This is an optimization exercise on Yosys and OpenROAD, whose aim is small area and a short achievable clock period, not a production implementation.
Where RTL was checked, it was by simulation tests only, not by an equivalence proof against the original.
Not every run is shown, and edits may drop behaviour that the tests do not exercise.
The RTL of runs 2 to 4 was laid out without a check of its function.
The flow treats the clock pin as an ideal source, which a real chip does not have.
Power is estimated from default activity; no workload was simulated.

===== design.v =====
module ALU(
    in1,
    in2,
    shamt,
    out,
    zero,
    mem_addr,
    alu_op,
    funct,
    jr
);
input signed  [31:0] in1, in2;
output  reg [31:0] out;
output  [6:0] mem_addr;
output   zero;
input   [4:0] shamt;
input   [1:0] alu_op;
wire  [3:0] alu_ctrl;
input   [5:0] funct;
output  jr;
wire    [4:0] temp[0:7];
wire    temp_ans;
assign temp[0] = in1[3:0]+in2[3:0];
assign temp[1] = in1[7:4]+in2[7:4]+{3'd0,temp[0][4]};
assign temp[2] = in1[11:8]+in2[11:8]+{3'd0,temp[1][4]};
assign temp[3] = in1[15:12]+in2[15:12]+{3'd0,temp[2][4]};
assign temp[4] = in1[19:16]+in2[19:16]+{3'd0,temp[3][4]};
assign temp[5] = in1[23:20]+in2[23:20]+{3'd0,temp[4][4]};
assign temp[6] = in1[27:24]+in2[27:24]+{3'd0,temp[5][4]};
assign temp[7] = in1[31:28]+in2[31:28]+{3'd0,temp[6][4]};
assign temp_ans = in1[8] ^ in2[8] ^ temp[1][4];
assign mem_addr = {temp_ans, temp[1][3:0], temp[0][3:2]};
assign alu_ctrl =   (alu_op==2'b00)? 4'b0010:
                    (alu_op==2'b01)? 4'b1111:
                    (alu_op==2'b10 & funct==6'b100000)? 4'b0010:
                    (alu_op==2'b10 & funct==6'b100100)? 4'b0000:
                    (alu_op==2'b10 & funct==6'b100101)? 4'b0001:
                    (alu_op==2'b10 & funct==6'b101010)? 4'b0111:
                    (alu_op==2'b10 & funct==6'b000000)? 4'b0011:
                    (alu_op==2'b10 & funct==6'b000010)? 4'b1000:
                    (alu_op==2'b10 & funct==6'b100010)? 4'b0110:
                    0;
always @(*) begin
    case(alu_ctrl)
        4'b0000: out = in1&in2;
        4'b0001: out = in1|in2;
        4'b0010: out = {temp[7][3:0],temp[6][3:0],temp[5][3:0],temp[4][3:0],temp[3][3:0],temp[2][3:0],temp[1][3:0],temp[0][3:0]};
        4'b0110: out = in1-in2;
        4'b0111: out = in1<in2;
        4'b1111: out = in1!=in2;
        4'b0011: out = in2 << shamt;
        4'b1000: out = in2 >>> shamt;
        default: out = 0;
    endcase
end
assign zero = (~out[0]);
assign jr = (alu_op==2'b10 & funct==6'b001000) ? 1 : 0;
endmodule
module CONTROL(
    opcode,
    regdst,
    jump,
    beq,
    bne,
    mem_read,
    mem_to_reg,
    alu_op,
    mem_write,
    alu_src,
    reg_write,
    mem_enable,
    jal
);
input wire  [5:0] opcode;
output wire regdst;
output wire jump;
output wire beq;
output wire bne;
output wire mem_read;
output wire mem_to_reg;
output wire [1:0] alu_op;
output wire mem_write;
output wire alu_src;
output wire reg_write;
output wire mem_enable;
output wire jal;
assign regdst = ~(opcode[3] | opcode[2] | opcode[1]);
assign jump = (~opcode[5] & opcode[1]);
assign beq = (opcode[2] & ~opcode[0]);
assign bne = (opcode[2] & opcode[0]);
assign mem_read = ~mem_to_reg;
assign mem_to_reg = (opcode[5] & ~opcode[3]);
assign alu_op[1] = regdst;
assign alu_op[0] = opcode[2];
assign mem_write = ~(opcode[5] & opcode[3]);
assign alu_src = (opcode[5] | opcode[3]);
assign reg_write = (~opcode[3] & opcode[1] & opcode[0] | ~(opcode[2] | opcode[1] | opcode[0]));
assign mem_enable = (~opcode[5]);
assign jal = (~opcode[5] & opcode[1] & opcode[0]);
endmodule
module REGISTER(
    clk,
    rst_n,
    reg_read,
    read_reg1,
    read_reg2,
    write_reg,
    ctrl_reg_w,
    write_data,
    read_data1,
    read_data2
);
input   clk, rst_n;
input   ctrl_reg_w;
input   reg_read;
input   [4:0] read_reg1, read_reg2, write_reg;
input   [31:0] write_data;
output  reg [31:0] read_data1, read_data2;
reg     [31:0] regs [0:31];
integer i;
always @(*) begin
    case (read_reg1)
        5'd0  : read_data1 = 31'b0;
        5'd1  : read_data1 = regs[1];
        5'd2  : read_data1 = regs[2];
        5'd3  : read_data1 = regs[3];
        5'd4  : read_data1 = regs[4];
        5'd5  : read_data1 = regs[5];
        5'd6  : read_data1 = regs[6];
        5'd7  : read_data1 = regs[7];
        5'd8  : read_data1 = regs[8];
        5'd9  : read_data1 = regs[9];
        5'd10 : read_data1 = regs[10];
        5'd11 : read_data1 = regs[11];
        5'd12 : read_data1 = regs[12];
        5'd13 : read_data1 = regs[13];
        5'd14 : read_data1 = regs[14];
        5'd15 : read_data1 = regs[15];
        5'd16 : read_data1 = regs[16];
        5'd17 : read_data1 = regs[17];
        5'd18 : read_data1 = regs[18];
        5'd19 : read_data1 = regs[19];
        5'd20 : read_data1 = regs[20];
        5'd21 : read_data1 = regs[21];
        5'd22 : read_data1 = regs[22];
        5'd23 : read_data1 = regs[23];
        5'd24 : read_data1 = regs[24];
        5'd25 : read_data1 = regs[25];
        5'd26 : read_data1 = regs[26];
        5'd27 : read_data1 = regs[27];
        5'd28 : read_data1 = regs[28];
        5'd29 : read_data1 = regs[29];
        5'd30 : read_data1 = regs[30];
        5'd31 : read_data1 = regs[31];
    endcase
    case (read_reg2)
        5'd0  : read_data2 = 31'b0;
        5'd1  : read_data2 = regs[1];
        5'd2  : read_data2 = regs[2];
        5'd3  : read_data2 = regs[3];
        5'd4  : read_data2 = regs[4];
        5'd5  : read_data2 = regs[5];
        5'd6  : read_data2 = regs[6];
        5'd7  : read_data2 = regs[7];
        5'd8  : read_data2 = regs[8];
        5'd9  : read_data2 = regs[9];
        5'd10 : read_data2 = regs[10];
        5'd11 : read_data2 = regs[11];
        5'd12 : read_data2 = regs[12];
        5'd13 : read_data2 = regs[13];
        5'd14 : read_data2 = regs[14];
        5'd15 : read_data2 = regs[15];
        5'd16 : read_data2 = regs[16];
        5'd17 : read_data2 = regs[17];
        5'd18 : read_data2 = regs[18];
        5'd19 : read_data2 = regs[19];
        5'd20 : read_data2 = regs[20];
        5'd21 : read_data2 = regs[21];
        5'd22 : read_data2 = regs[22];
        5'd23 : read_data2 = regs[23];
        5'd24 : read_data2 = regs[24];
        5'd25 : read_data2 = regs[25];
        5'd26 : read_data2 = regs[26];
        5'd27 : read_data2 = regs[27];
        5'd28 : read_data2 = regs[28];
        5'd29 : read_data2 = regs[29];
        5'd30 : read_data2 = regs[30];
        5'd31 : read_data2 = regs[31];
    endcase
end
always@(posedge clk) begin
	if (~rst_n) begin
        for (i=0; i<32; i=i+1) begin
            regs[i] <= 0;
        end
    end
    else if (ctrl_reg_w==1'b1) begin
        regs[write_reg] <= write_data;
    end
end
endmodule
module PC(
    clk,
    rst_n,
    in,
    out
);
input   clk, rst_n;
input   [29:0] in;
output  reg [29:0] out;
always@(posedge clk)begin
    if (rst_n==0) begin
        out <= 0;
    end
    else begin
        out <= in;
    end
end
endmodule
module SingleCycleMIPS( 
    clk,
    rst_n,
    IR_addr,
    IR,
    ReadDataMem,
    CEN,
    WEN,
    A,
    Data2Mem,
    OEN
);
    input         clk, rst_n;
    input  [31:0] IR;
    output [31:0] IR_addr;
    input  [31:0] ReadDataMem;  
    output        CEN;  
    output        WEN;  
    output [6:0] A;
    output [31:0] Data2Mem;  
    output        OEN;  
    wire w_regdst, w_jump, w_beq, w_bne, w_mem_r, w_mem2reg, w_jr;
    wire w_mem_w, w_alusrc, w_reg_w, w_mem_en, w_zero, w_jal;
    wire [1:0] w_aluop;
    wire [4:0] w_write_reg;
    wire [6:0] w_A;
    wire [29:0] w_pc_in, w_pc_out, w_pc_add4, w_pc_branch, w_pc_jump;
    wire [31:0] w_rd1, w_rd2, w_alu, w_se, w_alu_result, w_jal_wr;
REGISTER register(
    .clk(clk),
    .rst_n(rst_n),
    .reg_read(w_jump),
    .read_reg1(IR[25:21]),
    .read_reg2(IR[20:16]),
    .write_reg(w_write_reg),
    .ctrl_reg_w(w_reg_w),
    .write_data(w_jal_wr),
    .read_data1(w_rd1),
    .read_data2(w_rd2)
);
CONTROL control(
    .opcode(IR[31:26]),
    .regdst(w_regdst),
    .jump(w_jump),
    .beq(w_beq),
    .bne(w_bne),
    .mem_read(w_mem_r),
    .mem_to_reg(w_mem2reg),
    .alu_op(w_aluop),
    .mem_write(w_mem_w),
    .alu_src(w_alusrc),
    .reg_write(w_reg_w),
    .mem_enable(w_mem_en),
    .jal(w_jal)
);
ALU alu(
    .in1(w_rd1),
    .in2(w_alu),
    .shamt(IR[10:6]),
    .out(w_alu_result),
    .zero(w_zero),
    .mem_addr(A),
    .alu_op(w_aluop),
    .funct(IR[5:0]),
    .jr(w_jr)
);
PC pc(
    .clk(clk),
    .rst_n(rst_n),
    .in(w_pc_in),
    .out(w_pc_out)
);
assign w_pc_add4 = w_pc_out + 1;
assign w_se = { {16{IR[15]}},IR[15:0] };
assign w_pc_branch = w_pc_add4 + w_se[29:0];
assign w_pc_jump = {w_pc_add4[29:26], IR[25:0]};
assign w_write_reg = (w_jal) ? 5'd31 : ((w_regdst) ? IR[15:11] : IR[20:16]);
assign w_alu = (w_alusrc) ? w_se : w_rd2;
assign w_pc_in =    (w_jr) ? w_rd1 :
                    (w_jump) ? w_pc_jump :
                    (w_beq && w_zero) || (w_bne && ~w_zero) ? w_pc_branch :
                    w_pc_add4;
assign w_jal_wr = (w_jal) ? w_pc_add4 : ((w_mem2reg) ? ReadDataMem : w_alu_result);
assign IR_addr = {w_pc_out, 2'b00};
assign CEN = w_mem_en;
assign OEN = w_mem_r;
assign WEN = w_mem_w;
assign Data2Mem = w_rd2;
endmodule

===== run.sh =====
#!/bin/bash
# synth_recipe.tcl (not shown) runs the flow's synth.tcl, then flattens the netlist and writes it again
# the make line also repeats each setting of config.mk as NAME=value (left out here)
make -C /OpenROAD-flow-scripts/flow DESIGN_CONFIG=/design/flow/config.mk WORK_HOME=/design/flow/orfs CLKGATE_MAP_FILE= SYNTH_SCRIPT=/design/flow/synth_recipe.tcl finish

===== config.mk =====
export PLATFORM = sky130hd
export DESIGN_NAME = SingleCycleMIPS
export DESIGN_NICKNAME = SingleCycleMIPS
export VERILOG_FILES = /design/flow/design.v
export SDC_FILE = /design/flow/constraint.sdc
export NUM_CORES = 8
export LEC_CHECK = 0
export CAP_MARGIN = 20
export CORE_MARGIN = 2
export CORE_UTILIZATION = 25
export SLEW_MARGIN = 20

===== constraint.sdc =====
create_clock -name core_clock -period 18.0 [get_ports {clk}]
set_input_delay 3.6000 -clock core_clock [delete_from_list [all_inputs] [get_ports {clk}]]
set_output_delay 3.6000 -clock core_clock [all_outputs]
set_load 0.01 [all_outputs]

==> impl_metrics.json, run 1 <==
{
  "ys_seq_elements": 1022,
  "cp_data_arrival_time_ns": 17.14,
  "die_area_um2": 249000,
  "start_util": 0.252,
  "via_per_inst": 7.01,
  "synth_simple_gate_area_frac": 0.208,
  "synth-compound-area-share": 0.171,
  "layout-drive-gt1-share": 0.137,
  "min_path_cells": 4,
  "drc": 0,
  "bufAreaShareNonClock": 0.0597,
  "areaGrowthSynthToFinish_pct": 17.1,
  "worst_skew_pair.late_latency_ns": 0.84,
  "max_freq_ghz": 0.0602,
  "final_nets": 6368,
  "async_flop_share": 0,
  "gp_congestion": 1.09,
  "setup_violations": 0,
  "multi_input_gates": 4384,
  "multi_input_area_um2": 28800,
  "p_leak_nw": 26.6,
  "seq_cells": 1022,
  "hold_viol": 0,
  "antenna_found_initial": 59,
  "holdWs_ns": 0.763,
  "die_w_um": 499,
  "synth_area_leaders": "edfxtp_1, nor2_1, and3_1",
  "cts_setup_buffers": 0,
  "grt-ovfl-total": 0,
  "slowest_stage": "nor2_2",
  "numPlacedInstances": 9250,
  "hpwl_um": 268000,
  "final_min_period_over_clock_period": 0.922,
  "postSynthAreaPerCell_um2": 10.0,
  "worstReg2RegStart": "register.regs[10][2]",
  "reg2reg_depth": 48,
  "cts_tree": "built",
  "yosysTopAreaCellShare": 0.486,
  "seq_share": 0.424,
  "clock_area_frac": 0.0493,
  "hp-start": "pc.out[27]",
  "synth-main-ff-cell": "edfxtp_1",
  "clock_sinks": 1022,
  "vdd_ir_drop_max_v": 0.0000993,
  "max-slew-margin-rel": 0.169,
  "grtUsageTotal": 0.316,
  "ant_nets": 0,
  "regToRegEndpoint": "register.regs[15][31]",
  "use_met1": 0.378,
  "grt_use_met2": 0.405,
  "synth-xor-area-share": 0.0136,
  "grt_max_degree": 82,
  "setup_tns_ns": 0,
  "synth_top_family_by_area": "simple AND/OR/NAND/NOR gates",
  "grtUsageMet3": 0.190,
  "clock_buffer_count": 129,
  "cp-end-kind": "flip-flop",
  "grt_pass1_vias": 59075,
  "die_h_um": 499,
  "signal_buffers": 514,
  "tap_cells": 3202,
  "synth_cell_types": 101,
  "p_per_area_nw_per_um2": 94.0,
  "worstPathRequired_ns": 18.54,
  "inverters": 129,
  "dr.pass1.iters": 14,
  "holdBufCountCts": 0,
  "ys_seq_area_frac": 0.496,
  "clock_path_buffers": 3,
  "hold_path_end": "pc.out[29]",
  "portBuffers": 136,
  "status": "finished clean",
  "coreArea_um2": 243000,
  "rrSetupSlack_ns": 4.93,
  "totalWireLength_um": 416000,
  "setup_slack_ns": 1.40,
  "antennaDiodeCount": 79,
  "largestClassByArea": "registers",
  "cts_buffers": 108,
  "final_util": 0.295,
  "endpoint": "register.regs[15][31]",
  "post_layout_nonfiller_instances": 9527,
  "cp_common_cell": "fa_1",
  "crit_type": "in -> reg",
  "yosys.area.top_type": "edfxtp_1",
  "first_iter_violations": 17296,
  "min_path_type": "reg -> reg",
  "slew_violations": 0,
  "synth_warnings": 3,
  "multi_input_area_share": 0.402,
  "synth_edf_count": 992,
  "fillCellCount": 25174,
  "startpoint_type": "input port",
  "path_clk_slew_ns": 0.07,
  "synth-adder-area-share": 0.0313,
  "cts-root-buf": "clkbuf_16",
  "synthMuxAreaShare": 0.0342,
  "vias": 66799,
  "regArea_um2": 30400,
  "period_needed_ns": 16.60,
  "top_usage_layer": "met2",
  "wire_per_inst_um": 43.6,
  "synth_area_um2": 61200,
  "htree_levels": 3,
  "cap_violations": 0,
  "cts_resized": 0,
  "syn_inst": 6121,
  "slowest_delay_ns": 0.98,
  "worst-path-max-fanout": 31,
  "place_ws_ns": 0.830,
  "grt_pass1_wl_um": 538000,
  "std_cell_rows": 181,
  "tightest_slew_ns": 1.25,
  "startpoint": "IR[18]",
  "grt_setup_unrepaired": "no",
  "ios": 140
}
## run 1: Yosys cell counts (all sizes together) (20+ instances only)
master,n
nor4,31
a221o,20
mux2i,69
nor2,1223
o211ai,31
a22o,83
o21bai,23
a21o,32
ha,126
or2,24
nand3,226
a22oi,328
nand2,220
clkbuf,482
a2111oi,138
dfxtp,30
a222oi,39
o221ai,41
nor2b,20
xnor2,66
mux2,34
inv,125
xor2,29
nand3b,45
buf,105
mux4,45
o22ai,33
o31ai,34
or3,27
a31oi,27
nand4,114
nor3,83
or4,36
o21ai,124
and3,485
nand2b,23
a221oi,132
a211oi,23
edfxtp,992
a21oi,147
## run 1: worst max-delay path: cells and delay by family
kind	cells	cell delay, ns
compound gates	21	3.38
fa+ha+maj	13	5.71
simple gates	5	2.19
mux	1	0.13
xor+xnor	1	0.14
buf+inv	8	1.84
## run 1: metrics by stage
step                      cell area, um^2  total power, mW
after floorplan                     61300             3.57
final                               71700             6.74
after CTS                           71500             6.58
after global routing                71500             6.79
after global placement              67900             4.31
after detailed placement            67900             4.31
## run 1: power breakdown
part	switching (mW)	internal [mW]
Combinational	1.17	0.437
Clock	1.09	1.26
Sequential	0.0795	2.70
Total	2.34	4.39
## run 1: cells in the final DEF, fill, tap and decap left out, types with 23 or more instances in the layout
cell type           n
ha_1              126
mux2i_1            68
o31ai_1            23
nand2_1           160
nor2_4             33
a21o_1             32
dfxtp_1            30
buf_4             369
clkdlybuf4s50_1   126
clkbuf_16         108
nor2_1           1167
o22ai_1            31
a2111oi_0         136
nand4_1           114
a21oi_1           143
o21ai_0           103
mux2_2             33
edfxtp_1          992
o211ai_1           29
a221oi_1          132
inv_1             122
or3_1              27
or4_1              35
xor2_1             29
nor3_1             78
a222oi_1           39
xnor2_1            66
clkinv_1           27
nand3b_1           43
a22o_1             83
diode_2            79
nand3_1           224
a22oi_1           328
a31oi_1            26
and3_1            484
nor4_1             29
o221ai_1           32
nand2_2            59
mux4_2             45
nor2_2             23
## run 1: flip-flops by register name, indices dropped and copies added (netlist names)
signal         cells
pc.out            30
register.regs    992
## run 1: per-layer routing
layer,vias up,part of all wire
met3,2586,0.20
li1,23566,-
met2,8295,0.37
met1,32311,0.34
met4,41,0.097
met5,-,0.0030
**Run 1: PDN straps and rails**

(1 px per um) Pins as bars on the die edge.
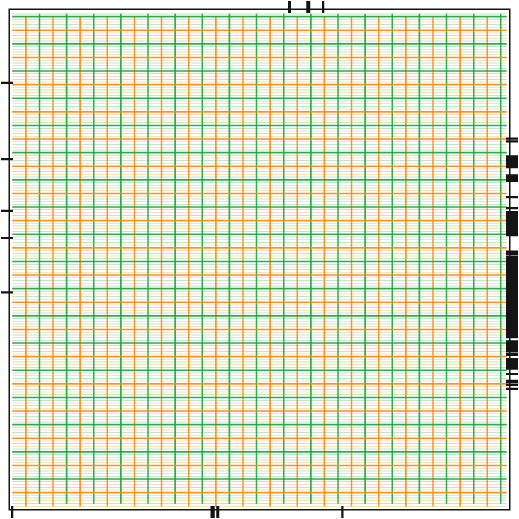
[orange] VSS
[green] VDD
met1 rails: 182
met5 straps: 36
met4 straps: 36

**Run 1: placed cells, one color a class**

(1 px per um)
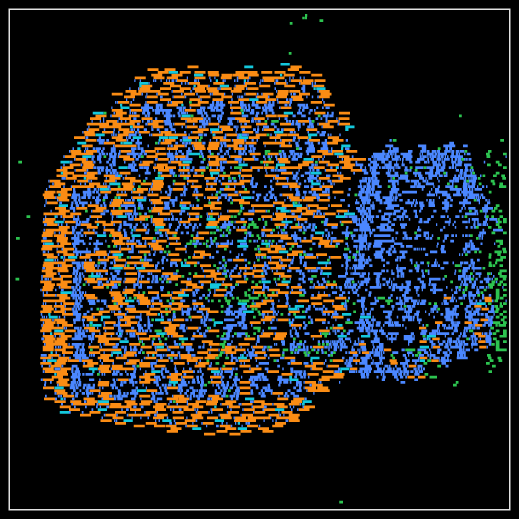
[orange] registers | cells: 1022 | share of their area: 45%
[green] remaining buffers and delay cells | cells: 514 | share of their area: 6.3%
[blue] remaining logic cells | cells: 4513 | share of their area: 43%
[cyan] clock drivers and dummy loads | cells: 197 | share of their area: 5.2%

**Run 1: clock distribution**

(1 px per um)
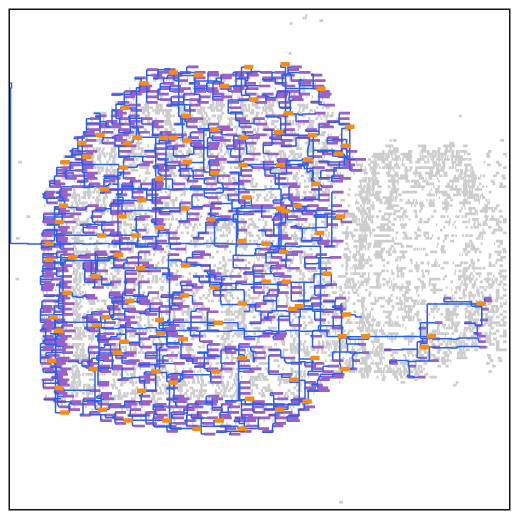
[orange] clock-net drivers | count: 108
[purple] flip-flops | count: 1022
[blue] clock wires | length: 14700 um
routed clock nets: 109
clk_skew: 0.114 ns
Clk network pwr share: 0.349

**Run 1: routed metal, one color a layer**

(1 px per um) Only two layers are drawn.
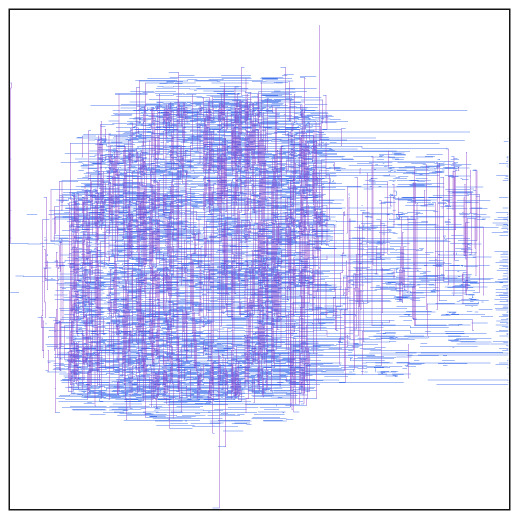
[blue] M3 | wire length: 81.3 mm
[purple] M4 | wire length: 40.4 mm

## Run 2: files that changed since run 1, shown whole
==> design.v <==
module c_ao22(input a1, a2, b1, b2, output y);
    assign y = (a1 & a2) | (b1 & b2);
endmodule
module c_aoi222(input a1, a2, b1, b2, c1, c2, output y);
    assign y = ~((a1 & a2) | (b1 & b2) | (c1 & c2));
endmodule
module c_nand2(input a, b, output y);
    assign y = ~(a & b);
endmodule
module c_nand4(input a, b, c, d, output y);
    assign y = ~(a & b & c & d);
endmodule
module c_nand3(input a, b, c, output y);
    assign y = ~(a & b & c);
endmodule
module c_or3(input a, b, c, output y);
    assign y = a | b | c;
endmodule
module rf_rdbit(input [31:1] s, input [31:1] d, output y);
    wire [10:0] t;
    wire [2:0]  o;
    genvar k;
    generate for (k = 0; k < 10; k = k + 1) begin : g
        c_aoi222 u(.a1(s[3*k+1]), .a2(d[3*k+1]), .b1(s[3*k+2]), .b2(d[3*k+2]),
                   .c1(s[3*k+3]), .c2(d[3*k+3]), .y(t[k]));
    end endgenerate
    c_nand2 u10(.a(s[31]), .b(d[31]), .y(t[10]));
    c_nand4 n0(.a(t[0]), .b(t[1]), .c(t[2]), .d(t[3]), .y(o[0]));
    c_nand4 n1(.a(t[4]), .b(t[5]), .c(t[6]), .d(t[7]), .y(o[1]));
    c_nand3 n2(.a(t[8]), .b(t[9]), .c(t[10]), .y(o[2]));
    c_or3   r (.a(o[0]), .b(o[1]), .c(o[2]), .y(y));
endmodule
module SingleCycleMIPS(
    clk,
    rst_n,
    IR_addr,
    IR,
    ReadDataMem,
    CEN,
    WEN,
    A,
    Data2Mem,
    OEN
);
    input         clk, rst_n;
    input  [31:0] IR;
    output [31:0] IR_addr;
    input  [31:0] ReadDataMem;
    output        CEN;
    output        WEN;
    output [6:0]  A;
    output [31:0] Data2Mem;
    output        OEN;
    wire [5:0]  op     = IR[31:26];
    wire [4:0]  rs     = IR[25:21];
    wire [4:0]  rt     = IR[20:16];
    wire [4:0]  rd     = IR[15:11];
    wire [4:0]  shamt  = IR[10:6];
    wire [5:0]  funct  = IR[5:0];
    wire [31:0] se     = {{16{IR[15]}}, IR[15:0]};
    wire rtype  = ~(op[5] | op[3] | op[2] | op[1]);
    wire is_mem = op[5];                  
    wire is_sw  = op[5] & op[3];
    wire is_lw  = op[5] & ~op[3];
    wire is_br  = ~op[5] & op[2];         
    wire is_jmp = ~op[5] & op[1];         
    wire is_jal = is_jmp & op[0];
    wire use_imm = op[5] | op[3];         
    wire f_shift = ~funct[5] & ~funct[3];           
    wire f_jr    = rtype & ~funct[5] & funct[3];
    wire f_sll   = ~funct[1];
    wire f_slt   = funct[5] & funct[3];
    wire f_logic = funct[5] & ~funct[3] & funct[2];  
    wire f_sub   = funct[5] & funct[1];             
    wire reg_we  = rtype | is_lw | (op[3] & ~op[5]) | is_jal;
    wire [4:0] wa = is_jal ? 5'd31 : (rtype ? rd : rt);
    reg  [31:0] r [1:31];
    reg  [31:1] v;
    wire [31:0] wd;
    wire [31:0] rd1, rd2;
    wire [31:1] s1, s2, we;
    genvar i, j;
    generate for (i = 1; i < 32; i = i + 1) begin : g_sel
        assign s1[i] = (rs == i) & v[i];
        assign s2[i] = (rt == i) & v[i];
        assign we[i] = reg_we & (wa == i);
        always @(posedge clk)
            if (~rst_n)     v[i] <= 1'b0;
            else if (we[i]) v[i] <= 1'b1;
    end endgenerate
    generate for (j = 0; j < 32; j = j + 1) begin : g_bit
        wire [31:1] col;
        for (i = 1; i < 32; i = i + 1) begin : g_w
            wire dn;
            assign col[i] = r[i][j];
            c_ao22 h(.a1(we[i]), .a2(wd[j]), .b1(~we[i]), .b2(r[i][j]), .y(dn));
            always @(posedge clk) r[i][j] <= dn;
        end
        rf_rdbit p1(.s(s1), .d(col), .y(rd1[j]));
        rf_rdbit p2(.s(s2), .d(col), .y(rd2[j]));
    end endgenerate
    wire        sub   = rtype & f_sub;
    wire [31:0] b     = use_imm ? se : rd2;
    wire [31:0] bx    = b ^ {32{sub}};
    wire [32:0] sum   = {1'b0, rd1} + {1'b0, bx} + {32'd0, sub};
    wire        lt    = (rd1[31] ^ rd2[31]) ? rd1[31] : sum[31];
    wire        eq    = (rd1 == rd2);
    wire [31:0] rt_rev;
    genvar gi;
    generate for (gi = 0; gi < 32; gi = gi + 1) begin : g_rev
        assign rt_rev[gi] = rd2[31-gi];
    end endgenerate
    wire [31:0] sh_in  = f_sll ? rt_rev : rd2;
    wire        fill   = ~f_sll & rd2[31];
    wire [63:0] sh_ext = {{32{fill}}, sh_in};
    wire [31:0] sh_out = sh_ext >> shamt;
    wire [31:0] sh_rev;
    generate for (gi = 0; gi < 32; gi = gi + 1) begin : g_rev2
        assign sh_rev[gi] = sh_out[31-gi];
    end endgenerate
    wire [31:0] and_r = rd1 & rd2;
    wire [31:0] or_r  = rd1 | rd2;
    wire s_add  = ~rtype | (funct[5] & ~funct[3] & ~funct[2]);   
    wire s_log_and = rtype & f_logic & ~funct[0];
    wire s_log_or  = rtype & f_logic &  funct[0];
    wire s_slt  = rtype & f_slt;
    wire s_sll  = rtype & f_shift & f_sll;
    wire s_srl  = rtype & f_shift & ~f_sll;
    wire [29:0] pc_add4;
    assign wd = is_jal ? {2'b00, pc_add4} :
                is_lw  ? ReadDataMem :
                ({32{s_add}} & sum[31:0]) |
                ({32{s_log_and}} & and_r) |
                ({32{s_log_or}} & or_r) |
                ({32{s_slt}} & {31'd0, lt}) |
                ({32{s_sll}} & sh_rev) |
                ({32{s_srl}} & sh_out);
    reg  [29:0] pc;
    assign pc_add4 = pc + 30'd1;
    wire [29:0] pc_br  = pc_add4 + se[29:0];
    wire        taken  = is_br & (eq ^ op[0]);
    wire [29:0] pc_nxt = f_jr   ? rd1[29:0] :
                         is_jmp ? {pc_add4[29:26], IR[25:0]} :
                         taken  ? pc_br : pc_add4;
    always @(posedge clk) begin
        if (~rst_n) pc <= 30'd0;
        else        pc <= pc_nxt;
    end
    assign IR_addr  = {pc, 2'b00};
    assign CEN      = ~is_mem;
    assign WEN      = ~is_sw;
    assign OEN      = ~is_lw;
    assign A        = sum[8:2];
    assign Data2Mem = rd2;
endmodule
==> config.mk <==
export PLATFORM = sky130hd
export DESIGN_NAME = SingleCycleMIPS
export DESIGN_NICKNAME = SingleCycleMIPS
export VERILOG_FILES = /design/flow/design.v
export SDC_FILE = /design/flow/constraint.sdc
export NUM_CORES = 8
export LEC_CHECK = 0
export CAP_MARGIN = 20
export CORE_MARGIN = 2
export CORE_UTILIZATION = 50
export SLEW_MARGIN = 20
export SYNTH_HIERARCHICAL = 1
**Run 2: placed cells, one color a class**

(1 px per um)
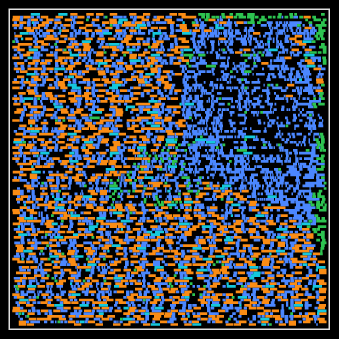
[green] remaining buffers and delay cells | cells: 321 | share of their area: 5.1%
[orange] registers | cells: 1053 | share of their area: 38%
[cyan] clock drivers and dummy loads | cells: 199 | share of their area: 6.5%
[blue] remaining logic cells | cells: 3582 | share of their area: 51%

==> run 2 against run 1 <==
Largest cell class is now multi-input gates; setup slack improved by 2.6 ns; clock-buffer cell count rose by 31; still clean; largest power group unchanged; critical path type is now in -> out; register-to-register slack improved by 5.6 ns; via count fell by 23%; final cell count fell by 32%; flip-flop and latch count rose by 31; critical endpoint is now A[6].
==> impl_metrics.json, run 2 <==
{
  "status": "finished clean",
  "layout-drive-gt1-share": 0.109,
  "vdd_ir_drop_max_v": 0.000100,
  "grt_pass1_wl_um": 356000,
  "ios": 140,
  "ant_nets": 0,
  "cts_buffers": 109,
  "worst_skew_pair.late_latency_ns": 0.76,
  "gp_congestion": 1.03,
  "cp_common_cell": "nor2b_1",
  "p_total_mw": 6.97,
  "min_path_type": "reg -> reg",
  "holdBufCountCts": 0,
  "hold_viol": 0,
  "std_cell_rows": 115,
  "worstPathRequired_ns": 14.40,
  "ys_seq_area_frac": 0.426,
  "startpoint_type": "input port",
  "htree_levels": 3,
  "slowest_stage": "and3_2",
  "areaGrowthSynthToFinish_pct": 16.8,
  "final_util": 0.588,
  "synth_area_leaders": "dfxtp_1, a22o_1, a222oi_1",
  "final_nets": 5263,
  "biggestRegsByFlops": "r x992, v x31, pc x30",
  "slew_violations": 0,
  "worst-path-max-fanout": 32,
  "largest_reg_flops": 992,
  "synth-main-ff-cell": "dfxtp_1",
  "holdWs_ns": 0.488,
  "cts_resized": 0,
  "final_min_period_over_clock_period": 0.778,
  "clock_path_buffers": 3,
  "setup_violations": 0,
  "die_w_um": 319,
  "syn_inst": 4748,
  "cap_violations": 0,
  "synth_cell_types": 85,
  "tightest_slew_ns": 1.31,
  "ys_seq_elements": 1053,
  "cts_tree": "built",
  "totalWireLength_um": 254000,
  "path_clk_slew_ns": 0.07,
  "synth_warnings": 9,
  "grt_pass1_vias": 47350,
  "postSynthAreaPerCell_um2": 10.4,
  "portBuffers": 136,
  "regMostFlops": "r",
  "yosysTopAreaCellShare": 0.426,
  "drc": 0,
  "die_h_um": 319,
  "cts-root-buf": "clkbuf_16",
  "crit_type": "in -> out",
  "via_per_inst": 7.98,
  "clock_sinks": 1053,
  "p_leak_nw": 23.3,
  "cp-end-kind": "output pin",
  "yosysMostFrequentCell": "dfxtp_1",
  "first_iter_violations": 11119,
  "dr.pass1.iters": 15,
  "skew_ns": 0.0816,
  "synth_common_cells": "dfxtp_1, a22o_1, a222oi_1",
  "coreArea_um2": 98300,
  "cts_setup_buffers": 0,
  "max_freq_ghz": 0.0714,
  "p_per_area_nw_per_um2": 121,
  "yosys.area.top_type": "dfxtp_1",
  "vias": 51536,
  "grt-ovfl-total": 0,
  "slowest_delay_ns": 1.13,
  "grt_max_degree": 59,
  "synth_area_um2": 49500,
  "setup_tns_ns": 0,
  "final_common_cell": "dfxtp_1",
  "hpwl_um": 160000,
  "die_area_um2": 101000,
  "async_flop_share": 0,
  "cp_data_arrival_time_ns": 10.40,
  "period_needed_ns": 14.00,
  "antenna_found_initial": 32,
  "max-slew-margin-rel": 0.127,
  "grt_setup_unrepaired": "no",
  "synth_edf_count": 0,
  "path_cells": "clkdlybuf4s50_1 -> nor2b_1 -> and3_2 -> a222oi_1 -> nand4_1 -> or3_1 -> mux2i_1 -> xnor2_1 -> ha_1 -> nor2b_1 -> o31a_1 -> or2_2 -> a21oi_1 -> nor2b_1 -> o21ai_0 -> nand2b_1 -> xnor2_1 -> inv_1 -> clkdlybuf4s50_1",
  "mostFrequentLayoutCells": "dfxtp_1, a22o_1, a222oi_1",
  "rrSetupSlack_ns": 10.51,
  "start_util": 0.503
}
**Run 2: routed metal, one color a layer**

(1 px per um) Only two layers are drawn.
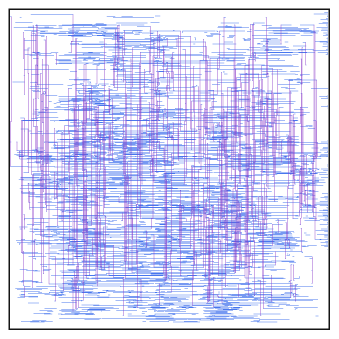
[purple] M4 | wire length: 21.1 mm
[blue] M3 | wire length: 40.1 mm
DR WL/cell: 39.3 um
GRT Util Overall: 0.479

run 2: area by class of cell:
class                           instances  area (um^2)
Clock buffer                          160         3140
Timing Repair Buffer                  321         2840
Clock inverter                         39          513
Fill cell                            8625        40500
Tap cell                             1287         1610
Multi-Input combinational cell       3452        28100
Antenna cell                           15         37.5
Sequential cell                      1053        21100
Inverter                              130          489
run 2: worst paths after layout:
path           from  endpoint  cells past startpoint
min reg2reg   v[20]     v[20]                      2
max reg2reg    v[1]  r[5][17]                     16
max          IR[19]      A[6]                     19
min           v[20]     v[20]                      2
run 2: where the power goes:
part	switching, mW	total (mW)	internal (mW)
clock network	1.01	2.33	1.31
registers	0.526	3.53	3.00
logic	0.539	1.11	0.573
run 2: metrics by stage:
| stage | worst slack (ns) | area [um^2] | instances |
|---|---|---|---|
| after CTS | 4.36 | 57700 | 6440 |
| final | 4.00 | 57800 | 6457 |
| after global routing | 3.96 | 57700 | 6443 |
| after floorplan | 6.84 | 49500 | 4749 |
| after detailed placement | 4.37 | 54000 | 6241 |
| after global placement | 4.44 | 53900 | 6236 |
run 2: metal layers:
layer / vias to the layer above / global-route usage / wire length (um)
li1: 21173 / - / -
met1: 24918 / 0.602 / 91200
met2: 4454 / 0.671 / 101000
met3: 965 / 0.179 / 40100
met4: 26 / 0.342 / 21100
met5: - / 0.00331 / 167
run 2: logic make-up after synthesis:
| logic type | count (synthesis) | synth area share |
|---|---|---|
| fa+ha+maj | 130 | 0.0332 |
| other cells | 1 | 0.0000758 |
| buf+inv | 244 | 0.0197 |
| mux | 114 | 0.0341 |
| simple gates | 963 | 0.0971 |
| compound gates | 2141 | 0.372 |
| xor+xnor | 102 | 0.0181 |
| flops | 1053 | 0.426 |
run 2: critical path: cells and delay by family:
kind | cells | cell delay (ns)
xor+xnor | 2 | 0.71
buf+inv | 3 | 1.40
mux | 1 | 0.15
simple gates | 8 | 3.26
compound gates | 4 | 0.86
fa+ha+maj | 1 | 0.37
run 2: modules after synthesis (local to each module, per instance), excerpt:
module / cells inside / area, um^2 / times used / flops+latches
SingleCycleMIPS: 2796 / 32600 / 1 / 1053
c_aoi222: 1 / 10.0 / 640 / 0
c_ao22: 1 / 8.76 / 992 / 0
c_nand4: 1 / 6.26 / 128 / 0
c_or3: 1 / 6.26 / 64 / 0
c_nand3: 1 / 5.00 / 64 / 0
c_nand2: 1 / 3.75 / 64 / 0
--- run 3 (changed files replaced; the others as in run 2) ---
==> design.v <==
module alu_add(input [31:0] a, input [31:0] bn, input cin, output [31:0] sum, output eq);
    wire [31:0] b = ~bn;
    assign sum = a + b + {31'd0, cin};
    assign eq  = &(a ^ b);
endmodule
module addr_add(input [8:0] a, input [8:0] b, output [6:0] y);
    wire [8:0] s = a + b;
    assign y = s[8:2];
endmodule
module sh_level #(parameter K = 1) (input [31:0] x, input l, n, r, f, output [31:0] y);
    genvar i;
    generate for (i = 0; i < 32; i = i + 1) begin : g
        wire xl = (i - K >= 0) ? x[(i - K) < 0 ? 0 : i - K] : f;
        wire xr = (i + K <= 31) ? x[(i + K) > 31 ? 31 : i + K] : f;
        c_aoi222 u(.a1(l), .a2(xl), .b1(n), .b2(x[i]), .c1(r), .c2(xr), .y(y[i]));
    end endgenerate
endmodule
module c_ao22(input a1, a2, b1, b2, output y);
    assign y = (a1 & a2) | (b1 & b2);
endmodule
module c_aoi222(input a1, a2, b1, b2, c1, c2, output y);
    assign y = ~((a1 & a2) | (b1 & b2) | (c1 & c2));
endmodule
module c_aoi22(input a1, a2, b1, b2, output y);
    assign y = ~((a1 & a2) | (b1 & b2));
endmodule
module c_nand2(input a, b, output y);
    assign y = ~(a & b);
endmodule
module c_nand3(input a, b, c, output y);
    assign y = ~(a & b & c);
endmodule
module c_nand4(input a, b, c, d, output y);
    assign y = ~(a & b & c & d);
endmodule
module c_or3(input a, b, c, output y);
    assign y = a | b | c;
endmodule
module c_nor3(input a, b, c, output y);
    assign y = ~(a | b | c);
endmodule
module c_maj3(input a, b, c, output y);
    assign y = (a & b) | (a & c) | (b & c);
endmodule
module rf_rdbit(input [31:1] s, input [31:1] d, output y, output yn);
    wire [10:0] t;
    wire [2:0]  o;
    genvar k;
    generate for (k = 0; k < 10; k = k + 1) begin : g
        c_aoi222 u(.a1(s[3*k+1]), .a2(d[3*k+1]), .b1(s[3*k+2]), .b2(d[3*k+2]),
                   .c1(s[3*k+3]), .c2(d[3*k+3]), .y(t[k]));
    end endgenerate
    c_nand2 u10(.a(s[31]), .b(d[31]), .y(t[10]));
    c_nand4 n0(.a(t[0]), .b(t[1]), .c(t[2]), .d(t[3]), .y(o[0]));
    c_nand4 n1(.a(t[4]), .b(t[5]), .c(t[6]), .d(t[7]), .y(o[1]));
    c_nand3 n2(.a(t[8]), .b(t[9]), .c(t[10]), .y(o[2]));
    c_or3   r (.a(o[0]), .b(o[1]), .c(o[2]), .y(y));
    c_nor3  rn(.a(o[0]), .b(o[1]), .c(o[2]), .y(yn));
endmodule
module rf_rdbit1(input [31:1] s, input [31:1] d, output y);
    wire [10:0] t;
    wire [2:0]  o;
    genvar k;
    generate for (k = 0; k < 10; k = k + 1) begin : g
        c_aoi222 u(.a1(s[3*k+1]), .a2(d[3*k+1]), .b1(s[3*k+2]), .b2(d[3*k+2]),
                   .c1(s[3*k+3]), .c2(d[3*k+3]), .y(t[k]));
    end endgenerate
    c_nand2 u10(.a(s[31]), .b(d[31]), .y(t[10]));
    c_nand4 n0(.a(t[0]), .b(t[1]), .c(t[2]), .d(t[3]), .y(o[0]));
    c_nand4 n1(.a(t[4]), .b(t[5]), .c(t[6]), .d(t[7]), .y(o[1]));
    c_nand3 n2(.a(t[8]), .b(t[9]), .c(t[10]), .y(o[2]));
    c_or3   r (.a(o[0]), .b(o[1]), .c(o[2]), .y(y));
endmodule
module pc_inc(input [29:0] pc, output [29:0] y);
    assign y = pc + 30'd1;
endmodule
module pc_br(input [29:0] pc, input [15:0] imm, output [29:0] y);
    assign y = pc + {{14{imm[15]}}, imm} + 30'd1;
endmodule
module SingleCycleMIPS(
    clk,
    rst_n,
    IR_addr,
    IR,
    ReadDataMem,
    CEN,
    WEN,
    A,
    Data2Mem,
    OEN
);
    input         clk, rst_n;
    input  [31:0] IR;
    output [31:0] IR_addr;
    input  [31:0] ReadDataMem;
    output        CEN;
    output        WEN;
    output [6:0]  A;
    output [31:0] Data2Mem;
    output        OEN;
    wire [5:0]  op     = IR[31:26];
    wire [4:0]  rs     = IR[25:21];
    wire [4:0]  rt     = IR[20:16];
    wire [4:0]  rd     = IR[15:11];
    wire [4:0]  shamt  = IR[10:6];
    wire [5:0]  funct  = IR[5:0];
    wire [31:0] se     = {{16{IR[15]}}, IR[15:0]};
    wire rtype   = ~(op[5] | op[3] | op[2] | op[1]);
    wire is_sw   = op[5] & op[3];
    wire is_lw   = op[5] & ~op[3];
    wire is_addi = ~op[5] & op[3];
    wire is_br   = ~op[5] & op[2];        
    wire is_jmp  = ~op[5] & op[1];        
    wire is_jal  = is_jmp & op[0];
    wire use_imm = op[5] | op[3];         
    wire f_sll   = ~funct[1];             
    wire f_jr    = rtype & ~funct[5] & funct[3];
    wire s_add   = is_addi | (rtype & funct[5] & ~funct[3] & ~funct[2]);   
    wire s_log   = rtype & funct[5] & ~funct[3] & funct[2];                
    wire s_slt   = rtype & funct[5] & funct[3];
    wire s_sh    = rtype & ~funct[5] & ~funct[3];                          
    wire s_neg   = is_br | (rtype & funct[5] & funct[1]);                  
    wire s_pos   = ~use_imm & ~s_neg;
    wire reg_we  = rtype | is_lw | is_addi | is_jal;
    wire [4:0] wa = is_jal ? 5'd31 : (rtype ? rd : rt);
    reg  [31:0] r [1:31];
    reg  [31:1] v;
    wire [31:0] wd;
    wire [31:0] rd1, rd2, rd2n;
    wire [31:1] s1, s2, we, wen;
    genvar i, j;
    generate for (i = 1; i < 32; i = i + 1) begin : g_sel
        assign s1[i]  = (rs == i) & v[i];
        assign s2[i]  = (rt == i) & v[i];
        assign we[i]  = reg_we & (wa == i);
        assign wen[i] = ~we[i];
        always @(posedge clk) v[i] <= rst_n & (v[i] | we[i]);
    end endgenerate
    generate for (j = 0; j < 32; j = j + 1) begin : g_bit
        wire [31:1] col;
        for (i = 1; i < 32; i = i + 1) begin : g_w
            wire dn;
            assign col[i] = r[i][j];
            c_ao22 h(.a1(we[i]), .a2(wd[j]), .b1(wen[i]), .b2(r[i][j]), .y(dn));
            always @(posedge clk) r[i][j] <= dn;
        end
        rf_rdbit1 p1(.s(s1), .d(col), .y(rd1[j]));
        rf_rdbit  p2(.s(s2), .d(col), .y(rd2[j]), .yn(rd2n[j]));
    end endgenerate
    wire [31:0] bn, sum;
    wire        eq;
    generate for (j = 0; j < 32; j = j + 1) begin : g_b
        c_aoi222 u(.a1(use_imm), .a2(se[j]), .b1(s_pos), .b2(rd2[j]), .c1(s_neg), .c2(rd2n[j]), .y(bn[j]));
    end endgenerate
    alu_add u_add(.a(rd1), .bn(bn), .cin(s_neg), .sum(sum), .eq(eq));
    wire lt = (rd1[31] ^ rd2[31]) ? rd1[31] : sum[31];
    wire fill  = ~f_sll & rd2[31];
    wire filln = ~fill;
    wire [3:0] shl, shn, shr;
    generate for (j = 0; j < 4; j = j + 1) begin : g_shs
        assign shl[j] = f_sll & shamt[j];
        assign shr[j] = ~f_sll & shamt[j];
        assign shn[j] = ~shamt[j];
    end endgenerate
    wire [31:0] x1n, x2, x3n, x4;
    sh_level #(1) u_sh1(.x(rd2), .l(shl[0]), .n(shn[0]), .r(shr[0]), .f(fill),  .y(x1n));
    sh_level #(2) u_sh2(.x(x1n), .l(shl[1]), .n(shn[1]), .r(shr[1]), .f(filln), .y(x2));
    sh_level #(4) u_sh4(.x(x2),  .l(shl[2]), .n(shn[2]), .r(shr[2]), .f(fill),  .y(x3n));
    sh_level #(8) u_sh8(.x(x3n), .l(shl[3]), .n(shn[3]), .r(shr[3]), .f(filln), .y(x4));
    wire sl16 = s_sh & f_sll & shamt[4];
    wire sr16 = s_sh & ~f_sll & shamt[4];
    wire sn16 = s_sh & ~shamt[4];
    wire [29:0] pc1;
    generate for (j = 0; j < 32; j = j + 1) begin : g_wb
        wire lg, t1, t2, t3;
        wire xl = (j >= 16) ? x4[(j >= 16) ? j - 16 : 0] : fill;
        wire xr = (j <= 15) ? x4[(j <= 15) ? j + 16 : 0] : fill;
        c_maj3   m (.a(rd1[j]), .b(rd2[j]), .c(funct[0]), .y(lg));
        c_aoi222 a1(.a1(s_add), .a2(sum[j]), .b1(s_log), .b2(lg), .c1(sn16), .c2(x4[j]), .y(t1));
        if (j < 30) begin : g_pc
            c_aoi222 a2(.a1(sl16), .a2(xl), .b1(sr16), .b2(xr), .c1(is_jal), .c2(pc1[j]), .y(t2));
        end else begin : g_nopc
            c_aoi22  a2(.a1(sl16), .a2(xl), .b1(sr16), .b2(xr), .y(t2));
        end
        c_nand2  a3(.a(is_lw), .b(ReadDataMem[j]), .y(t3));
        if (j == 0) begin : g_slt
            wire t4;
            c_nand2 a4(.a(s_slt), .b(lt), .y(t4));
            c_nand4 o(.a(t1), .b(t2), .c(t3), .d(t4), .y(wd[j]));
        end else begin : g_o
            c_nand3 o(.a(t1), .b(t2), .c(t3), .y(wd[j]));
        end
    end endgenerate
    reg  [29:0] pc;
    wire [29:0] pcb, pcd;
    pc_inc u_inc(.pc(pc), .y(pc1));
    pc_br  u_br (.pc(pc), .imm(IR[15:0]), .y(pcb));
    wire [29:0] pcj = {pc1[29:26], IR[25:0]};
    wire taken  = is_br & (eq ^ op[0]);
    wire p_jr   = rst_n & f_jr;
    wire p_j    = rst_n & is_jmp;
    wire p_br   = rst_n & taken;
    wire p_seq  = rst_n & ~f_jr & ~is_jmp & ~taken;
    generate for (j = 0; j < 30; j = j + 1) begin : g_pc
        wire u, w;
        c_aoi222 a(.a1(p_jr), .a2(rd1[j]), .b1(p_j), .b2(pcj[j]), .c1(p_br), .c2(pcb[j]), .y(u));
        c_nand2  b(.a(p_seq), .b(pc1[j]), .y(w));
        c_nand2  o(.a(u), .b(w), .y(pcd[j]));
    end endgenerate
    always @(posedge clk) pc <= pcd;
    assign IR_addr  = {pc, 2'b00};
    assign CEN      = ~op[5];
    assign WEN      = ~is_sw;
    assign OEN      = ~is_lw;
    addr_add u_a(.a(rd1[8:0]), .b(IR[8:0]), .y(A));
    assign Data2Mem = rd2;
endmodule
==> config.mk <==
export PLATFORM = sky130hd
export DESIGN_NAME = SingleCycleMIPS
export DESIGN_NICKNAME = SingleCycleMIPS
export VERILOG_FILES = /design/flow/design.v
export SDC_FILE = /design/flow/constraint.sdc
export NUM_CORES = 8
export LEC_CHECK = 0
export CAP_MARGIN = 20
export CORE_MARGIN = 2
export CORE_UTILIZATION = 65
export PLACE_DENSITY = 0.75
export SLEW_MARGIN = 20
export SYNTH_HIERARCHICAL = 1
**Run 3: placed cells, one color a class**

(1.5 px per um)
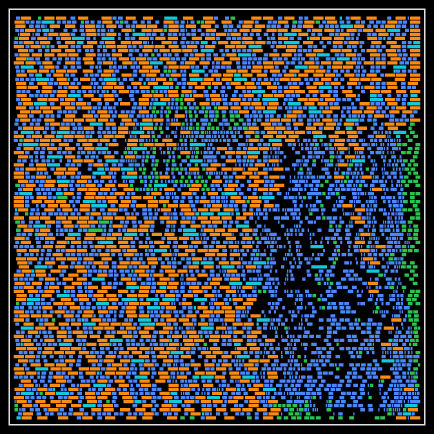
[blue] remaining logic cells | cells: 3347 | share of their area: 50%
[green] remaining buffers and delay cells | cells: 321 | share of their area: 5.1%
[cyan] clock drivers and dummy loads | cells: 190 | share of their area: 6.6%
[orange] registers | cells: 1053 | share of their area: 39%

==> run 3 against run 2 <==
Clock skew fell by 0.018 ns; register-to-register slack improved by 0.22 ns; final area shrank 3.5%; routed wire length decreased by 9.1%; synthesized cell count down 6.5%; critical endpoint unchanged; highest routed layer unchanged; largest power group unchanged; area after synthesis decreased by 2.8%; global-route usage increased by 9.2 points; first-iteration DRC count grew 46%; hold slack got worse by 0.019 ns; still clean.
==> impl_metrics.json, run 3 <==
{
  "drc": 0,
  "final_util": 0.763,
  "die_area_um2": 76200,
  "grtUsageMet3": 0.310,
  "grt_setup_unrepaired": "no",
  "final_nets": 4963,
  "die_h_um": 276,
  "final_area_um2": 55700,
  "path_clk_slew_ns": 0.06,
  "postSynthAreaPerCell_um2": 10.8,
  "use_met1": 0.678,
  "wire_per_inst_um": 39.2,
  "cap_violations": 0,
  "cp_data_arrival_time_ns": 9.19,
  "ios": 140,
  "grt_use_met2": 0.762,
  "min_path_type": "reg -> reg",
  "totalWireLength_um": 231000,
  "tightest_slew_ns": 1.39,
  "start_util": 0.658,
  "holdBufCountCts": 0,
  "coreArea_um2": 73100,
  "slew_violations": 0,
  "clock_sinks": 1053,
  "gp_congestion": 1.11,
  "ys_seq_area_frac": 0.438,
  "final_common_cell": "dfxtp_1",
  "vias": 53497,
  "p_per_area_nw_per_um2": 113,
  "synth_warnings": 9,
  "biggestRegsByFlops": "r x992, v x31, pc x30",
  "path_cells": "clkdlybuf4s50_1 -> nor2_1 -> and3_1 -> buf_4 -> a222oi_1 -> nand4_1 -> or3_1 -> ha_1 -> a31o_2 -> a21oi_2 -> o21ai_2 -> a21oi_2 -> xnor2_1 -> clkdlybuf4s50_1",
  "setup_violations": 0,
  "synth-main-ff-cell": "dfxtp_1",
  "slowest_stage": "clkdlybuf4s50_1",
  "rrSetupSlack_ns": 10.73,
  "holdWs_ns": 0.469,
  "p_total_mw": 6.28,
  "clock_path_buffers": 3,
  "cts_tree": "built",
  "grt-ovfl-total": 0,
  "place_ws_ns": 5.72,
  "worstPathRequired_ns": 14.40,
  "startpoint_type": "input port",
  "setup_slack_ns": 5.21,
  "cp-end-kind": "output pin",
  "ant_nets": 0,
  "antenna_found_initial": 17,
  "cts-root-buf": "clkbuf_16",
  "first_iter_violations": 16183,
  "grtUsageTotal": 0.571,
  "numPlacedInstances": 5670,
  "mostFrequentLayoutCells": "dfxtp_1, a22o_1, a222oi_1",
  "syn_inst": 4440,
  "grt_pass1_wl_um": 330000,
  "regMostFlops": "r",
  "yosysTopAreaCellShare": 0.438,
  "top_usage_layer": "met2",
  "dr.pass1.iters": 31,
  "grt_max_degree": 43,
  "hpwl_um": 139000,
  "worst-path-max-fanout": 32,
  "hold_viol": 0,
  "synth_common_cells": "dfxtp_1, a22o_1, a222oi_1",
  "grt_pass1_vias": 49420,
  "final_min_period_over_clock_period": 0.711,
  "layout-drive-gt1-share": 0.103,
  "areaGrowthSynthToFinish_pct": 15.9,
  "htree_levels": 3,
  "max_freq_ghz": 0.0782,
  "yosysMostFrequentCell": "dfxtp_1",
  "cts_resized": 0,
  "die_w_um": 276,
  "synth_cell_types": 99,
  "setup_tns_ns": 0,
  "status": "finished clean",
  "place_area_um2": 52000,
  "period_needed_ns": 12.79,
  "post_layout_nonfiller_instances": 5883,
  "crit_type": "in -> out",
  "cts_buffers": 103,
  "synth_area_leaders": "dfxtp_1, a222oi_1, a22o_1",
  "largest_reg_flops": 992,
  "via_per_inst": 9.09,
  "crit_buf_inv": 3,
  "ys_seq_elements": 1053,
  "p_leak_nw": 21.8,
  "slowest_delay_ns": 0.93,
  "yosys.area.top_type": "dfxtp_1",
  "max-slew-margin-rel": 0.0756,
  "async_flop_share": 0,
  "cts_setup_buffers": 0,
  "std_cell_rows": 99,
  "crit_family": "simple AND/OR/NAND/NOR gates",
  "vdd_ir_drop_max_v": 0.000109,
  "synth_area_um2": 48100,
  "synth_edf_count": 0,
  "portBuffers": 136
}
**Run 3: clock distribution**

(1.5 px per um)
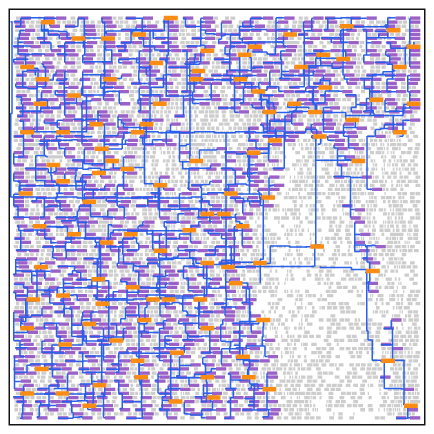
[orange] clock-net drivers | count: 103
[purple] flip-flops | count: 1053
[blue] clock wires | length: 11300 um
flops lie: spread over the die
Clk network pwr share: 0.363
worst-skew pair later-pin latency: 0.72 ns
clk_skew: 0.0639 ns

run 3: cell count changes in the layout (fill, tap and decap cells not counted), sizes merged, moves of 23 or more:
cell / previous run / this run
o22ai: 32 / 1
mux2i: 46 / 3
a222oi: 640 / 892
a211oi: 27 / 4
a21oi: 134 / 83
inv: 128 / 85
maj3: 0 / 32
ha: 128 / 68
mux4: 39 / 0
mux2: 29 / 0
nor2: 215 / 81
o211ai: 42 / 10
o21ai: 107 / 54
nand2: 222 / 276
run 3: layout make-up:
cell class / count / area, um^2
repair buffers: 321 / 2780
clock buffers: 146 / 2950
clock inverters: 44 / 623
flip-flops and latches: 1053 / 21100
inverters: 81 / 304
diodes: 13 / 32.5
fillers: 5102 / 17300
multi-input cells: 3266 / 26800
well taps: 959 / 1200
run 3: per-layer routing:
| layer | vias to the layer above | part of all wire | wire (um) |
|---|---|---|---|
| met5 | - | 0.0011 | 244 |
| met4 | 18 | 0.10 | 24100 |
| met3 | 1638 | 0.20 | 46100 |
| met2 | 5933 | 0.37 | 86200 |
| met1 | 24961 | 0.32 | 74200 |
| li1 | 20947 | - | - |
run 3: cells by family (layout without fill, tap and decap cells):
logic type      count (synthesis)  in the layout  synth area share
other cells                     1             15         0.0000780
buf+inv                       122            592            0.0104
flops                        1053           1053             0.438
xor+xnor                       92             92            0.0168
fa+ha+maj                     103            103            0.0264
simple gates                  915            915             0.102
compound gates               2151           2151             0.405
mux                             3              3          0.000624
run 3: per-module statistics from Yosys, one instance, submodules excluded, a selection:
module	cells inside	times used	flops+latches	area, um^2
SingleCycleMIPS	1371	1	1053	22900
alu_add	306	1	0	2040
pc_br	250	1	0	1690
pc_inc	87	1	0	606
c_aoi22	1	2	0	12.5
c_maj3	1	32	0	11.3
c_aoi222	1	892	0	10.0
c_nor3	1	32	0	10.0
c_ao22	1	992	0	8.76
c_or3	1	64	0	6.26
c_nand4	1	129	0	6.26
run 3: worst paths after layout:
check / start / endpoint / cells after the start
setup / recovery: IR[25] / A[6] / 14
hold / removal: v[29] / v[29] / 2
setup reg to reg: v[11] / r[25][10] / 17
hold reg to reg: v[29] / v[29] / 2
run 3: where the power goes:
part / internal, mW / total [mW] / leakage (nW) / switching (mW)
clock network: 1.30 / 2.28 / 1.75 / 0.985
logic: 0.409 / 0.850 / 11.4 / 0.442
registers: 2.78 / 3.15 / 8.65 / 0.373
==> inputs of run 4 (changes only) <==
--- a/config.mk
+++ b/config.mk
@@ -7,7 +7,6 @@
 export LEC_CHECK = 0
 export CAP_MARGIN = 20
 export CORE_MARGIN = 2
-export CORE_UTILIZATION = 65
-export PLACE_DENSITY = 0.75
+export CORE_UTILIZATION = 50
 export SLEW_MARGIN = 20
 export SYNTH_HIERARCHICAL = 1
**Run 4: clock distribution**

(1.5 px per um)
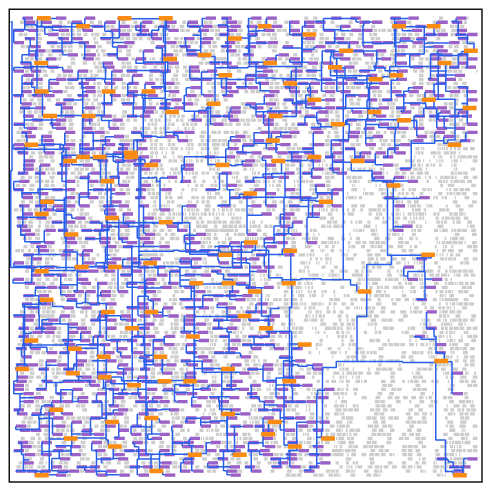
[purple] flip-flops | count: 1053
[blue] clock wires | length: 12700 um
[orange] clock-net drivers | count: 106
flops lie: spread over the die
routed clock nets: 107
clk pwr: 2.32 mW
clk_skew: 0.0611 ns
Clk network pwr share: 0.369
worst-skew pair later-pin latency: 0.75 ns

==> run 4 against run 3 <==
Still clean on timing, DRC and antenna; hold slack worse by 0.0063 ns; clock power grew 2%; first-iteration DRC count is 17% lower; synthesized cell count did not move; clock skew fell by 0.0028 ns; total power rose by 0.29%; final cell count grew 5.0%; sequential power is essentially flat; critical path type unchanged; largest cell class unchanged; largest power group unchanged.
==> impl_metrics.json, run 4 <==
{
  "status": "finished clean",
  "grt_pass1_vias": 46834,
  "grtUsageTotal": 0.468,
  "hp-start": "v[17]",
  "grt-ovfl-total": 0,
  "antenna_found_initial": 20,
  "drt-met1-wl_um": 87900,
  "worstReg2RegStart": "v[13]",
  "rrSetupSlack_ns": 10.68,
  "start_util": 0.506,
  "dr.pass1.iters": 20,
  "syn_inst": 4440,
  "ys_seq_elements": 1053,
  "drc": 0,
  "synth_area_um2": 48100,
  "period_needed_ns": 12.70,
  "async_flop_share": 0,
  "cts_buffers": 106,
  "hpwl_um": 150000,
  "ant_nets": 0,
  "tightest_slew_ns": 1.34,
  "die_w_um": 314,
  "crit_type": "in -> out",
  "clock_path_buffers": 3,
  "vias": 51583,
  "areaGrowthSynthToFinish_pct": 16.9,
  "ios": 140,
  "worstPathRequired_ns": 14.40,
  "dr.max_layer_used": "met5",
  "worst-path-max-fanout": 23,
  "largest_reg_flops": 992,
  "die_area_um2": 98700,
  "grt_setup_unrepaired": "no",
  "yosysTopAreaCellShare": 0.438,
  "reg2reg_depth": 17,
  "vdd_ir_drop_max_v": 0.0000976,
  "path_clk_slew_ns": 0.06,
  "yosysMostFrequentCell": "dfxtp_1",
  "multi_input_area_um2": 26800,
  "first_iter_violations": 13489,
  "synth_common_cells": "dfxtp_1, a22o_1, a222oi_1",
  "route.met3.wl_um": 40700,
  "yosys.area.top_type": "dfxtp_1",
  "htree_levels": 3,
  "coreArea_um2": 95200,
  "die_h_um": 314,
  "min_path_type": "reg -> reg",
  "regToRegEndpoint": "r[9][31]",
  "clock_sinks": 1053,
  "cap_violations": 0,
  "cts_setup_buffers": 0,
  "p_per_area_nw_per_um2": 112,
  "biggestRegsByFlops": "r x992, v x31, pc x30",
  "slew_violations": 0,
  "startpoint_type": "input port",
  "grt_max_degree": 43,
  "max_freq_ghz": 0.0788,
  "via_per_inst": 8.35,
  "cp_data_arrival_time_ns": 9.10,
  "totalWireLength_um": 243000,
  "p_total_mw": 6.30,
  "std_cell_rows": 113,
  "ys_seq_area_frac": 0.438,
  "setup_violations": 0,
  "grt_pass1_wl_um": 340000,
  "cts_resized": 0,
  "portBuffers": 136,
  "cts-root-buf": "clkbuf_16",
  "layout-drive-gt1-share": 0.107,
  "met2_length_um": 95700,
  "min_path_cells": 2,
  "synth_edf_count": 0,
  "final_min_period_over_clock_period": 0.705,
  "hold_viol": 0,
  "gp_congestion": 0.999,
  "wire_per_inst_um": 39.3,
  "setup_tns_ns": 0,
  "fillCellCount": 8085,
  "postSynthAreaPerCell_um2": 10.8,
  "holdBufCountCts": 0,
  "synth_cell_types": 99,
  "cp-end-kind": "output pin",
  "synth-main-ff-cell": "dfxtp_1",
  "final_nets": 4955,
  "synth_warnings": 9,
  "regMostFlops": "r",
  "hold_path_end": "v[17]",
  "final_common_cell": "dfxtp_1",
  "regArea_um2": 21100,
  "p_leak_nw": 21.9,
  "mostFrequentLayoutCells": "dfxtp_1, a22o_1, a222oi_1",
  "cts_tree": "built",
  "max-slew-margin-rel": 0.106,
  "synth_area_leaders": "dfxtp_1, a222oi_1, a22o_1"
}
**Run 4: routed metal, one color a layer**

(1 px per um) Only two layers are drawn.
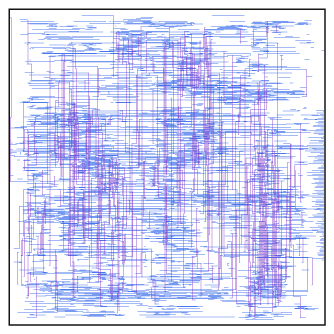
[purple] M4 | wire length: 18300 um
[blue] M3 | wire length: 40.7 mm

[run 4: stage by stage]
step / setup WS, ns / area, um^2 / utilization / instances / hold WS [ns]
after detailed placement: 5.67 / 52400 / 0.551 / 5966 / 0.448
after global routing: 5.29 / 56200 / 0.591 / 6171 / 0.490
after CTS: 5.65 / 56100 / 0.589 / 6161 / 0.459
after floorplan: 8.03 / 48100 / - / 4441 / 0.431
after global placement: 5.68 / 52400 / 0.551 / 5964 / 0.443
final: 5.30 / 56200 / 0.591 / 6179 / 0.462
[run 4: how the worst max path moves through the flow]
stage / endpoint / start / slack [ns]
3_3_place_gp: A[4] / IR[21] / 5.68
3_5_place_dp: A[4] / IR[21] / 5.67
2_1_floorplan: A[6] / IR[23] / 8.03
6_report: A[4] / IR[23] / 5.30
4_1_cts: A[4] / IR[21] / 5.65
5_1_grt: A[6] / IR[23] / 5.29
[run 4: area by class of cell]
cell class,instances,area share
clock buffers,158,0.0563
well taps,1265,0.0281
diodes,9,0.000400
flip-flops and latches,1053,0.375
multi-input cells,3266,0.477
repair buffers,310,0.0489
inverters,81,0.00541
clock inverters,37,0.00874
[run 4: modules after synthesis (local to each module, per instance), excerpt]
module | cells inside | copies in the design
alu_add | 306 | 1
pc_inc | 87 | 1
addr_add | 31 | 1
c_aoi22 | 1 | 2
c_aoi222 | 1 | 892
c_nand4 | 1 | 129
c_nand2 | 1 | 157
[run 4: cells by family after synthesis]
kind of cell,share of synthesized area
fa+ha+maj,0.0264
simple gates,0.102
other cells,0.0000780
compound gates,0.405
flops,0.438
xor+xnor,0.0168
mux,0.000624
buf+inv,0.0104
[run 4: worst max-delay path, stage by stage]
cell             delay [ns]
clkdlybuf4s50_1        0.81
nor2b_1                0.31
and3_1                 0.44
buf_4                  0.37
a222oi_1               0.42
nand4_1                0.57
or3_1                  0.77
ha_1                   0.44
nor3_1                 0.08
a211oi_2               0.29
a21oi_2                0.13
o21bai_2               0.13
xor2_1                 0.15
clkdlybuf4s50_1        0.55
[run 4: per-layer routing]
layer | GRT usage | up-vias
met3 | 0.171 | 960
met5 | 0.00242 | -
met1 | 0.610 | 24847
li1 | - | 20914
met4 | 0.296 | 10
met2 | 0.650 | 4852
[run 4: report_power, final]
part	internal [mW]	switching (mW)	total, mW
Sequential	2.78	0.357	3.14
Clock	1.32	1.00	2.32
Combinational	0.408	0.434	0.842
Total	4.51	1.79	6.30
## Run 5: large edit since run 4, in outline
design.v: 217 -> 693 lines; modules unchanged: 2
  addr_add: edited, 4 -> 58 lines
  alu_add: edited, 5 -> 225 lines
  c_inv: new, 1 lines
  c_buf: new, 1 lines
  c_nand2: edited, 3 -> 1 lines
  c_nor2: new, 1 lines
  c_nand3: edited, 3 -> 1 lines
  c_nor3: edited, 3 -> 1 lines
  c_nand4: edited, 3 -> 1 lines
  c_nor4: new, 1 lines
  c_xor2: new, 1 lines
  c_xnor2: new, 1 lines
  c_a21oi: new, 1 lines
  c_o21ai: new, 1 lines
  c_a21boi: new, 1 lines
  c_o21bai: new, 1 lines
  c_ao22: edited, 3 -> 1 lines
  c_aoi22: edited, 3 -> 1 lines
  c_o21a: new, 1 lines
  c_ha: new, 1 lines
  rf_rdbit: edited, 15 -> 14 lines
  rf_rdbit_fast: new, 18 lines
  rf_dec: new, 6 lines
  pc_inc: edited, 3 -> 10 lines
  pc_br_add: new, 186 lines
  SingleCycleMIPS: edited, 138 -> 147 lines
  removed: c_or3, c_maj3, rf_rdbit1, pc_br
==> module addr_add as of run 5 <==
module addr_add(input [8:0] a, input [8:0] imm, output [6:0] y);
    wire pn1, gn2, tn4, pn6, gn7, tn9, pn11, gn12;
    wire tn15, pn17, gn18, tn21, pn23, gn24, tn27, pn29;
    wire gn30, tn33, pn35, gn36, tn39, pn41, gn42, tn45;
    wire pn47, gn48, g50, g52, p54, g56, p58, g60;
    wire p62, i64, g66, g68, i70, g72, p74, g76;
    wire p78, g80, i82, g84, g86, g88;
    c_nand2 u3(.a(a[0]), .b(imm[0]), .y(gn2));
    c_nor2 u5(.a(a[0]), .b(imm[0]), .y(tn4));
    c_nand2 u8(.a(a[1]), .b(imm[1]), .y(gn7));
    c_nor2 u10(.a(a[1]), .b(imm[1]), .y(tn9));
    c_xnor2 u13(.a(a[2]), .b(imm[2]), .y(pn11));
    c_nand2 u14(.a(a[2]), .b(imm[2]), .y(gn12));
    c_nor2 u16(.a(a[2]), .b(imm[2]), .y(tn15));
    c_xnor2 u19(.a(a[3]), .b(imm[3]), .y(pn17));
    c_nand2 u20(.a(a[3]), .b(imm[3]), .y(gn18));
    c_nor2 u22(.a(a[3]), .b(imm[3]), .y(tn21));
    c_xnor2 u25(.a(a[4]), .b(imm[4]), .y(pn23));
    c_nand2 u26(.a(a[4]), .b(imm[4]), .y(gn24));
    c_nor2 u28(.a(a[4]), .b(imm[4]), .y(tn27));
    c_xnor2 u31(.a(a[5]), .b(imm[5]), .y(pn29));
    c_nand2 u32(.a(a[5]), .b(imm[5]), .y(gn30));
    c_nor2 u34(.a(a[5]), .b(imm[5]), .y(tn33));
    c_xnor2 u37(.a(a[6]), .b(imm[6]), .y(pn35));
    c_nand2 u38(.a(a[6]), .b(imm[6]), .y(gn36));
    c_nor2 u40(.a(a[6]), .b(imm[6]), .y(tn39));
    c_xnor2 u43(.a(a[7]), .b(imm[7]), .y(pn41));
    c_nand2 u44(.a(a[7]), .b(imm[7]), .y(gn42));
    c_nor2 u46(.a(a[7]), .b(imm[7]), .y(tn45));
    c_xnor2 u49(.a(a[8]), .b(imm[8]), .y(pn47));
    c_o21ai u51(.a1(tn9), .a2(gn2), .b(gn7), .y(g50));
    c_o21ai u53(.a1(tn21), .a2(gn12), .b(gn18), .y(g52));
    c_nor2 u55(.a(tn21), .b(tn15), .y(p54));
    c_o21ai u57(.a1(tn33), .a2(gn24), .b(gn30), .y(g56));
    c_nor2 u59(.a(tn33), .b(tn27), .y(p58));
    c_o21ai u61(.a1(tn45), .a2(gn36), .b(gn42), .y(g60));
    c_nor2 u63(.a(tn45), .b(tn39), .y(p62));
    c_inv u65(.a(tn15), .y(i64));
    c_a21boi u67(.a1(i64), .a2(g50), .bn(gn12), .y(g66));
    c_a21oi u69(.a1(p54), .a2(g50), .b(g52), .y(g68));
    c_inv u71(.a(tn39), .y(i70));
    c_a21boi u73(.a1(i70), .a2(g56), .bn(gn36), .y(g72));
    c_nand2 u75(.a(i70), .b(p58), .y(p74));
    c_a21oi u77(.a1(p62), .a2(g56), .b(g60), .y(g76));
    c_nand2 u79(.a(p62), .b(p58), .y(p78));
    c_o21ai u81(.a1(tn27), .a2(g68), .b(gn24), .y(g80));
    c_inv u83(.a(p58), .y(i82));
    c_o21bai u85(.a1(i82), .a2(g68), .bn(g56), .y(g84));
    c_o21ai u87(.a1(p74), .a2(g68), .b(g72), .y(g86));
    c_o21ai u89(.a1(p78), .a2(g68), .b(g76), .y(g88));
    c_xnor2 u90(.a(pn11), .b(g50), .y(y[0]));
    c_xor2 u91(.a(pn17), .b(g66), .y(y[1]));
    c_xor2 u92(.a(pn23), .b(g68), .y(y[2]));
    c_xnor2 u93(.a(pn29), .b(g80), .y(y[3]));
    c_xnor2 u94(.a(pn35), .b(g84), .y(y[4]));
    c_xnor2 u95(.a(pn41), .b(g86), .y(y[5]));
    c_xnor2 u96(.a(pn47), .b(g88), .y(y[6]));
endmodule
==> module c_o21ai as of run 5 <==
module c_o21ai(input a1, a2, b, output y);  assign y = ~((a1 | a2) & b);                endmodule
==> module c_buf as of run 5 <==
module c_buf(input a, output y);            assign y = a;                               endmodule
==> module c_nand4 as of run 5 <==
module c_nand4(input a, b, c, d, output y); assign y = ~(a & b & c & d);                endmodule
==> module c_xnor2 as of run 5 <==
module c_xnor2(input a, b, output y);       assign y = ~(a ^ b);                        endmodule
==> module rf_dec as of run 5 <==
module rf_dec(input [4:0] a, input [31:1] v, output [31:1] s);
    genvar i;
    generate for (i = 1; i < 32; i = i + 1) begin : g
        assign s[i] = (a == i) & v[i];
    end endgenerate
endmodule
==> module c_inv as of run 5 <==
module c_inv(input a, output y);            assign y = ~a;                              endmodule
==> module c_o21bai as of run 5 <==
module c_o21bai(input a1, a2, bn, output y); assign y = ~((a1 | a2) & ~bn);             endmodule
==> module SingleCycleMIPS as of run 5 <==
module SingleCycleMIPS(
    clk,
    rst_n,
    IR_addr,
    IR,
    ReadDataMem,
    CEN,
    WEN,
    A,
    Data2Mem,
    OEN
);
    input         clk, rst_n;
    input  [31:0] IR;
    output [31:0] IR_addr;
    input  [31:0] ReadDataMem;
    output        CEN;
    output        WEN;
    output [6:0]  A;
    output [31:0] Data2Mem;
    output        OEN;
    wire [5:0]  op     = IR[31:26];
    wire [4:0]  rs     = IR[25:21];
    wire [4:0]  rt     = IR[20:16];
    wire [4:0]  rd     = IR[15:11];
    wire [4:0]  shamt  = IR[10:6];
    wire [5:0]  funct  = IR[5:0];
    wire [31:0] se     = {{16{IR[15]}}, IR[15:0]};
    wire rtype   = ~(op[5] | op[3] | op[2] | op[1]);
    wire is_sw   = op[5] & op[3];
    wire is_lw   = op[5] & ~op[3];
    wire is_addi = ~op[5] & op[3];
    wire is_br   = ~op[5] & op[2];        
    wire is_jmp  = ~op[5] & op[1];        
    wire is_jal  = is_jmp & op[0];
    wire use_imm = op[5] | op[3];         
    wire f_sll   = ~funct[1];             
    wire f_jr    = rtype & ~funct[5] & funct[3];
    wire s_add   = is_addi | (rtype & funct[5] & ~funct[3] & ~funct[2]);   
    wire s_log   = rtype & funct[5] & ~funct[3] & funct[2];                
    wire s_slt   = rtype & funct[5] & funct[3];
    wire s_sh    = rtype & ~funct[5] & ~funct[3];                          
    wire s_neg   = is_br | (rtype & funct[5] & funct[1]);                  
    wire s_pos   = ~use_imm & ~s_neg;
    wire reg_we  = rtype | is_lw | is_addi | is_jal;
    wire [4:0] wa = is_jal ? 5'd31 : (rtype ? rd : rt);
    reg  [31:0] r [1:31];
    reg  [31:1] v;
    wire [31:0] wd;
    wire [31:0] rd1, rd1n, rd2, rd2n;
    wire [8:0]  rd1a;            
    wire [31:1] s1, s1f, s2, we, wen;
    rf_dec d1 (.a(rs), .v(v), .s(s1));
    rf_dec d1f(.a(rs), .v(v), .s(s1f));
    rf_dec d2 (.a(rt), .v(v), .s(s2));
    genvar i, j;
    generate for (i = 1; i < 32; i = i + 1) begin : g_sel
        assign we[i]  = reg_we & (wa == i);
        assign wen[i] = ~we[i];
        always @(posedge clk) v[i] <= rst_n & (v[i] | we[i]);
    end endgenerate
    generate for (j = 0; j < 32; j = j + 1) begin : g_bit
        wire [31:1] col;
        for (i = 1; i < 32; i = i + 1) begin : g_w
            wire dn;
            assign col[i] = r[i][j];
            c_ao22 h(.a1(we[i]), .a2(wd[j]), .b1(wen[i]), .b2(r[i][j]), .y(dn));
            always @(posedge clk) r[i][j] <= dn;
        end
        if (j < 9) begin : g_fast
            rf_rdbit_fast p1(.s(s1f), .d(col), .ya(rd1a[j]), .yb(rd1[j]));
            c_inv         i1(.a(rd1[j]), .y(rd1n[j]));
        end else begin : g_slow
            rf_rdbit      p1(.s(s1), .d(col), .yn(rd1n[j]));
            c_inv         i1(.a(rd1n[j]), .y(rd1[j]));
        end
        rf_rdbit p2(.s(s2), .d(col), .yn(rd2n[j]));
        c_inv    i2(.a(rd2n[j]), .y(rd2[j]));
    end endgenerate
    wire [31:0] bn, sum, orr, xn;
    wire        eq;
    generate for (j = 0; j < 32; j = j + 1) begin : g_b
        c_aoi222 u(.a1(use_imm), .a2(se[j]), .b1(s_pos), .b2(rd2[j]), .c1(s_neg), .c2(rd2n[j]), .y(bn[j]));
    end endgenerate
    alu_add u_add(.an(rd1n), .bn(bn), .cin(s_neg), .sum(sum), .eq(eq), .orr(orr), .xn(xn));
    wire lt = (rd1[31] ^ rd2[31]) ? rd1[31] : sum[31];
    wire fill  = ~f_sll & rd2[31];
    wire filln = ~fill;
    wire [3:0] shl, shn, shr;
    generate for (j = 0; j < 4; j = j + 1) begin : g_shs
        assign shl[j] = f_sll & shamt[j];
        assign shr[j] = ~f_sll & shamt[j];
        assign shn[j] = ~shamt[j];
    end endgenerate
    wire [31:0] x1n, x2, x3n, x4;
    sh_level #(1) u_sh1(.x(rd2), .l(shl[0]), .n(shn[0]), .r(shr[0]), .f(fill),  .y(x1n));
    sh_level #(2) u_sh2(.x(x1n), .l(shl[1]), .n(shn[1]), .r(shr[1]), .f(filln), .y(x2));
    sh_level #(4) u_sh4(.x(x2),  .l(shl[2]), .n(shn[2]), .r(shr[2]), .f(fill),  .y(x3n));
    sh_level #(8) u_sh8(.x(x3n), .l(shl[3]), .n(shn[3]), .r(shr[3]), .f(filln), .y(x4));
    wire sl16 = s_sh & f_sll & shamt[4];
    wire sr16 = s_sh & ~f_sll & shamt[4];
    wire sn16 = s_sh & ~shamt[4];
    wire [29:0] pc1;
    generate for (j = 0; j < 32; j = j + 1) begin : g_wb
        wire lg, t1, t2, t3;
        wire xl = (j >= 16) ? x4[(j >= 16) ? j - 16 : 0] : fill;
        wire xr = (j <= 15) ? x4[(j <= 15) ? j + 16 : 0] : fill;
        c_o21a   m (.a1(funct[0]), .a2(xn[j]), .b(orr[j]), .y(lg));
        c_aoi222 a1(.a1(s_add), .a2(sum[j]), .b1(s_log), .b2(lg), .c1(sn16), .c2(x4[j]), .y(t1));
        if (j < 30) begin : g_pc
            c_aoi222 a2(.a1(sl16), .a2(xl), .b1(sr16), .b2(xr), .c1(is_jal), .c2(pc1[j]), .y(t2));
        end else begin : g_nopc
            c_aoi22  a2(.a1(sl16), .a2(xl), .b1(sr16), .b2(xr), .y(t2));
        end
        c_nand2  a3(.a(is_lw), .b(ReadDataMem[j]), .y(t3));
        if (j == 0) begin : g_slt
            wire t4;
            c_nand2 a4(.a(s_slt), .b(lt), .y(t4));
            c_nand4 o(.a(t1), .b(t2), .c(t3), .d(t4), .y(wd[j]));
        end else begin : g_o
            c_nand3 o(.a(t1), .b(t2), .c(t3), .y(wd[j]));
        end
    end endgenerate
    reg  [29:0] pc;
    wire [29:0] pcb, pcd;
    pc_inc    u_inc(.pc(pc), .y(pc1));
    pc_br_add u_br (.pc(pc), .imm(IR[15:0]), .y(pcb));
    wire [29:0] pcj = {pc1[29:26], IR[25:0]};
    wire taken  = is_br & (eq ^ op[0]);
    wire p_jr   = rst_n & f_jr;
    wire p_j    = rst_n & is_jmp;
    wire p_br   = rst_n & taken;
    wire p_seq  = rst_n & ~f_jr & ~is_jmp & ~taken;
    generate for (j = 0; j < 30; j = j + 1) begin : g_pc
        wire u, w;
        c_aoi222 a(.a1(p_jr), .a2(rd1[j]), .b1(p_j), .b2(pcj[j]), .c1(p_br), .c2(pcb[j]), .y(u));
        c_nand2  b(.a(p_seq), .b(pc1[j]), .y(w));
        c_nand2  o(.a(u), .b(w), .y(pcd[j]));
    end endgenerate
    always @(posedge clk) pc <= pcd;
    assign IR_addr  = {pc, 2'b00};
    assign CEN      = ~op[5];
    assign WEN      = ~is_sw;
    assign OEN      = ~is_lw;
    addr_add u_a(.a(rd1a), .imm(IR[8:0]), .y(A));
    assign Data2Mem = rd2;
endmodule
==> module c_ao22 as of run 5 <==
module c_ao22(input a1, a2, b1, b2, output y);  assign y = (a1 & a2) | (b1 & b2);       endmodule
==> module c_a21oi as of run 5 <==
module c_a21oi(input a1, a2, b, output y);  assign y = ~((a1 & a2) | b);                endmodule
==> module c_aoi22 as of run 5 <==
module c_aoi22(input a1, a2, b1, b2, output y); assign y = ~((a1 & a2) | (b1 & b2));    endmodule
==> module c_nor2 as of run 5 <==
module c_nor2(input a, b, output y);        assign y = ~(a | b);                        endmodule
==> module pc_inc as of run 5 <==
module pc_inc(input [29:0] pc, output [29:0] y);
    wire [29:0] c;
    c_inv i0(.a(pc[0]), .y(y[0]));
    assign c[1] = pc[0];
    genvar i;
    generate for (i = 1; i < 29; i = i + 1) begin : g
        c_ha h(.a(pc[i]), .b(c[i]), .s(y[i]), .co(c[i+1]));
    end endgenerate
    c_xor2 x29(.a(pc[29]), .b(c[29]), .y(y[29]));
endmodule
==> module c_a21boi as of run 5 <==
module c_a21boi(input a1, a2, bn, output y); assign y = ~((a1 & a2) | ~bn);             endmodule
==> module c_o21a as of run 5 <==
module c_o21a(input a1, a2, b, output y);   assign y = (a1 | a2) & b;                   endmodule
==> module c_nor3 as of run 5 <==
module c_nor3(input a, b, c, output y);     assign y = ~(a | b | c);                    endmodule
==> module c_nor4 as of run 5 <==
module c_nor4(input a, b, c, d, output y);  assign y = ~(a | b | c | d);                endmodule
==> module c_nand2 as of run 5 <==
module c_nand2(input a, b, output y);       assign y = ~(a & b);                        endmodule
==> module c_xor2 as of run 5 <==
module c_xor2(input a, b, output y);        assign y = a ^ b;                           endmodule
==> module c_ha as of run 5 <==
module c_ha(input a, b, output s, co);      assign s = a ^ b; assign co = a & b;        endmodule
==> module rf_rdbit_fast as of run 5 <==
module rf_rdbit_fast(input [31:1] s, input [31:1] d, output ya, output yb);
    wire [31:1] t;
    wire [7:0]  o;
    wire [3:0]  q;
    genvar k;
    generate for (k = 1; k < 32; k = k + 1) begin : g
        c_nand2 u(.a(s[k]), .b(d[k]), .y(t[k]));
    end endgenerate
    generate for (k = 0; k < 7; k = k + 1) begin : h
        c_nand4 u(.a(t[4*k+1]), .b(t[4*k+2]), .c(t[4*k+3]), .d(t[4*k+4]), .y(o[k]));
    end endgenerate
    c_nand3 n7(.a(t[29]), .b(t[30]), .c(t[31]), .y(o[7]));
    generate for (k = 0; k < 4; k = k + 1) begin : m
        c_nor2 u(.a(o[2*k]), .b(o[2*k+1]), .y(q[k]));
    end endgenerate
    c_nand4 ra(.a(q[0]), .b(q[1]), .c(q[2]), .d(q[3]), .y(ya));
    c_nand4 rb(.a(q[0]), .b(q[1]), .c(q[2]), .d(q[3]), .y(yb));
endmodule
==> module c_nand3 as of run 5 <==
module c_nand3(input a, b, c, output y);    assign y = ~(a & b & c);                    endmodule
==> module rf_rdbit as of run 5 <==
module rf_rdbit(input [31:1] s, input [31:1] d, output yn);
    wire [10:0] t;
    wire [2:0]  o;
    genvar k;
    generate for (k = 0; k < 10; k = k + 1) begin : g
        c_aoi222 u(.a1(s[3*k+1]), .a2(d[3*k+1]), .b1(s[3*k+2]), .b2(d[3*k+2]),
                   .c1(s[3*k+3]), .c2(d[3*k+3]), .y(t[k]));
    end endgenerate
    c_nand2 u10(.a(s[31]), .b(d[31]), .y(t[10]));
    c_nand4 n0(.a(t[0]), .b(t[1]), .c(t[2]), .d(t[3]), .y(o[0]));
    c_nand4 n1(.a(t[4]), .b(t[5]), .c(t[6]), .d(t[7]), .y(o[1]));
    c_nand3 n2(.a(t[8]), .b(t[9]), .c(t[10]), .y(o[2]));
    c_nor3  r (.a(o[0]), .b(o[1]), .c(o[2]), .y(yn));
endmodule
==> flow/run.sh (new file) <==
#!/bin/bash
# Own layout flow: the standard flow (standard.sh, unchanged synthesis)
# with stronger timing repair, plain buffers on the ports and a clock tree
# without dummy loads. Each tool's output goes to the ORFS logs under
# orfs/logs/; make's own output goes to standard.log.
set -euo pipefail
cd "$(dirname "$0")/.."
bash standard.sh \
  MATCH_CELL_FOOTPRINT=0 \
  SETUP_SLACK_MARGIN=8 \
  "BUFFER_PORTS_ARGS=-buffer_cell sky130_fd_sc_hd__buf_2" \
  "CTS_ARGS=-sink_clustering_enable -repair_clock_nets -dont_use_dummy_load -sink_clustering_size 30 -sink_clustering_max_diameter 100" \
  finish > standard.log 2>&1
==> standard.sh (new file) <==
#!/bin/bash
# synth_recipe.tcl (not shown) runs the flow's synth.tcl, then flattens the netlist and writes it again
# the make line also repeats each setting of config.mk as NAME=value (left out here)
make -C /OpenROAD-flow-scripts/flow DESIGN_CONFIG=/design/flow/config.mk WORK_HOME=/design/flow/orfs CLKGATE_MAP_FILE= SYNTH_SCRIPT=/design/flow/synth_recipe.tcl "${@:-finish}"
--- a/config.mk
+++ b/config.mk
@@ -8,5 +8,6 @@
 export CAP_MARGIN = 20
 export CORE_MARGIN = 2
-export CORE_UTILIZATION = 50
+export CORE_UTILIZATION = 55
+export PLACE_DENSITY = 0.65
 export SLEW_MARGIN = 20
 export SYNTH_HIERARCHICAL = 1
removed: run.sh
**Run 5: PDN straps and rails**

(1.5 px per um) Pins as bars on the die edge.
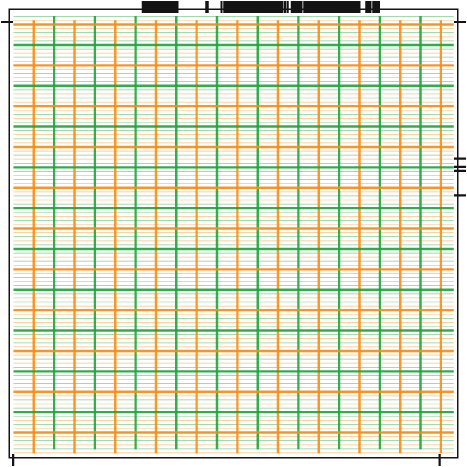
[orange] VSS
[green] VDD
signal pins: 140
rows: 107
met4 straps: 21
met1 rails: 108
met5 straps: 21

==> run 5 against run 4 <==
Critical path depth down 4; register-to-register slack worse by 0.12 ns; routed wire length down 4.4%; setup slack better by 2.5 ns; final area down 6.0%; die area down 10%; area after synthesis down 1.1%; hold slack better by 0.042 ns; clock skew up 0.016 ns; maximum frequency up 25%; largest cell class unchanged.
==> impl_metrics.json, run 5 <==
{
  "status": "finished clean",
  "areaGrowthSynthToFinish_pct": 11.2,
  "endpoint": "Data2Mem[24]",
  "coreArea_um2": 85400,
  "p_per_area_nw_per_um2": 98.3,
  "grt_pass1_vias": 45682,
  "fillCellCount": 7400,
  "grtUsageMet3": 0.190,
  "htree_levels": 2,
  "use_met1": 0.613,
  "layout-drive-gt1-share": 0.120,
  "min_path_type": "reg -> reg",
  "regToRegEndpoint": "r[16][29]",
  "synth-main-ff-cell": "dfxtp_1",
  "max-slew-margin-rel": 0.148,
  "dr.max_layer_used": "met4",
  "yosysTopAreaCellShare": 0.443,
  "yosys.area.top_type": "dfxtp_1",
  "min_path_cells": 1,
  "setup_slack_ns": 7.83,
  "first_iter_violations": 12365,
  "start_util": 0.557,
  "startpoint": "IR[16]",
  "crit_type": "in -> out",
  "vias": 50509,
  "grtUsageTotal": 0.489,
  "regArea_um2": 21100,
  "seqPwrFrac": 0.607,
  "synth_area_leaders": "dfxtp_1, a22o_1, a222oi_1",
  "swShare": 0.300,
  "synth_top_family_by_area": "compound AO/OA/AOI/OAI gates",
  "cts_tree": "built",
  "multi_input_area_um2": 26400,
  "period_needed_ns": 10.17,
  "cap_violations": 0,
  "die_h_um": 298,
  "synth-compound-area-share": 0.383,
  "worst-path-max-fanout": 16,
  "p_int_mw": 3.64,
  "ys_seq_elements": 1053,
  "vdd_ir_drop_max_v": 0.000101,
  "antenna_found_initial": 4,
  "max_freq_ghz": 0.0983,
  "die_area_um2": 88800,
  "path_clk_slew_ns": 0.08,
  "std_cell_rows": 107,
  "antennaDiodeCount": 0,
  "wire_per_inst_um": 38.1,
  "hold_viol": 0,
  "cp-end-kind": "output pin",
  "async_flop_share": 0,
  "synth_cell_types": 60,
  "setup_tns_ns": 0,
  "route.met3.wl_um": 39700,
  "cp_data_arrival_time_ns": 6.57,
  "p_leak_nw": 21.0,
  "portBuffers": 136,
  "largest_reg_flops": 992,
  "drt-met1-wl_um": 79200,
  "startpoint_type": "input port",
  "totalWireLength_um": 232000,
  "seq_power_mw": 3.15,
  "gp_congestion": 1.05,
  "numPlacedInstances": 6017,
  "grt_max_degree": 55,
  "hp-start": "r[29][5]",
  "power_frac_comb": 0.166,
  "power.group.top": "registers",
  "final_nets": 5046,
  "reg2reg_depth": 33,
  "grt_pass1_wl_um": 323000,
  "grt_setup_unrepaired": "yes",
  "hpwl_um": 142000,
  "tightest_slew_ns": 1.28,
  "ant_nets": 0,
  "synth_area_um2": 47600,
  "die_w_um": 298,
  "grt-ovfl-total": 0,
  "cts_buffers": 43,
  "worstReg2RegStart": "pc[0]",
  "synth_warnings": 9,
  "drc": 0,
  "grt_use_met2": 0.691,
  "rrSetupSlack_ns": 10.56,
  "dr.pass1.iters": 22,
  "worstPathRequired_ns": 14.40,
  "top_usage_layer": "met2",
  "synth_common_cells": "dfxtp_1, a22o_1, a222oi_1",
  "place_ws_ns": 7.28,
  "synth_edf_count": 0,
  "syn_inst": 4576,
  "p_total_mw": 5.20,
  "p_switching_mw": 1.56,
  "worst_skew_pair.late_latency_ns": 0.66,
  "postSynthAreaPerCell_um2": 10.4,
  "clock_sinks": 1053,
  "yosysMostFrequentCell": "dfxtp_1",
  "clock_path_buffers": 3,
  "biggestRegsByFlops": "r x992, v x31, pc x30",
  "ys_seq_area_frac": 0.443,
  "slew_violations": 0,
  "final_common_cell": "dfxtp_1",
  "final_min_period_over_clock_period": 0.565,
  "synth-adder-area-share": 0.00737,
  "p_clk_mw": 1.18
}
**Run 5: full-chip view from the flow's report step**

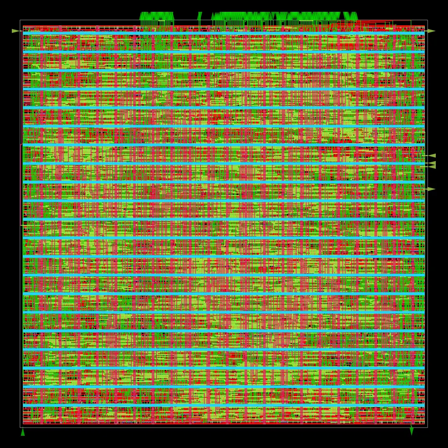
non-filler instance count after layout: 6094
io pins: 140

==> run 5: cell types whose count changed after synthesis, moves of 41 or more <==
| cell | before | now |
|---|---|---|
| nand2_1 | 275 | 554 |
| xnor2_1 | 56 | 104 |
| nor2_1 | 77 | 123 |
| a21oi_1 | 75 | 6 |
| a222oi_1 | 892 | 802 |
| nand4_1 | 157 | 198 |
| or3_1 | 66 | 0 |
| o21ai_1 | 8 | 80 |
==> run 5: timing repair <==
| item | in CTS | in global routing |
|---|---|---|
| setup endpoints to repair | 37 | 87 |
| cloned | 0 | 3 |
| buffers inserted | 12 | 17 |
| hold buffers | 0 | 0 |
| pin swaps | 25 | 37 |
| gates resized for setup | 65 | 63 |
==> run 5: final cells by class <==
cell class,count,area share
tap,1144,0.0271
clock buffer,43,0.0204
multi-input combinational,3407,0.500
timing repair buffer,345,0.0462
sequential,1053,0.399
inverter,102,0.00731
==> run 5: metrics by stage <==
stage / hold WS (ns) / cell area [um^2]
after CTS: 0.500 / 52500
final: 0.504 / 52900
after detailed placement: 0.475 / 51100
after floorplan: 0.437 / 47600
after global placement: 0.473 / 51100
after global routing: 0.518 / 52900
==> run 5: Yosys stat by module (local to each module, per instance), a selection <==
module / cells / copies in the design / flip-flops and latches / cell area (um^2)
c_ao22: 1 / 992 / 0 / 8.76
c_nor3: 1 / 55 / 0 / 10.0
c_o21a: 1 / 32 / 0 / 7.51
c_a21boi: 1 / 2 / 0 / 11.3
c_o21bai: 1 / 1 / 0 / 7.51
c_inv: 1 / 83 / 0 / 3.75
c_nand3: 1 / 95 / 0 / 5.00
c_nor2: 1 / 96 / 0 / 3.75
c_o21ai: 1 / 80 / 0 / 5.00
SingleCycleMIPS: 1286 / 1 / 1053 / 22500
c_nand2: 1 / 511 / 0 / 3.75
c_nor4: 1 / 1 / 0 / 12.5
rf_dec: 47 / 3 / 0 / 318
==> run 5: worst max-delay path, cell delays in order <==
cell	delay, ns
buf_8	0.14
and3b_2	0.28
and3_4	0.18
buf_12	0.16
a222oi_1	0.58
nand4_1	0.68
nor3_4	0.37
buf_6	0.18
clkinvlp_4	0.18
buf_6	0.17
==> run 5: cell families after synthesis <==
family                     count (synthesis)
xor gates and xnor gates                 140
and+or+nand+nor                         1227
other                                      1
buffers and inverters                    117
muxes                                      6
AOI/OAI and AO/OA                       2004
DFF                                     1053
adders and majority gates                 28
==> inputs of run 6 (changes only) <==
--- a/design.v
+++ b/design.v
@@ -56,11 +56,11 @@
     c_xnor2 u95(.a(pn41), .b(g86), .y(y[5]));
     c_xnor2 u96(.a(pn47), .b(g88), .y(y[6]));
 endmodule
-module sh_level #(parameter K = 1) (input [31:0] x, input l, n, r, f, output [31:0] y);
+module sh_level #(parameter K = 1, parameter INV = 0) (input [31:0] x, input l, n, r, output [31:0] y);
     genvar i;
     generate for (i = 0; i < 32; i = i + 1) begin : g
-        wire xl = (i - K >= 0) ? x[(i - K) < 0 ? 0 : i - K] : f;
-        wire xr = (i + K <= 31) ? x[(i + K) > 31 ? 31 : i + K] : f;
+        wire xl = (i - K >= 0) ? x[(i - K) < 0 ? 0 : i - K] : (INV ? l : r);
+        wire xr = (i + K <= 31) ? x[(i + K) > 31 ? 31 : i + K] : x[31];
         c_aoi222 u(.a1(l), .a2(xl), .b1(n), .b2(x[i]), .c1(r), .c2(xr), .y(y[i]));
     end endgenerate
 endmodule
@@ -342,10 +342,10 @@
     c_nand4 ra(.a(q[0]), .b(q[1]), .c(q[2]), .d(q[3]), .y(ya));
     c_nand4 rb(.a(q[0]), .b(q[1]), .c(q[2]), .d(q[3]), .y(yb));
 endmodule
-module rf_dec(input [4:0] a, input [31:1] v, output [31:1] s);
+module rf_dec(input [4:0] a, output [31:1] s);
     genvar i;
     generate for (i = 1; i < 32; i = i + 1) begin : g
-        assign s[i] = (a == i) & v[i];
+        assign s[i] = (a == i);
     end endgenerate
 endmodule
 module pc_inc(input [29:0] pc, output [29:0] y);
@@ -591,26 +591,24 @@
     wire reg_we  = rtype | is_lw | is_addi | is_jal;
     wire [4:0] wa = is_jal ? 5'd31 : (rtype ? rd : rt);
     reg  [31:0] r [1:31];
-    reg  [31:1] v;
     wire [31:0] wd;
     wire [31:0] rd1, rd1n, rd2, rd2n;
     wire [8:0]  rd1a;            
     wire [31:1] s1, s1f, s2, we, wen;
-    rf_dec d1 (.a(rs), .v(v), .s(s1));
-    rf_dec d1f(.a(rs), .v(v), .s(s1f));
-    rf_dec d2 (.a(rt), .v(v), .s(s2));
+    rf_dec d1 (.a(rs), .s(s1));
+    rf_dec d1f(.a(rs), .s(s1f));
+    rf_dec d2 (.a(rt), .s(s2));
     genvar i, j;
     generate for (i = 1; i < 32; i = i + 1) begin : g_sel
-        assign we[i]  = reg_we & (wa == i);
+        assign we[i]  = (reg_we & (wa == i)) | ~rst_n;
         assign wen[i] = ~we[i];
-        always @(posedge clk) v[i] <= rst_n & (v[i] | we[i]);
     end endgenerate
     generate for (j = 0; j < 32; j = j + 1) begin : g_bit
         wire [31:1] col;
         for (i = 1; i < 32; i = i + 1) begin : g_w
             wire dn;
             assign col[i] = r[i][j];
-            c_ao22 h(.a1(we[i]), .a2(wd[j]), .b1(wen[i]), .b2(r[i][j]), .y(dn));
+            c_ao22 h(.a1(we[i]), .a2((i < 16) ? wd[j] : wdb[j]), .b1(wen[i]), .b2(r[i][j]), .y(dn));
             always @(posedge clk) r[i][j] <= dn;
         end
         if (j < 9) begin : g_fast
@@ -622,6 +620,7 @@
         end
         rf_rdbit p2(.s(s2), .d(col), .yn(rd2n[j]));
         c_inv    i2(.a(rd2n[j]), .y(rd2[j]));
+        c_inv    i3(.a(rd2n[j]), .y(Data2Mem[j]));      
     end endgenerate
     wire [31:0] bn, sum, orr, xn;
     wire        eq;
@@ -630,41 +629,47 @@
     end endgenerate
     alu_add u_add(.an(rd1n), .bn(bn), .cin(s_neg), .sum(sum), .eq(eq), .orr(orr), .xn(xn));
     wire lt = (rd1[31] ^ rd2[31]) ? rd1[31] : sum[31];
-    wire fill  = ~f_sll & rd2[31];
-    wire filln = ~fill;
-    wire [3:0] shl, shn, shr;
-    generate for (j = 0; j < 4; j = j + 1) begin : g_shs
+    wire [4:0] shl, shn, shr;
+    generate for (j = 0; j < 5; j = j + 1) begin : g_shs
         assign shl[j] = f_sll & shamt[j];
         assign shr[j] = ~f_sll & shamt[j];
         assign shn[j] = ~shamt[j];
     end endgenerate
-    wire [31:0] x1n, x2, x3n, x4;
-    sh_level #(1) u_sh1(.x(rd2), .l(shl[0]), .n(shn[0]), .r(shr[0]), .f(fill),  .y(x1n));
-    sh_level #(2) u_sh2(.x(x1n), .l(shl[1]), .n(shn[1]), .r(shr[1]), .f(filln), .y(x2));
-    sh_level #(4) u_sh4(.x(x2),  .l(shl[2]), .n(shn[2]), .r(shr[2]), .f(fill),  .y(x3n));
-    sh_level #(8) u_sh8(.x(x3n), .l(shl[3]), .n(shn[3]), .r(shr[3]), .f(filln), .y(x4));
-    wire sl16 = s_sh & f_sll & shamt[4];
-    wire sr16 = s_sh & ~f_sll & shamt[4];
-    wire sn16 = s_sh & ~shamt[4];
+    wire [31:0] x16n, x8, x4n, x2;
+    sh_level #(16, 0) u_sh16(.x(rd2),  .l(shl[4]), .n(shn[4]), .r(shr[4]), .y(x16n));
+    sh_level #(8, 1)  u_sh8 (.x(x16n), .l(shl[3]), .n(shn[3]), .r(shr[3]), .y(x8));
+    sh_level #(4, 0)  u_sh4 (.x(x8),   .l(shl[2]), .n(shn[2]), .r(shr[2]), .y(x4n));
+    sh_level #(2, 1)  u_sh2 (.x(x4n),  .l(shl[1]), .n(shn[1]), .r(shr[1]), .y(x2));
+    wire sl1 = rst_n & s_sh & shl[0];
+    wire sr1 = rst_n & s_sh & shr[0];
+    wire sn1 = rst_n & s_sh & shn[0];
+    wire w_add = rst_n & s_add;
+    wire w_log = rst_n & s_log;
+    wire w_jal = rst_n & is_jal;
+    wire w_lw  = rst_n & is_lw;
+    wire w_slt = rst_n & s_slt;
     wire [29:0] pc1;
+    wire [31:0] wdb;
     generate for (j = 0; j < 32; j = j + 1) begin : g_wb
         wire lg, t1, t2, t3;
-        wire xl = (j >= 16) ? x4[(j >= 16) ? j - 16 : 0] : fill;
-        wire xr = (j <= 15) ? x4[(j <= 15) ? j + 16 : 0] : fill;
+        wire xl = (j >= 1)  ? x2[(j >= 1)  ? j - 1 : 0] : sr1;    
+        wire xr = (j <= 30) ? x2[(j <= 30) ? j + 1 : 0] : x2[31];
         c_o21a   m (.a1(funct[0]), .a2(xn[j]), .b(orr[j]), .y(lg));
-        c_aoi222 a1(.a1(s_add), .a2(sum[j]), .b1(s_log), .b2(lg), .c1(sn16), .c2(x4[j]), .y(t1));
+        c_aoi222 a1(.a1(w_add), .a2(sum[j]), .b1(w_log), .b2(lg), .c1(sn1), .c2(x2[j]), .y(t1));
         if (j < 30) begin : g_pc
-            c_aoi222 a2(.a1(sl16), .a2(xl), .b1(sr16), .b2(xr), .c1(is_jal), .c2(pc1[j]), .y(t2));
+            c_aoi222 a2(.a1(sl1), .a2(xl), .b1(sr1), .b2(xr), .c1(w_jal), .c2(pc1[j]), .y(t2));
         end else begin : g_nopc
-            c_aoi22  a2(.a1(sl16), .a2(xl), .b1(sr16), .b2(xr), .y(t2));
+            c_aoi22  a2(.a1(sl1), .a2(xl), .b1(sr1), .b2(xr), .y(t2));
         end
-        c_nand2  a3(.a(is_lw), .b(ReadDataMem[j]), .y(t3));
+        c_nand2  a3(.a(w_lw), .b(ReadDataMem[j]), .y(t3));
         if (j == 0) begin : g_slt
             wire t4;
-            c_nand2 a4(.a(s_slt), .b(lt), .y(t4));
-            c_nand4 o(.a(t1), .b(t2), .c(t3), .d(t4), .y(wd[j]));
+            c_nand2 a4(.a(w_slt), .b(lt), .y(t4));
+            c_nand4 o (.a(t1), .b(t2), .c(t3), .d(t4), .y(wd[j]));
+            c_nand4 ob(.a(t1), .b(t2), .c(t3), .d(t4), .y(wdb[j]));
         end else begin : g_o
-            c_nand3 o(.a(t1), .b(t2), .c(t3), .y(wd[j]));
+            c_nand3 o (.a(t1), .b(t2), .c(t3), .y(wd[j]));
+            c_nand3 ob(.a(t1), .b(t2), .c(t3), .y(wdb[j]));
         end
     end endgenerate
     reg  [29:0] pc;
@@ -689,5 +694,4 @@
     assign WEN      = ~is_sw;
     assign OEN      = ~is_lw;
     addr_add u_a(.a(rd1a), .imm(IR[8:0]), .y(A));
-    assign Data2Mem = rd2;
 endmodule
--- a/flow/run.sh
+++ b/flow/run.sh
@@ -9,5 +9,5 @@
   MATCH_CELL_FOOTPRINT=0 \
   SETUP_SLACK_MARGIN=8 \
   "BUFFER_PORTS_ARGS=-buffer_cell sky130_fd_sc_hd__buf_2" \
-  "CTS_ARGS=-sink_clustering_enable -repair_clock_nets -dont_use_dummy_load -sink_clustering_size 30 -sink_clustering_max_diameter 100" \
+  "CTS_ARGS=-sink_clustering_enable -repair_clock_nets -dont_use_dummy_load -sink_clustering_size 28 -sink_clustering_max_diameter 90" \
   finish > standard.log 2>&1
**Run 6: clock distribution**

(1.5 px per um)
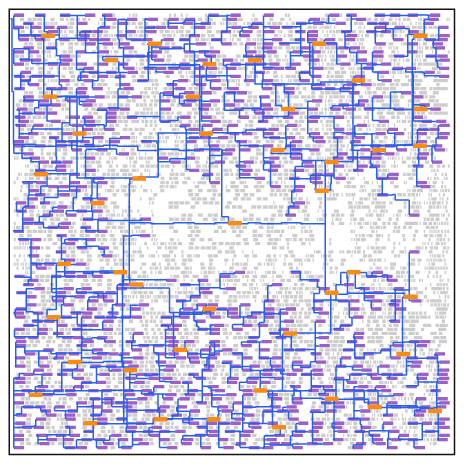
[blue] clock wires | length: 10500 um
[purple] flip-flops | count: 1022
[orange] clock-net drivers | count: 45
routed clock nets: 46
flops lie: spread over the die
worst-skew pair later-pin latency: 0.67 ns
clk_skew: 0.0968 ns
clk pwr: 1.18 mW

==> run 6 against run 5 <==
Hold slack got worse by 0.0055 ns; global-route usage fell by 0.36 points; highest routed layer unchanged; routed wire length fell by 3.6%; non-clock buffer count fell by 55.
==> impl_metrics.json, run 6 <==
{
  "syn_inst": 4551,
  "path_clk_slew_ns": 0.05,
  "largest_reg_flops": 992,
  "cts_tree": "built",
  "worstReg2RegStart": "pc[0]",
  "grt_setup_unrepaired": "yes",
  "cp-end-kind": "output pin",
  "post_layout_nonfiller_instances": 5990,
  "synth_common_cells": "dfxtp_1, a22o_1, a222oi_1",
  "endpoint": "Data2Mem[25]",
  "grt_pass1_vias": 43711,
  "dr.pass1.iters": 23,
  "seq_power_mw": 2.88,
  "cts_buffers": 45,
  "slowest_stage": "a222oi_1",
  "p_int_mw": 3.56,
  "ys_seq_elements": 1022,
  "coreArea_um2": 84700,
  "drc": 0,
  "grt_use_met2": 0.672,
  "synth_area_um2": 46900,
  "numPlacedInstances": 5920,
  "clock_path_buffers": 3,
  "setup_slack_ns": 7.79,
  "slowest_delay_ns": 0.99,
  "htree_levels": 2,
  "min_path_type": "reg -> reg",
  "vdd_ir_drop_max_v": 0.0000861,
  "regToRegEndpoint": "r[1][29]",
  "seqPwrFrac": 0.531,
  "final_area_um2": 52400,
  "rrSetupSlack_ns": 10.18,
  "cp_data_arrival_time_ns": 6.61,
  "yosysTopAreaCellShare": 0.437,
  "power.group.top": "registers",
  "top_usage_layer": "met2",
  "start_util": 0.553,
  "hold_viol": 0,
  "slew_violations": 0,
  "reg2reg_depth": 32,
  "std_cell_rows": 107,
  "grtUsageMet3": 0.133,
  "p_per_area_nw_per_um2": 104,
  "p_total_mw": 5.43,
  "synth_area_leaders": "dfxtp_1, a22o_1, a222oi_1",
  "synth_cell_types": 49,
  "holdWs_ns": 0.499,
  "postSynthAreaPerCell_um2": 10.3,
  "final_min_period_over_clock_period": 0.567,
  "use_met1": 0.631,
  "portBuffers": 136,
  "dr.max_layer_used": "met4",
  "final_common_cell": "dfxtp_1",
  "place_ws_ns": 6.66,
  "ant_nets": 0,
  "max_freq_ghz": 0.0979,
  "crit_type": "in -> out",
  "power_frac_comb": 0.252,
  "biggestRegsByFlops": "r x992, pc x30",
  "grt_max_degree": 66,
  "max-slew-margin-rel": 0.123,
  "cap_violations": 0,
  "place_area_um2": 50500,
  "status": "finished clean",
  "first_iter_violations": 11694,
  "clock_sinks": 1022,
  "setup_tns_ns": 0,
  "gp_congestion": 1.09,
  "grt_pass1_wl_um": 312000
}
**Run 6: routed metal, one color a layer**

(1 px per um) Only two layers are drawn.
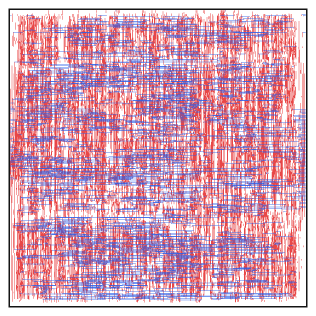
[blue] M3 | wire length: 34.2 mm
[red] M2 | wire length: 87.5 mm
Routed WL: 223000 um
GRT Util Overall: 0.486
total number of vias: 49481
DR WL/cell: 37.3 um

-- run 6: changes by cell type after synthesis, moves of 15 or more --
cell      previous run  this run
and3_1              97         2
nor2_1             123       209
dfxtp_1           1053      1022
nand2_1            554       523
o41a_1               0        31
and2_1              27         2
clkbuf_1             6        31
nand3_1            105       130
o41ai_1              1        23
inv_1              102       123
a22o_1            1007       992
-- run 6: worst min-delay path by stage --
stage / end / cells after the start
3_5_place_dp: r[31][23] / 1
5_1_grt: r[11][20] / 1
6_report: r[13][4] / 1
2_1_floorplan: r[10][10] / 1
4_1_cts: r[13][4] / 1
3_3_place_gp: r[13][12] / 1
-- run 6: Yosys stat by module, one instance, submodules excluded, a selection --
module,area [um^2],cells,flops+latches,times used
c_xor2,8.76,1,0,34
c_nand3,5.00,1,0,126
c_aoi22,12.5,1,0,2
c_o21ai,5.00,1,0,80
c_aoi222,10.0,1,0,802
c_o21a,7.51,1,0,32
c_ha,12.5,1,0,28
SingleCycleMIPS,21800,1200,1022,1
c_nor4,12.5,1,0,1
c_ao22,8.76,1,0,992
c_nor3,10.0,1,0,55
c_nor2,3.75,1,0,96
c_nand4,6.26,1,0,197
c_inv,3.75,1,0,115
-- run 6: layout make-up --
class                      instances  area [um^2]
clock buffer                      45         1130
antenna                            1         2.50
multi-input combinational       3365        27000
fill                            7211        32400
tap                             1144         1430
inverter                         123          462
sequential                      1022        20500
timing repair buffer             290         1880
-- run 6: cell families (layout without fill, tap and decap cells) --
| family | count (synthesis) | after routing | share of synthesized area |
|---|---|---|---|
| AOI/OAI and AO/OA | 2017 | 2017 | 0.394 |
| xor gates and xnor gates | 139 | 139 | 0.0260 |
| adders and majority gates | 28 | 28 | 0.00748 |
| buffers and inverters | 165 | 458 | 0.0142 |
| DFF | 1022 | 1022 | 0.437 |
| muxes | 8 | 8 | 0.00192 |
| other | 1 | 3 | 0.0000800 |
| and+or+nand+nor | 1171 | 1171 | 0.120 |
-- run 6: timing repair --
action | CTS | global route
pin swaps | 9 | 19
setup buffers | 12 | 11
endpoints found under the setup margin | 456 | 374
hold buffers | 0 | 0
resized for setup | 90 | 34
gates cloned | 0 | 0
-- run 6: critical path, delay by kind of cell --
kind | cells | cell delay [ns]
compound gates | 1 | 0.99
buf+inv | 4 | 0.81
simple gates | 4 | 1.18
==> inputs of run 7 (changes only) <==
==> flow/run.sh (replaced) <==
#!/bin/bash
# Own layout flow: the standard flow (standard.sh, unchanged synthesis)
# with stronger timing repair (a larger setup margin and more repair passes,
# see hooks.tcl), plain buffers on the ports and a clock tree without dummy
# loads. Each tool's output goes to the ORFS logs under orfs/logs/; make's
# own output goes to standard.log.
set -euo pipefail
cd "$(dirname "$0")/.."
HOOKS="$PWD/flow/hooks.tcl"
bash standard.sh \
  MATCH_CELL_FOOTPRINT=0 \
  SETUP_SLACK_MARGIN=8.5 \
  "BUFFER_PORTS_ARGS=-buffer_cell sky130_fd_sc_hd__buf_2" \
  "CTS_ARGS=-sink_clustering_enable -repair_clock_nets -dont_use_dummy_load -sink_clustering_size 28 -sink_clustering_max_diameter 90" \
  "PRE_FLOORPLAN_TCL=$HOOKS" "PRE_CTS_TCL=$HOOKS" "PRE_GLOBAL_ROUTE_TCL=$HOOKS" \
  finish > standard.log 2>&1
==> flow/hooks.tcl (new file) <==
# Sourced before the floorplan, CTS and global-route steps: the same timing
# repair as ORFS's repair_timing_helper, with more repair passes.
proc repair_timing_helper { args } {
  set additional_args {}
  append_env_var additional_args SETUP_SLACK_MARGIN -setup_margin 1
  append_env_var additional_args HOLD_SLACK_MARGIN -hold_margin 1
  append_env_var additional_args SETUP_MOVE_SEQUENCE -sequence 1
  append_env_var additional_args TNS_END_PERCENT -repair_tns 1
  append_env_var additional_args SKIP_PIN_SWAP -skip_pin_swap 0
  append_env_var additional_args SKIP_GATE_CLONING -skip_gate_cloning 0
  append_env_var additional_args SKIP_BUFFER_REMOVAL -skip_buffer_removal 0
  append_env_var additional_args SKIP_LAST_GASP -skip_last_gasp 0
  append_env_var additional_args SKIP_VT_SWAP -skip_vt_swap 0
  append_env_var additional_args SKIP_CRIT_VT_SWAP -skip_crit_vt_swap 0
  append_env_var additional_args MATCH_CELL_FOOTPRINT -match_cell_footprint 0
  lappend additional_args -max_passes 200
  lappend additional_args {*}$args -verbose
  log_cmd repair_timing {*}$additional_args
}
**Run 7: routed metal, one color a layer**

(1 px per um) Only two layers are drawn.
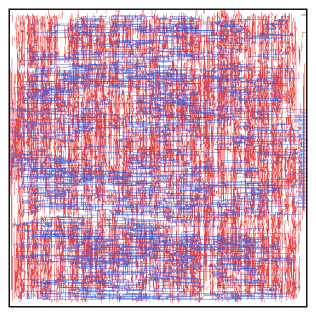
[red] M2 | wire length: 88.9 mm
[blue] M3 | wire length: 36.2 mm
Routed WL: 228000 um
GRT Util Overall: 0.490

==> run 7 against run 6 <==
Hold slack better by 0.00078 ns; maximum frequency up 5.1%; clock power about the same; final cell count up 1.5%; global-route usage up 0.38 points; largest power group unchanged; highest routed layer unchanged.
==> impl_metrics.json, run 7 <==
{
  "status": "finished clean",
  "synth_cell_types": 49,
  "ios": 140,
  "largest_reg_flops": 992,
  "seq_power_mw": 2.88,
  "syn_inst": 4551,
  "slew_violations": 0,
  "synth-adder-area-share": 0.00748,
  "max-slew-margin-rel": 0.143,
  "grt_pass1_wl_um": 314000,
  "std_cell_rows": 107,
  "clock_sinks": 1022,
  "dr.max_layer_used": "met4",
  "vias": 50343,
  "setup_tns_ns": 0,
  "top_usage_layer": "met2",
  "ys_seq_elements": 1022,
  "p_int_mw": 3.60,
  "p_leak_nw": 20.8,
  "yosysTopAreaCellShare": 0.437,
  "crit_family": "simple AND/OR/NAND/NOR gates",
  "period_needed_ns": 9.72,
  "synth_area_um2": 46900,
  "hold_path_end": "r[13][4]",
  "synth_simple_gate_area_frac": 0.120,
  "regToRegEndpoint": "r[23][29]",
  "cp-end-kind": "output pin",
  "grt_setup_unrepaired": "yes",
  "reg2reg_depth": 32,
  "antenna_found_initial": 0,
  "setup_violations": 0,
  "cts_buffers": 45,
  "use_met1": 0.632,
  "place_area_um2": 50500,
  "final_area_um2": 54000,
  "grt_max_degree": 66,
  "min_path_type": "reg -> reg",
  "grt_pass1_vias": 44272,
  "gp_congestion": 1.09,
  "crit_type": "in -> out",
  "place_ws_ns": 6.66,
  "cp_data_arrival_time_ns": 6.12,
  "final_min_period_over_clock_period": 0.540,
  "max_freq_ghz": 0.103,
  "yosys.area.top_type": "dfxtp_1",
  "async_flop_share": 0,
  "post_layout_nonfiller_instances": 6079,
  "grt_use_met2": 0.677,
  "wire_per_inst_um": 37.6,
  "numPlacedInstances": 5920,
  "p_clk_mw": 1.18,
  "crit_buf_inv": 6,
  "slowest_stage": "nand4_1",
  "cp_common_cell": "buf_12",
  "skew_ns": 0.0949,
  "via_per_inst": 8.28,
  "portBuffers": 136,
  "power.group.top": "registers",
  "cap_violations": 0,
  "path_clk_slew_ns": 0.05,
  "swShare": 0.344,
  "setup_slack_ns": 8.28,
  "rrSetupSlack_ns": 10.24,
  "synth-compound-area-share": 0.394,
  "antennaDiodeCount": 0,
  "worstReg2RegStart": "pc[0]",
  "met2_length_um": 88900,
  "grtUsageMet3": 0.137,
  "mostFrequentLayoutCells": "dfxtp_1, a22o_1, a222oi_1",
  "dr.pass1.iters": 28,
  "seqPwrFrac": 0.526,
  "min_path_cells": 1,
  "slowest_delay_ns": 0.71,
  "worst_skew_pair.late_latency_ns": 0.67,
  "synth_area_leaders": "dfxtp_1, a22o_1, a222oi_1",
  "cts_tree": "built",
  "hp-start": "r[13][4]",
  "synth-xor-area-share": 0.0260,
  "final_common_cell": "dfxtp_1",
  "holdWs_ns": 0.499,
  "first_iter_violations": 12344,
  "power_frac_comb": 0.259,
  "holdBufCountCts": 0,
  "start_util": 0.553,
  "synth_top_family_by_area": "compound AO/OA/AOI/OAI gates",
  "p_total_mw": 5.48,
  "biggestRegsByFlops": "r x992, pc x30",
  "p_per_area_nw_per_um2": 102,
  "drc": 0,
  "synth_edf_count": 0,
  "postSynthAreaPerCell_um2": 10.3,
  "hold_viol": 0,
  "synthMuxAreaShare": 0.00192,
  "final_util": 0.637,
  "ant_nets": 0,
  "synth_common_cells": "dfxtp_1, a22o_1, a222oi_1"
}
**Run 7: PDN straps and rails**

(1.5 px per um) Pins as bars on the die edge.
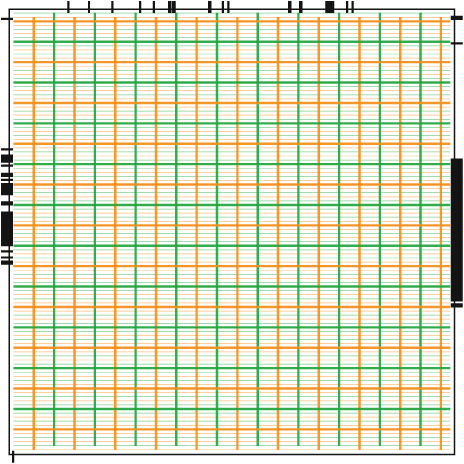
[green] VDD
[orange] VSS
met1 rails: 108
met5 straps: 21
signal pins: 140
rows: 107
met4 straps: 21
core area: 84700 um^2
Max VDD drop: 0.0000870 V
Die Y: 296 um
Die W: 296 um

run 7: changes by cell type in the layout (fill, tap and decap cells not counted), sizes merged:
cell,delta
nand2b,+1
nor2,+5
buf,+81
diode,-1
clkbuf,+3
run 7: layout make-up:
| type | count | area (um^2) |
|---|---|---|
| inverters | 123 | 462 |
| repair buffers | 374 | 3100 |
| flip-flops and latches | 1022 | 20500 |
| well taps | 1144 | 1430 |
| multi-input cells | 3371 | 27400 |
| fillers | 7012 | 30700 |
| clock buffers | 45 | 1130 |
run 7: what timing repair did:
item | in CTS | in global routing
endpoints found under the setup margin | 768 | 446
cloned | 3 | 12
setup buffers | 63 | 35
resized for setup | 214 | 113
endpoints found under the hold margin | 0 | 0
pin swaps | 96 | 84
run 7: logic make-up (layout without fill, tap and decap cells):
| logic type | Yosys count | after routing |
|---|---|---|
| AO/OA/AOI/OAI | 2017 | 2017 |
| XOR/XNOR | 139 | 139 |
| adder cells (fa/ha/maj) | 28 | 28 |
| buffers and inverters | 165 | 542 |
| flip-flops | 1022 | 1022 |
| multiplexers | 8 | 8 |
| other | 1 | 2 |
| AND/OR/NAND/NOR | 1171 | 1177 |
run 7: modules after synthesis, one instance, submodules excluded, a selection:
module | cells inside | flip-flops and latches | copies in the design | area [um^2]
c_xnor2 | 1 | 0 | 104 | 8.76
c_xor2 | 1 | 0 | 34 | 8.76
SingleCycleMIPS | 1200 | 1022 | 1 | 21800
c_nand3 | 1 | 0 | 126 | 5.00
c_nand2 | 1 | 0 | 511 | 3.75
c_a21oi | 1 | 0 | 35 | 8.76
c_nor4 | 1 | 0 | 1 | 12.5
c_ao22 | 1 | 0 | 992 | 8.76
c_nor2 | 1 | 0 | 96 | 3.75
rf_dec | 46 | 0 | 3 | 218
c_o21bai | 1 | 0 | 1 | 7.51
c_inv | 1 | 0 | 115 | 3.75
run 7: worst max-delay path by stage:
stage | startpoint | to | slack (ns) | cells past startpoint
2_1_floorplan | IR[20] | Data2Mem[0] | 8.78 | 7
3_3_place_gp | IR[20] | r[3][30] | 6.68 | 23
3_5_place_dp | IR[20] | r[8][30] | 6.66 | 23
4_1_cts | IR[17] | Data2Mem[18] | 8.50 | 10
5_1_grt | IR[19] | Data2Mem[22] | 8.36 | 11
6_report | IR[19] | Data2Mem[22] | 8.28 | 11
==> inputs of run 8 (changes only) <==
--- a/design.v
+++ b/design.v
@@ -310,19 +310,32 @@
 endmodule
 module c_o21a(input a1, a2, b, output y);   assign y = (a1 | a2) & b;                   endmodule
 module c_ha(input a, b, output s, co);      assign s = a ^ b; assign co = a & b;        endmodule
-module rf_rdbit(input [31:1] s, input [31:1] d, output yn);
+module rf_rdbit(input [31:1] s, input [31:1] d, output y);
+    wire [1:0] q;
+    rf_rdq u(.s(s), .d(d), .q(q));
+    c_nand2 r(.a(q[0]), .b(q[1]), .y(y));
+endmodule
+module rf_rdbit2(input [31:1] s, input [31:1] d, output ya, output yb);
+    wire [1:0] q;
+    rf_rdq u(.s(s), .d(d), .q(q));
+    c_nand2 ra(.a(q[0]), .b(q[1]), .y(ya));
+    c_nand2 rb(.a(q[0]), .b(q[1]), .y(yb));
+endmodule
+module rf_rdq(input [31:1] s, input [31:1] d, output [1:0] q);
     wire [10:0] t;
-    wire [2:0]  o;
+    wire [4:0]  o;
     genvar k;
     generate for (k = 0; k < 10; k = k + 1) begin : g
         c_aoi222 u(.a1(s[3*k+1]), .a2(d[3*k+1]), .b1(s[3*k+2]), .b2(d[3*k+2]),
                    .c1(s[3*k+3]), .c2(d[3*k+3]), .y(t[k]));
     end endgenerate
     c_nand2 u10(.a(s[31]), .b(d[31]), .y(t[10]));
-    c_nand4 n0(.a(t[0]), .b(t[1]), .c(t[2]), .d(t[3]), .y(o[0]));
-    c_nand4 n1(.a(t[4]), .b(t[5]), .c(t[6]), .d(t[7]), .y(o[1]));
-    c_nand3 n2(.a(t[8]), .b(t[9]), .c(t[10]), .y(o[2]));
-    c_nor3  r (.a(o[0]), .b(o[1]), .c(o[2]), .y(yn));
+    generate for (k = 0; k < 4; k = k + 1) begin : h
+        c_nand2 u(.a(t[2*k]), .b(t[2*k+1]), .y(o[k]));
+    end endgenerate
+    c_nand3 n4(.a(t[8]), .b(t[9]), .c(t[10]), .y(o[4]));
+    c_nor3  q0(.a(o[0]), .b(o[1]), .c(o[2]), .y(q[0]));
+    c_nor2  q1(.a(o[3]), .b(o[4]), .y(q[1]));
 endmodule
 module rf_rdbit_fast(input [31:1] s, input [31:1] d, output ya, output yb);
     wire [31:1] t;
@@ -615,12 +628,11 @@
             rf_rdbit_fast p1(.s(s1f), .d(col), .ya(rd1a[j]), .yb(rd1[j]));
             c_inv         i1(.a(rd1[j]), .y(rd1n[j]));
         end else begin : g_slow
-            rf_rdbit      p1(.s(s1), .d(col), .yn(rd1n[j]));
-            c_inv         i1(.a(rd1n[j]), .y(rd1[j]));
+            rf_rdbit      p1(.s(s1), .d(col), .y(rd1[j]));
+            c_inv         i1(.a(rd1[j]), .y(rd1n[j]));
         end
-        rf_rdbit p2(.s(s2), .d(col), .yn(rd2n[j]));
-        c_inv    i2(.a(rd2n[j]), .y(rd2[j]));
-        c_inv    i3(.a(rd2n[j]), .y(Data2Mem[j]));      
+        rf_rdbit2 p2(.s(s2), .d(col), .ya(Data2Mem[j]), .yb(rd2[j]));
+        c_inv     i2(.a(rd2[j]), .y(rd2n[j]));
     end endgenerate
     wire [31:0] bn, sum, orr, xn;
     wire        eq;
==> flow/run.sh (replaced) <==
#!/bin/bash
# Own layout flow: the standard flow (standard.sh, unchanged synthesis)
# with stronger timing repair (a larger setup margin, more repair passes and,
# after global routing, downsizing of gates with slack to spare followed by a
# second repair; see hooks.tcl), plain buffers on the ports and a clock tree
# without dummy loads. Each tool's output goes to the ORFS logs under
# orfs/logs/; make's own output goes to standard.log.
set -euo pipefail
cd "$(dirname "$0")/.."
HOOKS="$PWD/flow/hooks.tcl"
bash standard.sh \
  MATCH_CELL_FOOTPRINT=0 \
  SETUP_SLACK_MARGIN=8.5 \
  RECOVER_POWER=100 \
  "BUFFER_PORTS_ARGS=-buffer_cell sky130_fd_sc_hd__buf_2" \
  "CTS_ARGS=-sink_clustering_enable -repair_clock_nets -dont_use_dummy_load -sink_clustering_size 28 -sink_clustering_max_diameter 90" \
  "PRE_FLOORPLAN_TCL=$HOOKS" "PRE_CTS_TCL=$HOOKS" "PRE_GLOBAL_ROUTE_TCL=$HOOKS" \
  finish > standard.log 2>&1
--- a/flow/hooks.tcl
+++ b/flow/hooks.tcl
@@ -17,3 +17,17 @@
   lappend additional_args {*}$args -verbose
   log_cmd repair_timing {*}$additional_args
 }
+
+# In the global-route step, after its timing repair: downsize the gates that
+# have slack to spare (recover_power), then repair timing again and legalize.
+proc recover_power_helper { } {
+  if { $::env(RECOVER_POWER) == 0 } {
+    return
+  }
+  log_cmd repair_timing -recover_power $::env(RECOVER_POWER) \
+    -setup_margin $::env(SETUP_SLACK_MARGIN) -verbose
+  log_cmd estimate_parasitics -global_routing
+  repair_timing_helper
+  log_cmd detailed_placement
+  check_placement -verbose
+}
**Run 8: placed cells, one color a class**

(1 px per um)
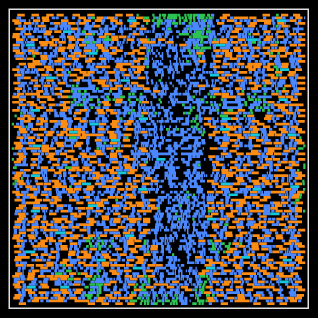
[green] remaining buffers and delay cells | cells: 367 | share of their area: 5.0%
[orange] registers | cells: 1022 | share of their area: 39%
[cyan] clock-net drivers | cells: 46 | share of their area: 2.2%
[blue] remaining logic cells | cells: 3715 | share of their area: 54%

==> run 8 against run 7 <==
Utilization shrank 0.39 points; clock-buffer cell count grew 1; global-route usage down 4.2 points; final cell count increased by 3.6%; flip-flop and latch count unchanged; critical path depth is 3 higher.
==> impl_metrics.json, run 8 <==
{
  "status": "finished clean",
  "reg2reg_depth": 32,
  "synth_edf_count": 0,
  "coreArea_um2": 85300,
  "totalWireLength_um": 211000,
  "top_usage_layer": "met2",
  "p_total_mw": 5.44,
  "holdBufCountCts": 0,
  "numPlacedInstances": 6170,
  "post_layout_nonfiller_instances": 6297,
  "synth_common_cells": "dfxtp_1, a22o_1, nand2_1",
  "rrSetupSlack_ns": 10.23,
  "dr.max_layer_used": "met5",
  "min_path_type": "reg -> reg",
  "period_needed_ns": 9.59,
  "cts_buffers": 46,
  "start_util": 0.556,
  "grtUsageMet3": 0.129,
  "crit_family": "simple AND/OR/NAND/NOR gates",
  "drc": 0,
  "hold_viol": 0,
  "ys_seq_elements": 1022,
  "std_cell_rows": 107,
  "yosysTopAreaCellShare": 0.431,
  "vdd_ir_drop_max_v": 0.0000838,
  "fillCellCount": 7165,
  "postSynthAreaPerCell_um2": 9.94,
  "cap_violations": 0,
  "path_clk_slew_ns": 0.04,
  "grt_pass1_wl_um": 304000,
  "grt_max_degree": 66,
  "setup_violations": 0,
  "antenna_found_initial": 9,
  "setup_slack_ns": 8.41,
  "slowest_stage": "or3b_4",
  "dr.pass1.iters": 23,
  "synth_cell_types": 49,
  "gp_congestion": 1.05,
  "final_util": 0.634,
  "first_iter_violations": 11776,
  "grtUsageTotal": 0.448,
  "final_common_cell": "dfxtp_1",
  "max_freq_ghz": 0.104,
  "met2_length_um": 88200,
  "syn_inst": 4772,
  "holdWs_ns": 0.494,
  "grt_pass1_vias": 44669,
  "grt-ovfl-total": 0,
  "mostFrequentLayoutCells": "dfxtp_1, a22o_1, nand2_1",
  "grt_use_met2": 0.663,
  "min_path_cells": 1,
  "p_per_area_nw_per_um2": 101,
  "final_min_period_over_clock_period": 0.533,
  "synth_area_um2": 47400,
  "skew_ns": 0.111,
  "portBuffers": 136,
  "place_ws_ns": 7.37,
  "final_area_um2": 54000,
  "grt_setup_unrepaired": "yes",
  "cts_tree": "built",
  "biggestRegsByFlops": "r x992, pc x30",
  "slew_violations": 0,
  "yosys.area.top_type": "dfxtp_1",
  "clock_sinks": 1022,
  "worst_skew_pair.late_latency_ns": 0.68,
  "wire_per_inst_um": 33.6,
  "die_h_um": 298,
  "ant_nets": 0,
  "crit_type": "in -> out",
  "p_leak_nw": 21.4,
  "cp_data_arrival_time_ns": 5.99,
  "async_flop_share": 0,
  "cp-end-kind": "output pin",
  "final_nets": 5246,
  "max-slew-margin-rel": 0.228,
  "vias": 49931,
  "largest_reg_flops": 992,
  "setup_tns_ns": 0,
  "place_area_um2": 51100,
  "startpoint_type": "input port",
  "cp_num_cells": 14
}
**Run 8: routed metal, one color a layer**

(1 px per um) Only two layers are drawn.
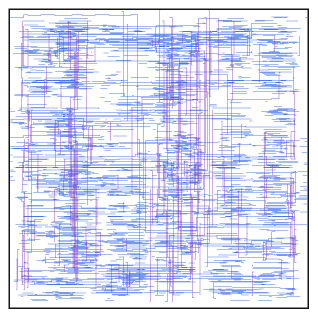
[blue] M3 | wire length: 33.4 mm
[purple] M4 | wire length: 10400 um

## run 8: cell types whose count changed in the layout (fill, tap and decap cells not counted), moves of 20 or more
cell / previous run / this run
clkbuf_1: 0 / 62
inv_1: 120 / 91
nand4_1: 197 / 87
buf_2: 125 / 70
o41a_2: 28 / 8
nand2_1: 517 / 816
o41a_1: 3 / 23
nor2_2: 66 / 95
nor2_1: 72 / 116
## run 8: power by group
group | internal (mW) | leakage (nW) | total, mW | switching, mW
Clock | 0.459 | 0.567 | 1.18 | 0.725
Sequential | 2.60 | 8.40 | 2.88 | 0.276
Combinational | 0.522 | 12.5 | 1.38 | 0.857
## run 8: final timing paths
check             end     start
max              A[4]    IR[21]
min          r[5][21]  r[5][21]
max reg2reg  r[1][29]     pc[1]
min reg2reg  r[5][21]  r[5][21]
## run 8: Yosys stat by module, one instance, submodules excluded, a selection
module	flops+latches	cells inside	area (um^2)
c_o21ai	0	1	5.00
c_a21oi	0	1	8.76
c_ha	0	1	12.5
c_nor4	0	1	12.5
c_nor3	0	1	10.0
c_nor2	0	1	3.75
c_ao22	0	1	8.76
c_nand4	0	1	6.26
c_inv	0	1	3.75
c_aoi22	0	1	12.5
rf_dec	0	46	218
c_xnor2	0	1	8.76
c_xor2	0	1	8.76
c_nand2	0	1	3.75
SingleCycleMIPS	1022	1200	21800
## run 8: cell families after synthesis
| group | after synthesis | synth area share |
|---|---|---|
| xor+xnor | 139 | 0.0257 |
| mux | 8 | 0.00190 |
| buf+inv | 134 | 0.0116 |
| fa+ha+maj | 28 | 0.00739 |
| simple gates | 1423 | 0.132 |
| compound gates | 2017 | 0.389 |
| flops | 1022 | 0.431 |
| other cells | 1 | 0.0000791 |
## run 8: layout make-up
class	instances	area (um^2)	area share
diodes	3	7.51	0.000139
multi-input cells	3623	28000	0.519
inverters	92	345	0.00639
repair buffers	367	2600	0.0482
flip-flops and latches	1022	20500	0.379
well taps	1144	1430	0.0265
clock buffers	46	1150	0.0213
## run 8: repair_timing
| action | 4_1_cts | 5_1_grt |
|---|---|---|
| gates resized for setup | 170 | 225 |
| pin swaps | 39 | 103 |
| endpoints found under the setup margin | 352 | 714 |
| gates cloned | 5 | 2 |
| hold endpoints to repair | 0 | 0 |
| setup buffers | 42 | 28 |

-- re-timing with driven ports --
How much do the figures lean on ideal ports? The routed layouts below were timed once more, with nothing changed but the port constraints.
Step 1, drivers: a clkbuf_16 drives clk and a buf_2 each remaining input, both assumed.
Step 2, shift: input delay + t, output delay - t, t = (earliest + latest rising clock arrival at the registers) / 2. This alone moves slack from input paths to output paths.
a / b / c = no drivers / after step 1 / after step 2; a / b = the first two.
run | shift t [ns] | setup WS [ns] | worst setup path at the end | worst slew at a driven data input, ns
run 1 | 0.878 | 1.397 / 1.376 / 0.498 | input to register | 0.14
run 2 | 0.791 | 4.004 / 3.926 / 3.926 | input to output | 0.13
run 3 | 0.767 | 5.207 / 5.182 / 5.182 | input to output | 0.18
run 4 | 0.795 | 5.303 / 5.270 / 5.270 | input to output | 0.20
run 5 | 0.696 | 7.829 / 7.771 / 7.167 | input to register | 0.09
run 6 | 0.696 | 7.787 / 7.761 / 7.171 | input to register | 0.06
run 7 | 0.693 | 8.281 / 8.206 / 7.630 | input to register | 0.15
run 8 | 0.697 | 8.407 / 8.316 / 7.961 | input to register | 0.14
After both steps every run listed still meets setup and hold. The setup slack of run 1, which loses most, moves by -0.021 ns with the drivers and by -0.899 ns with both steps.
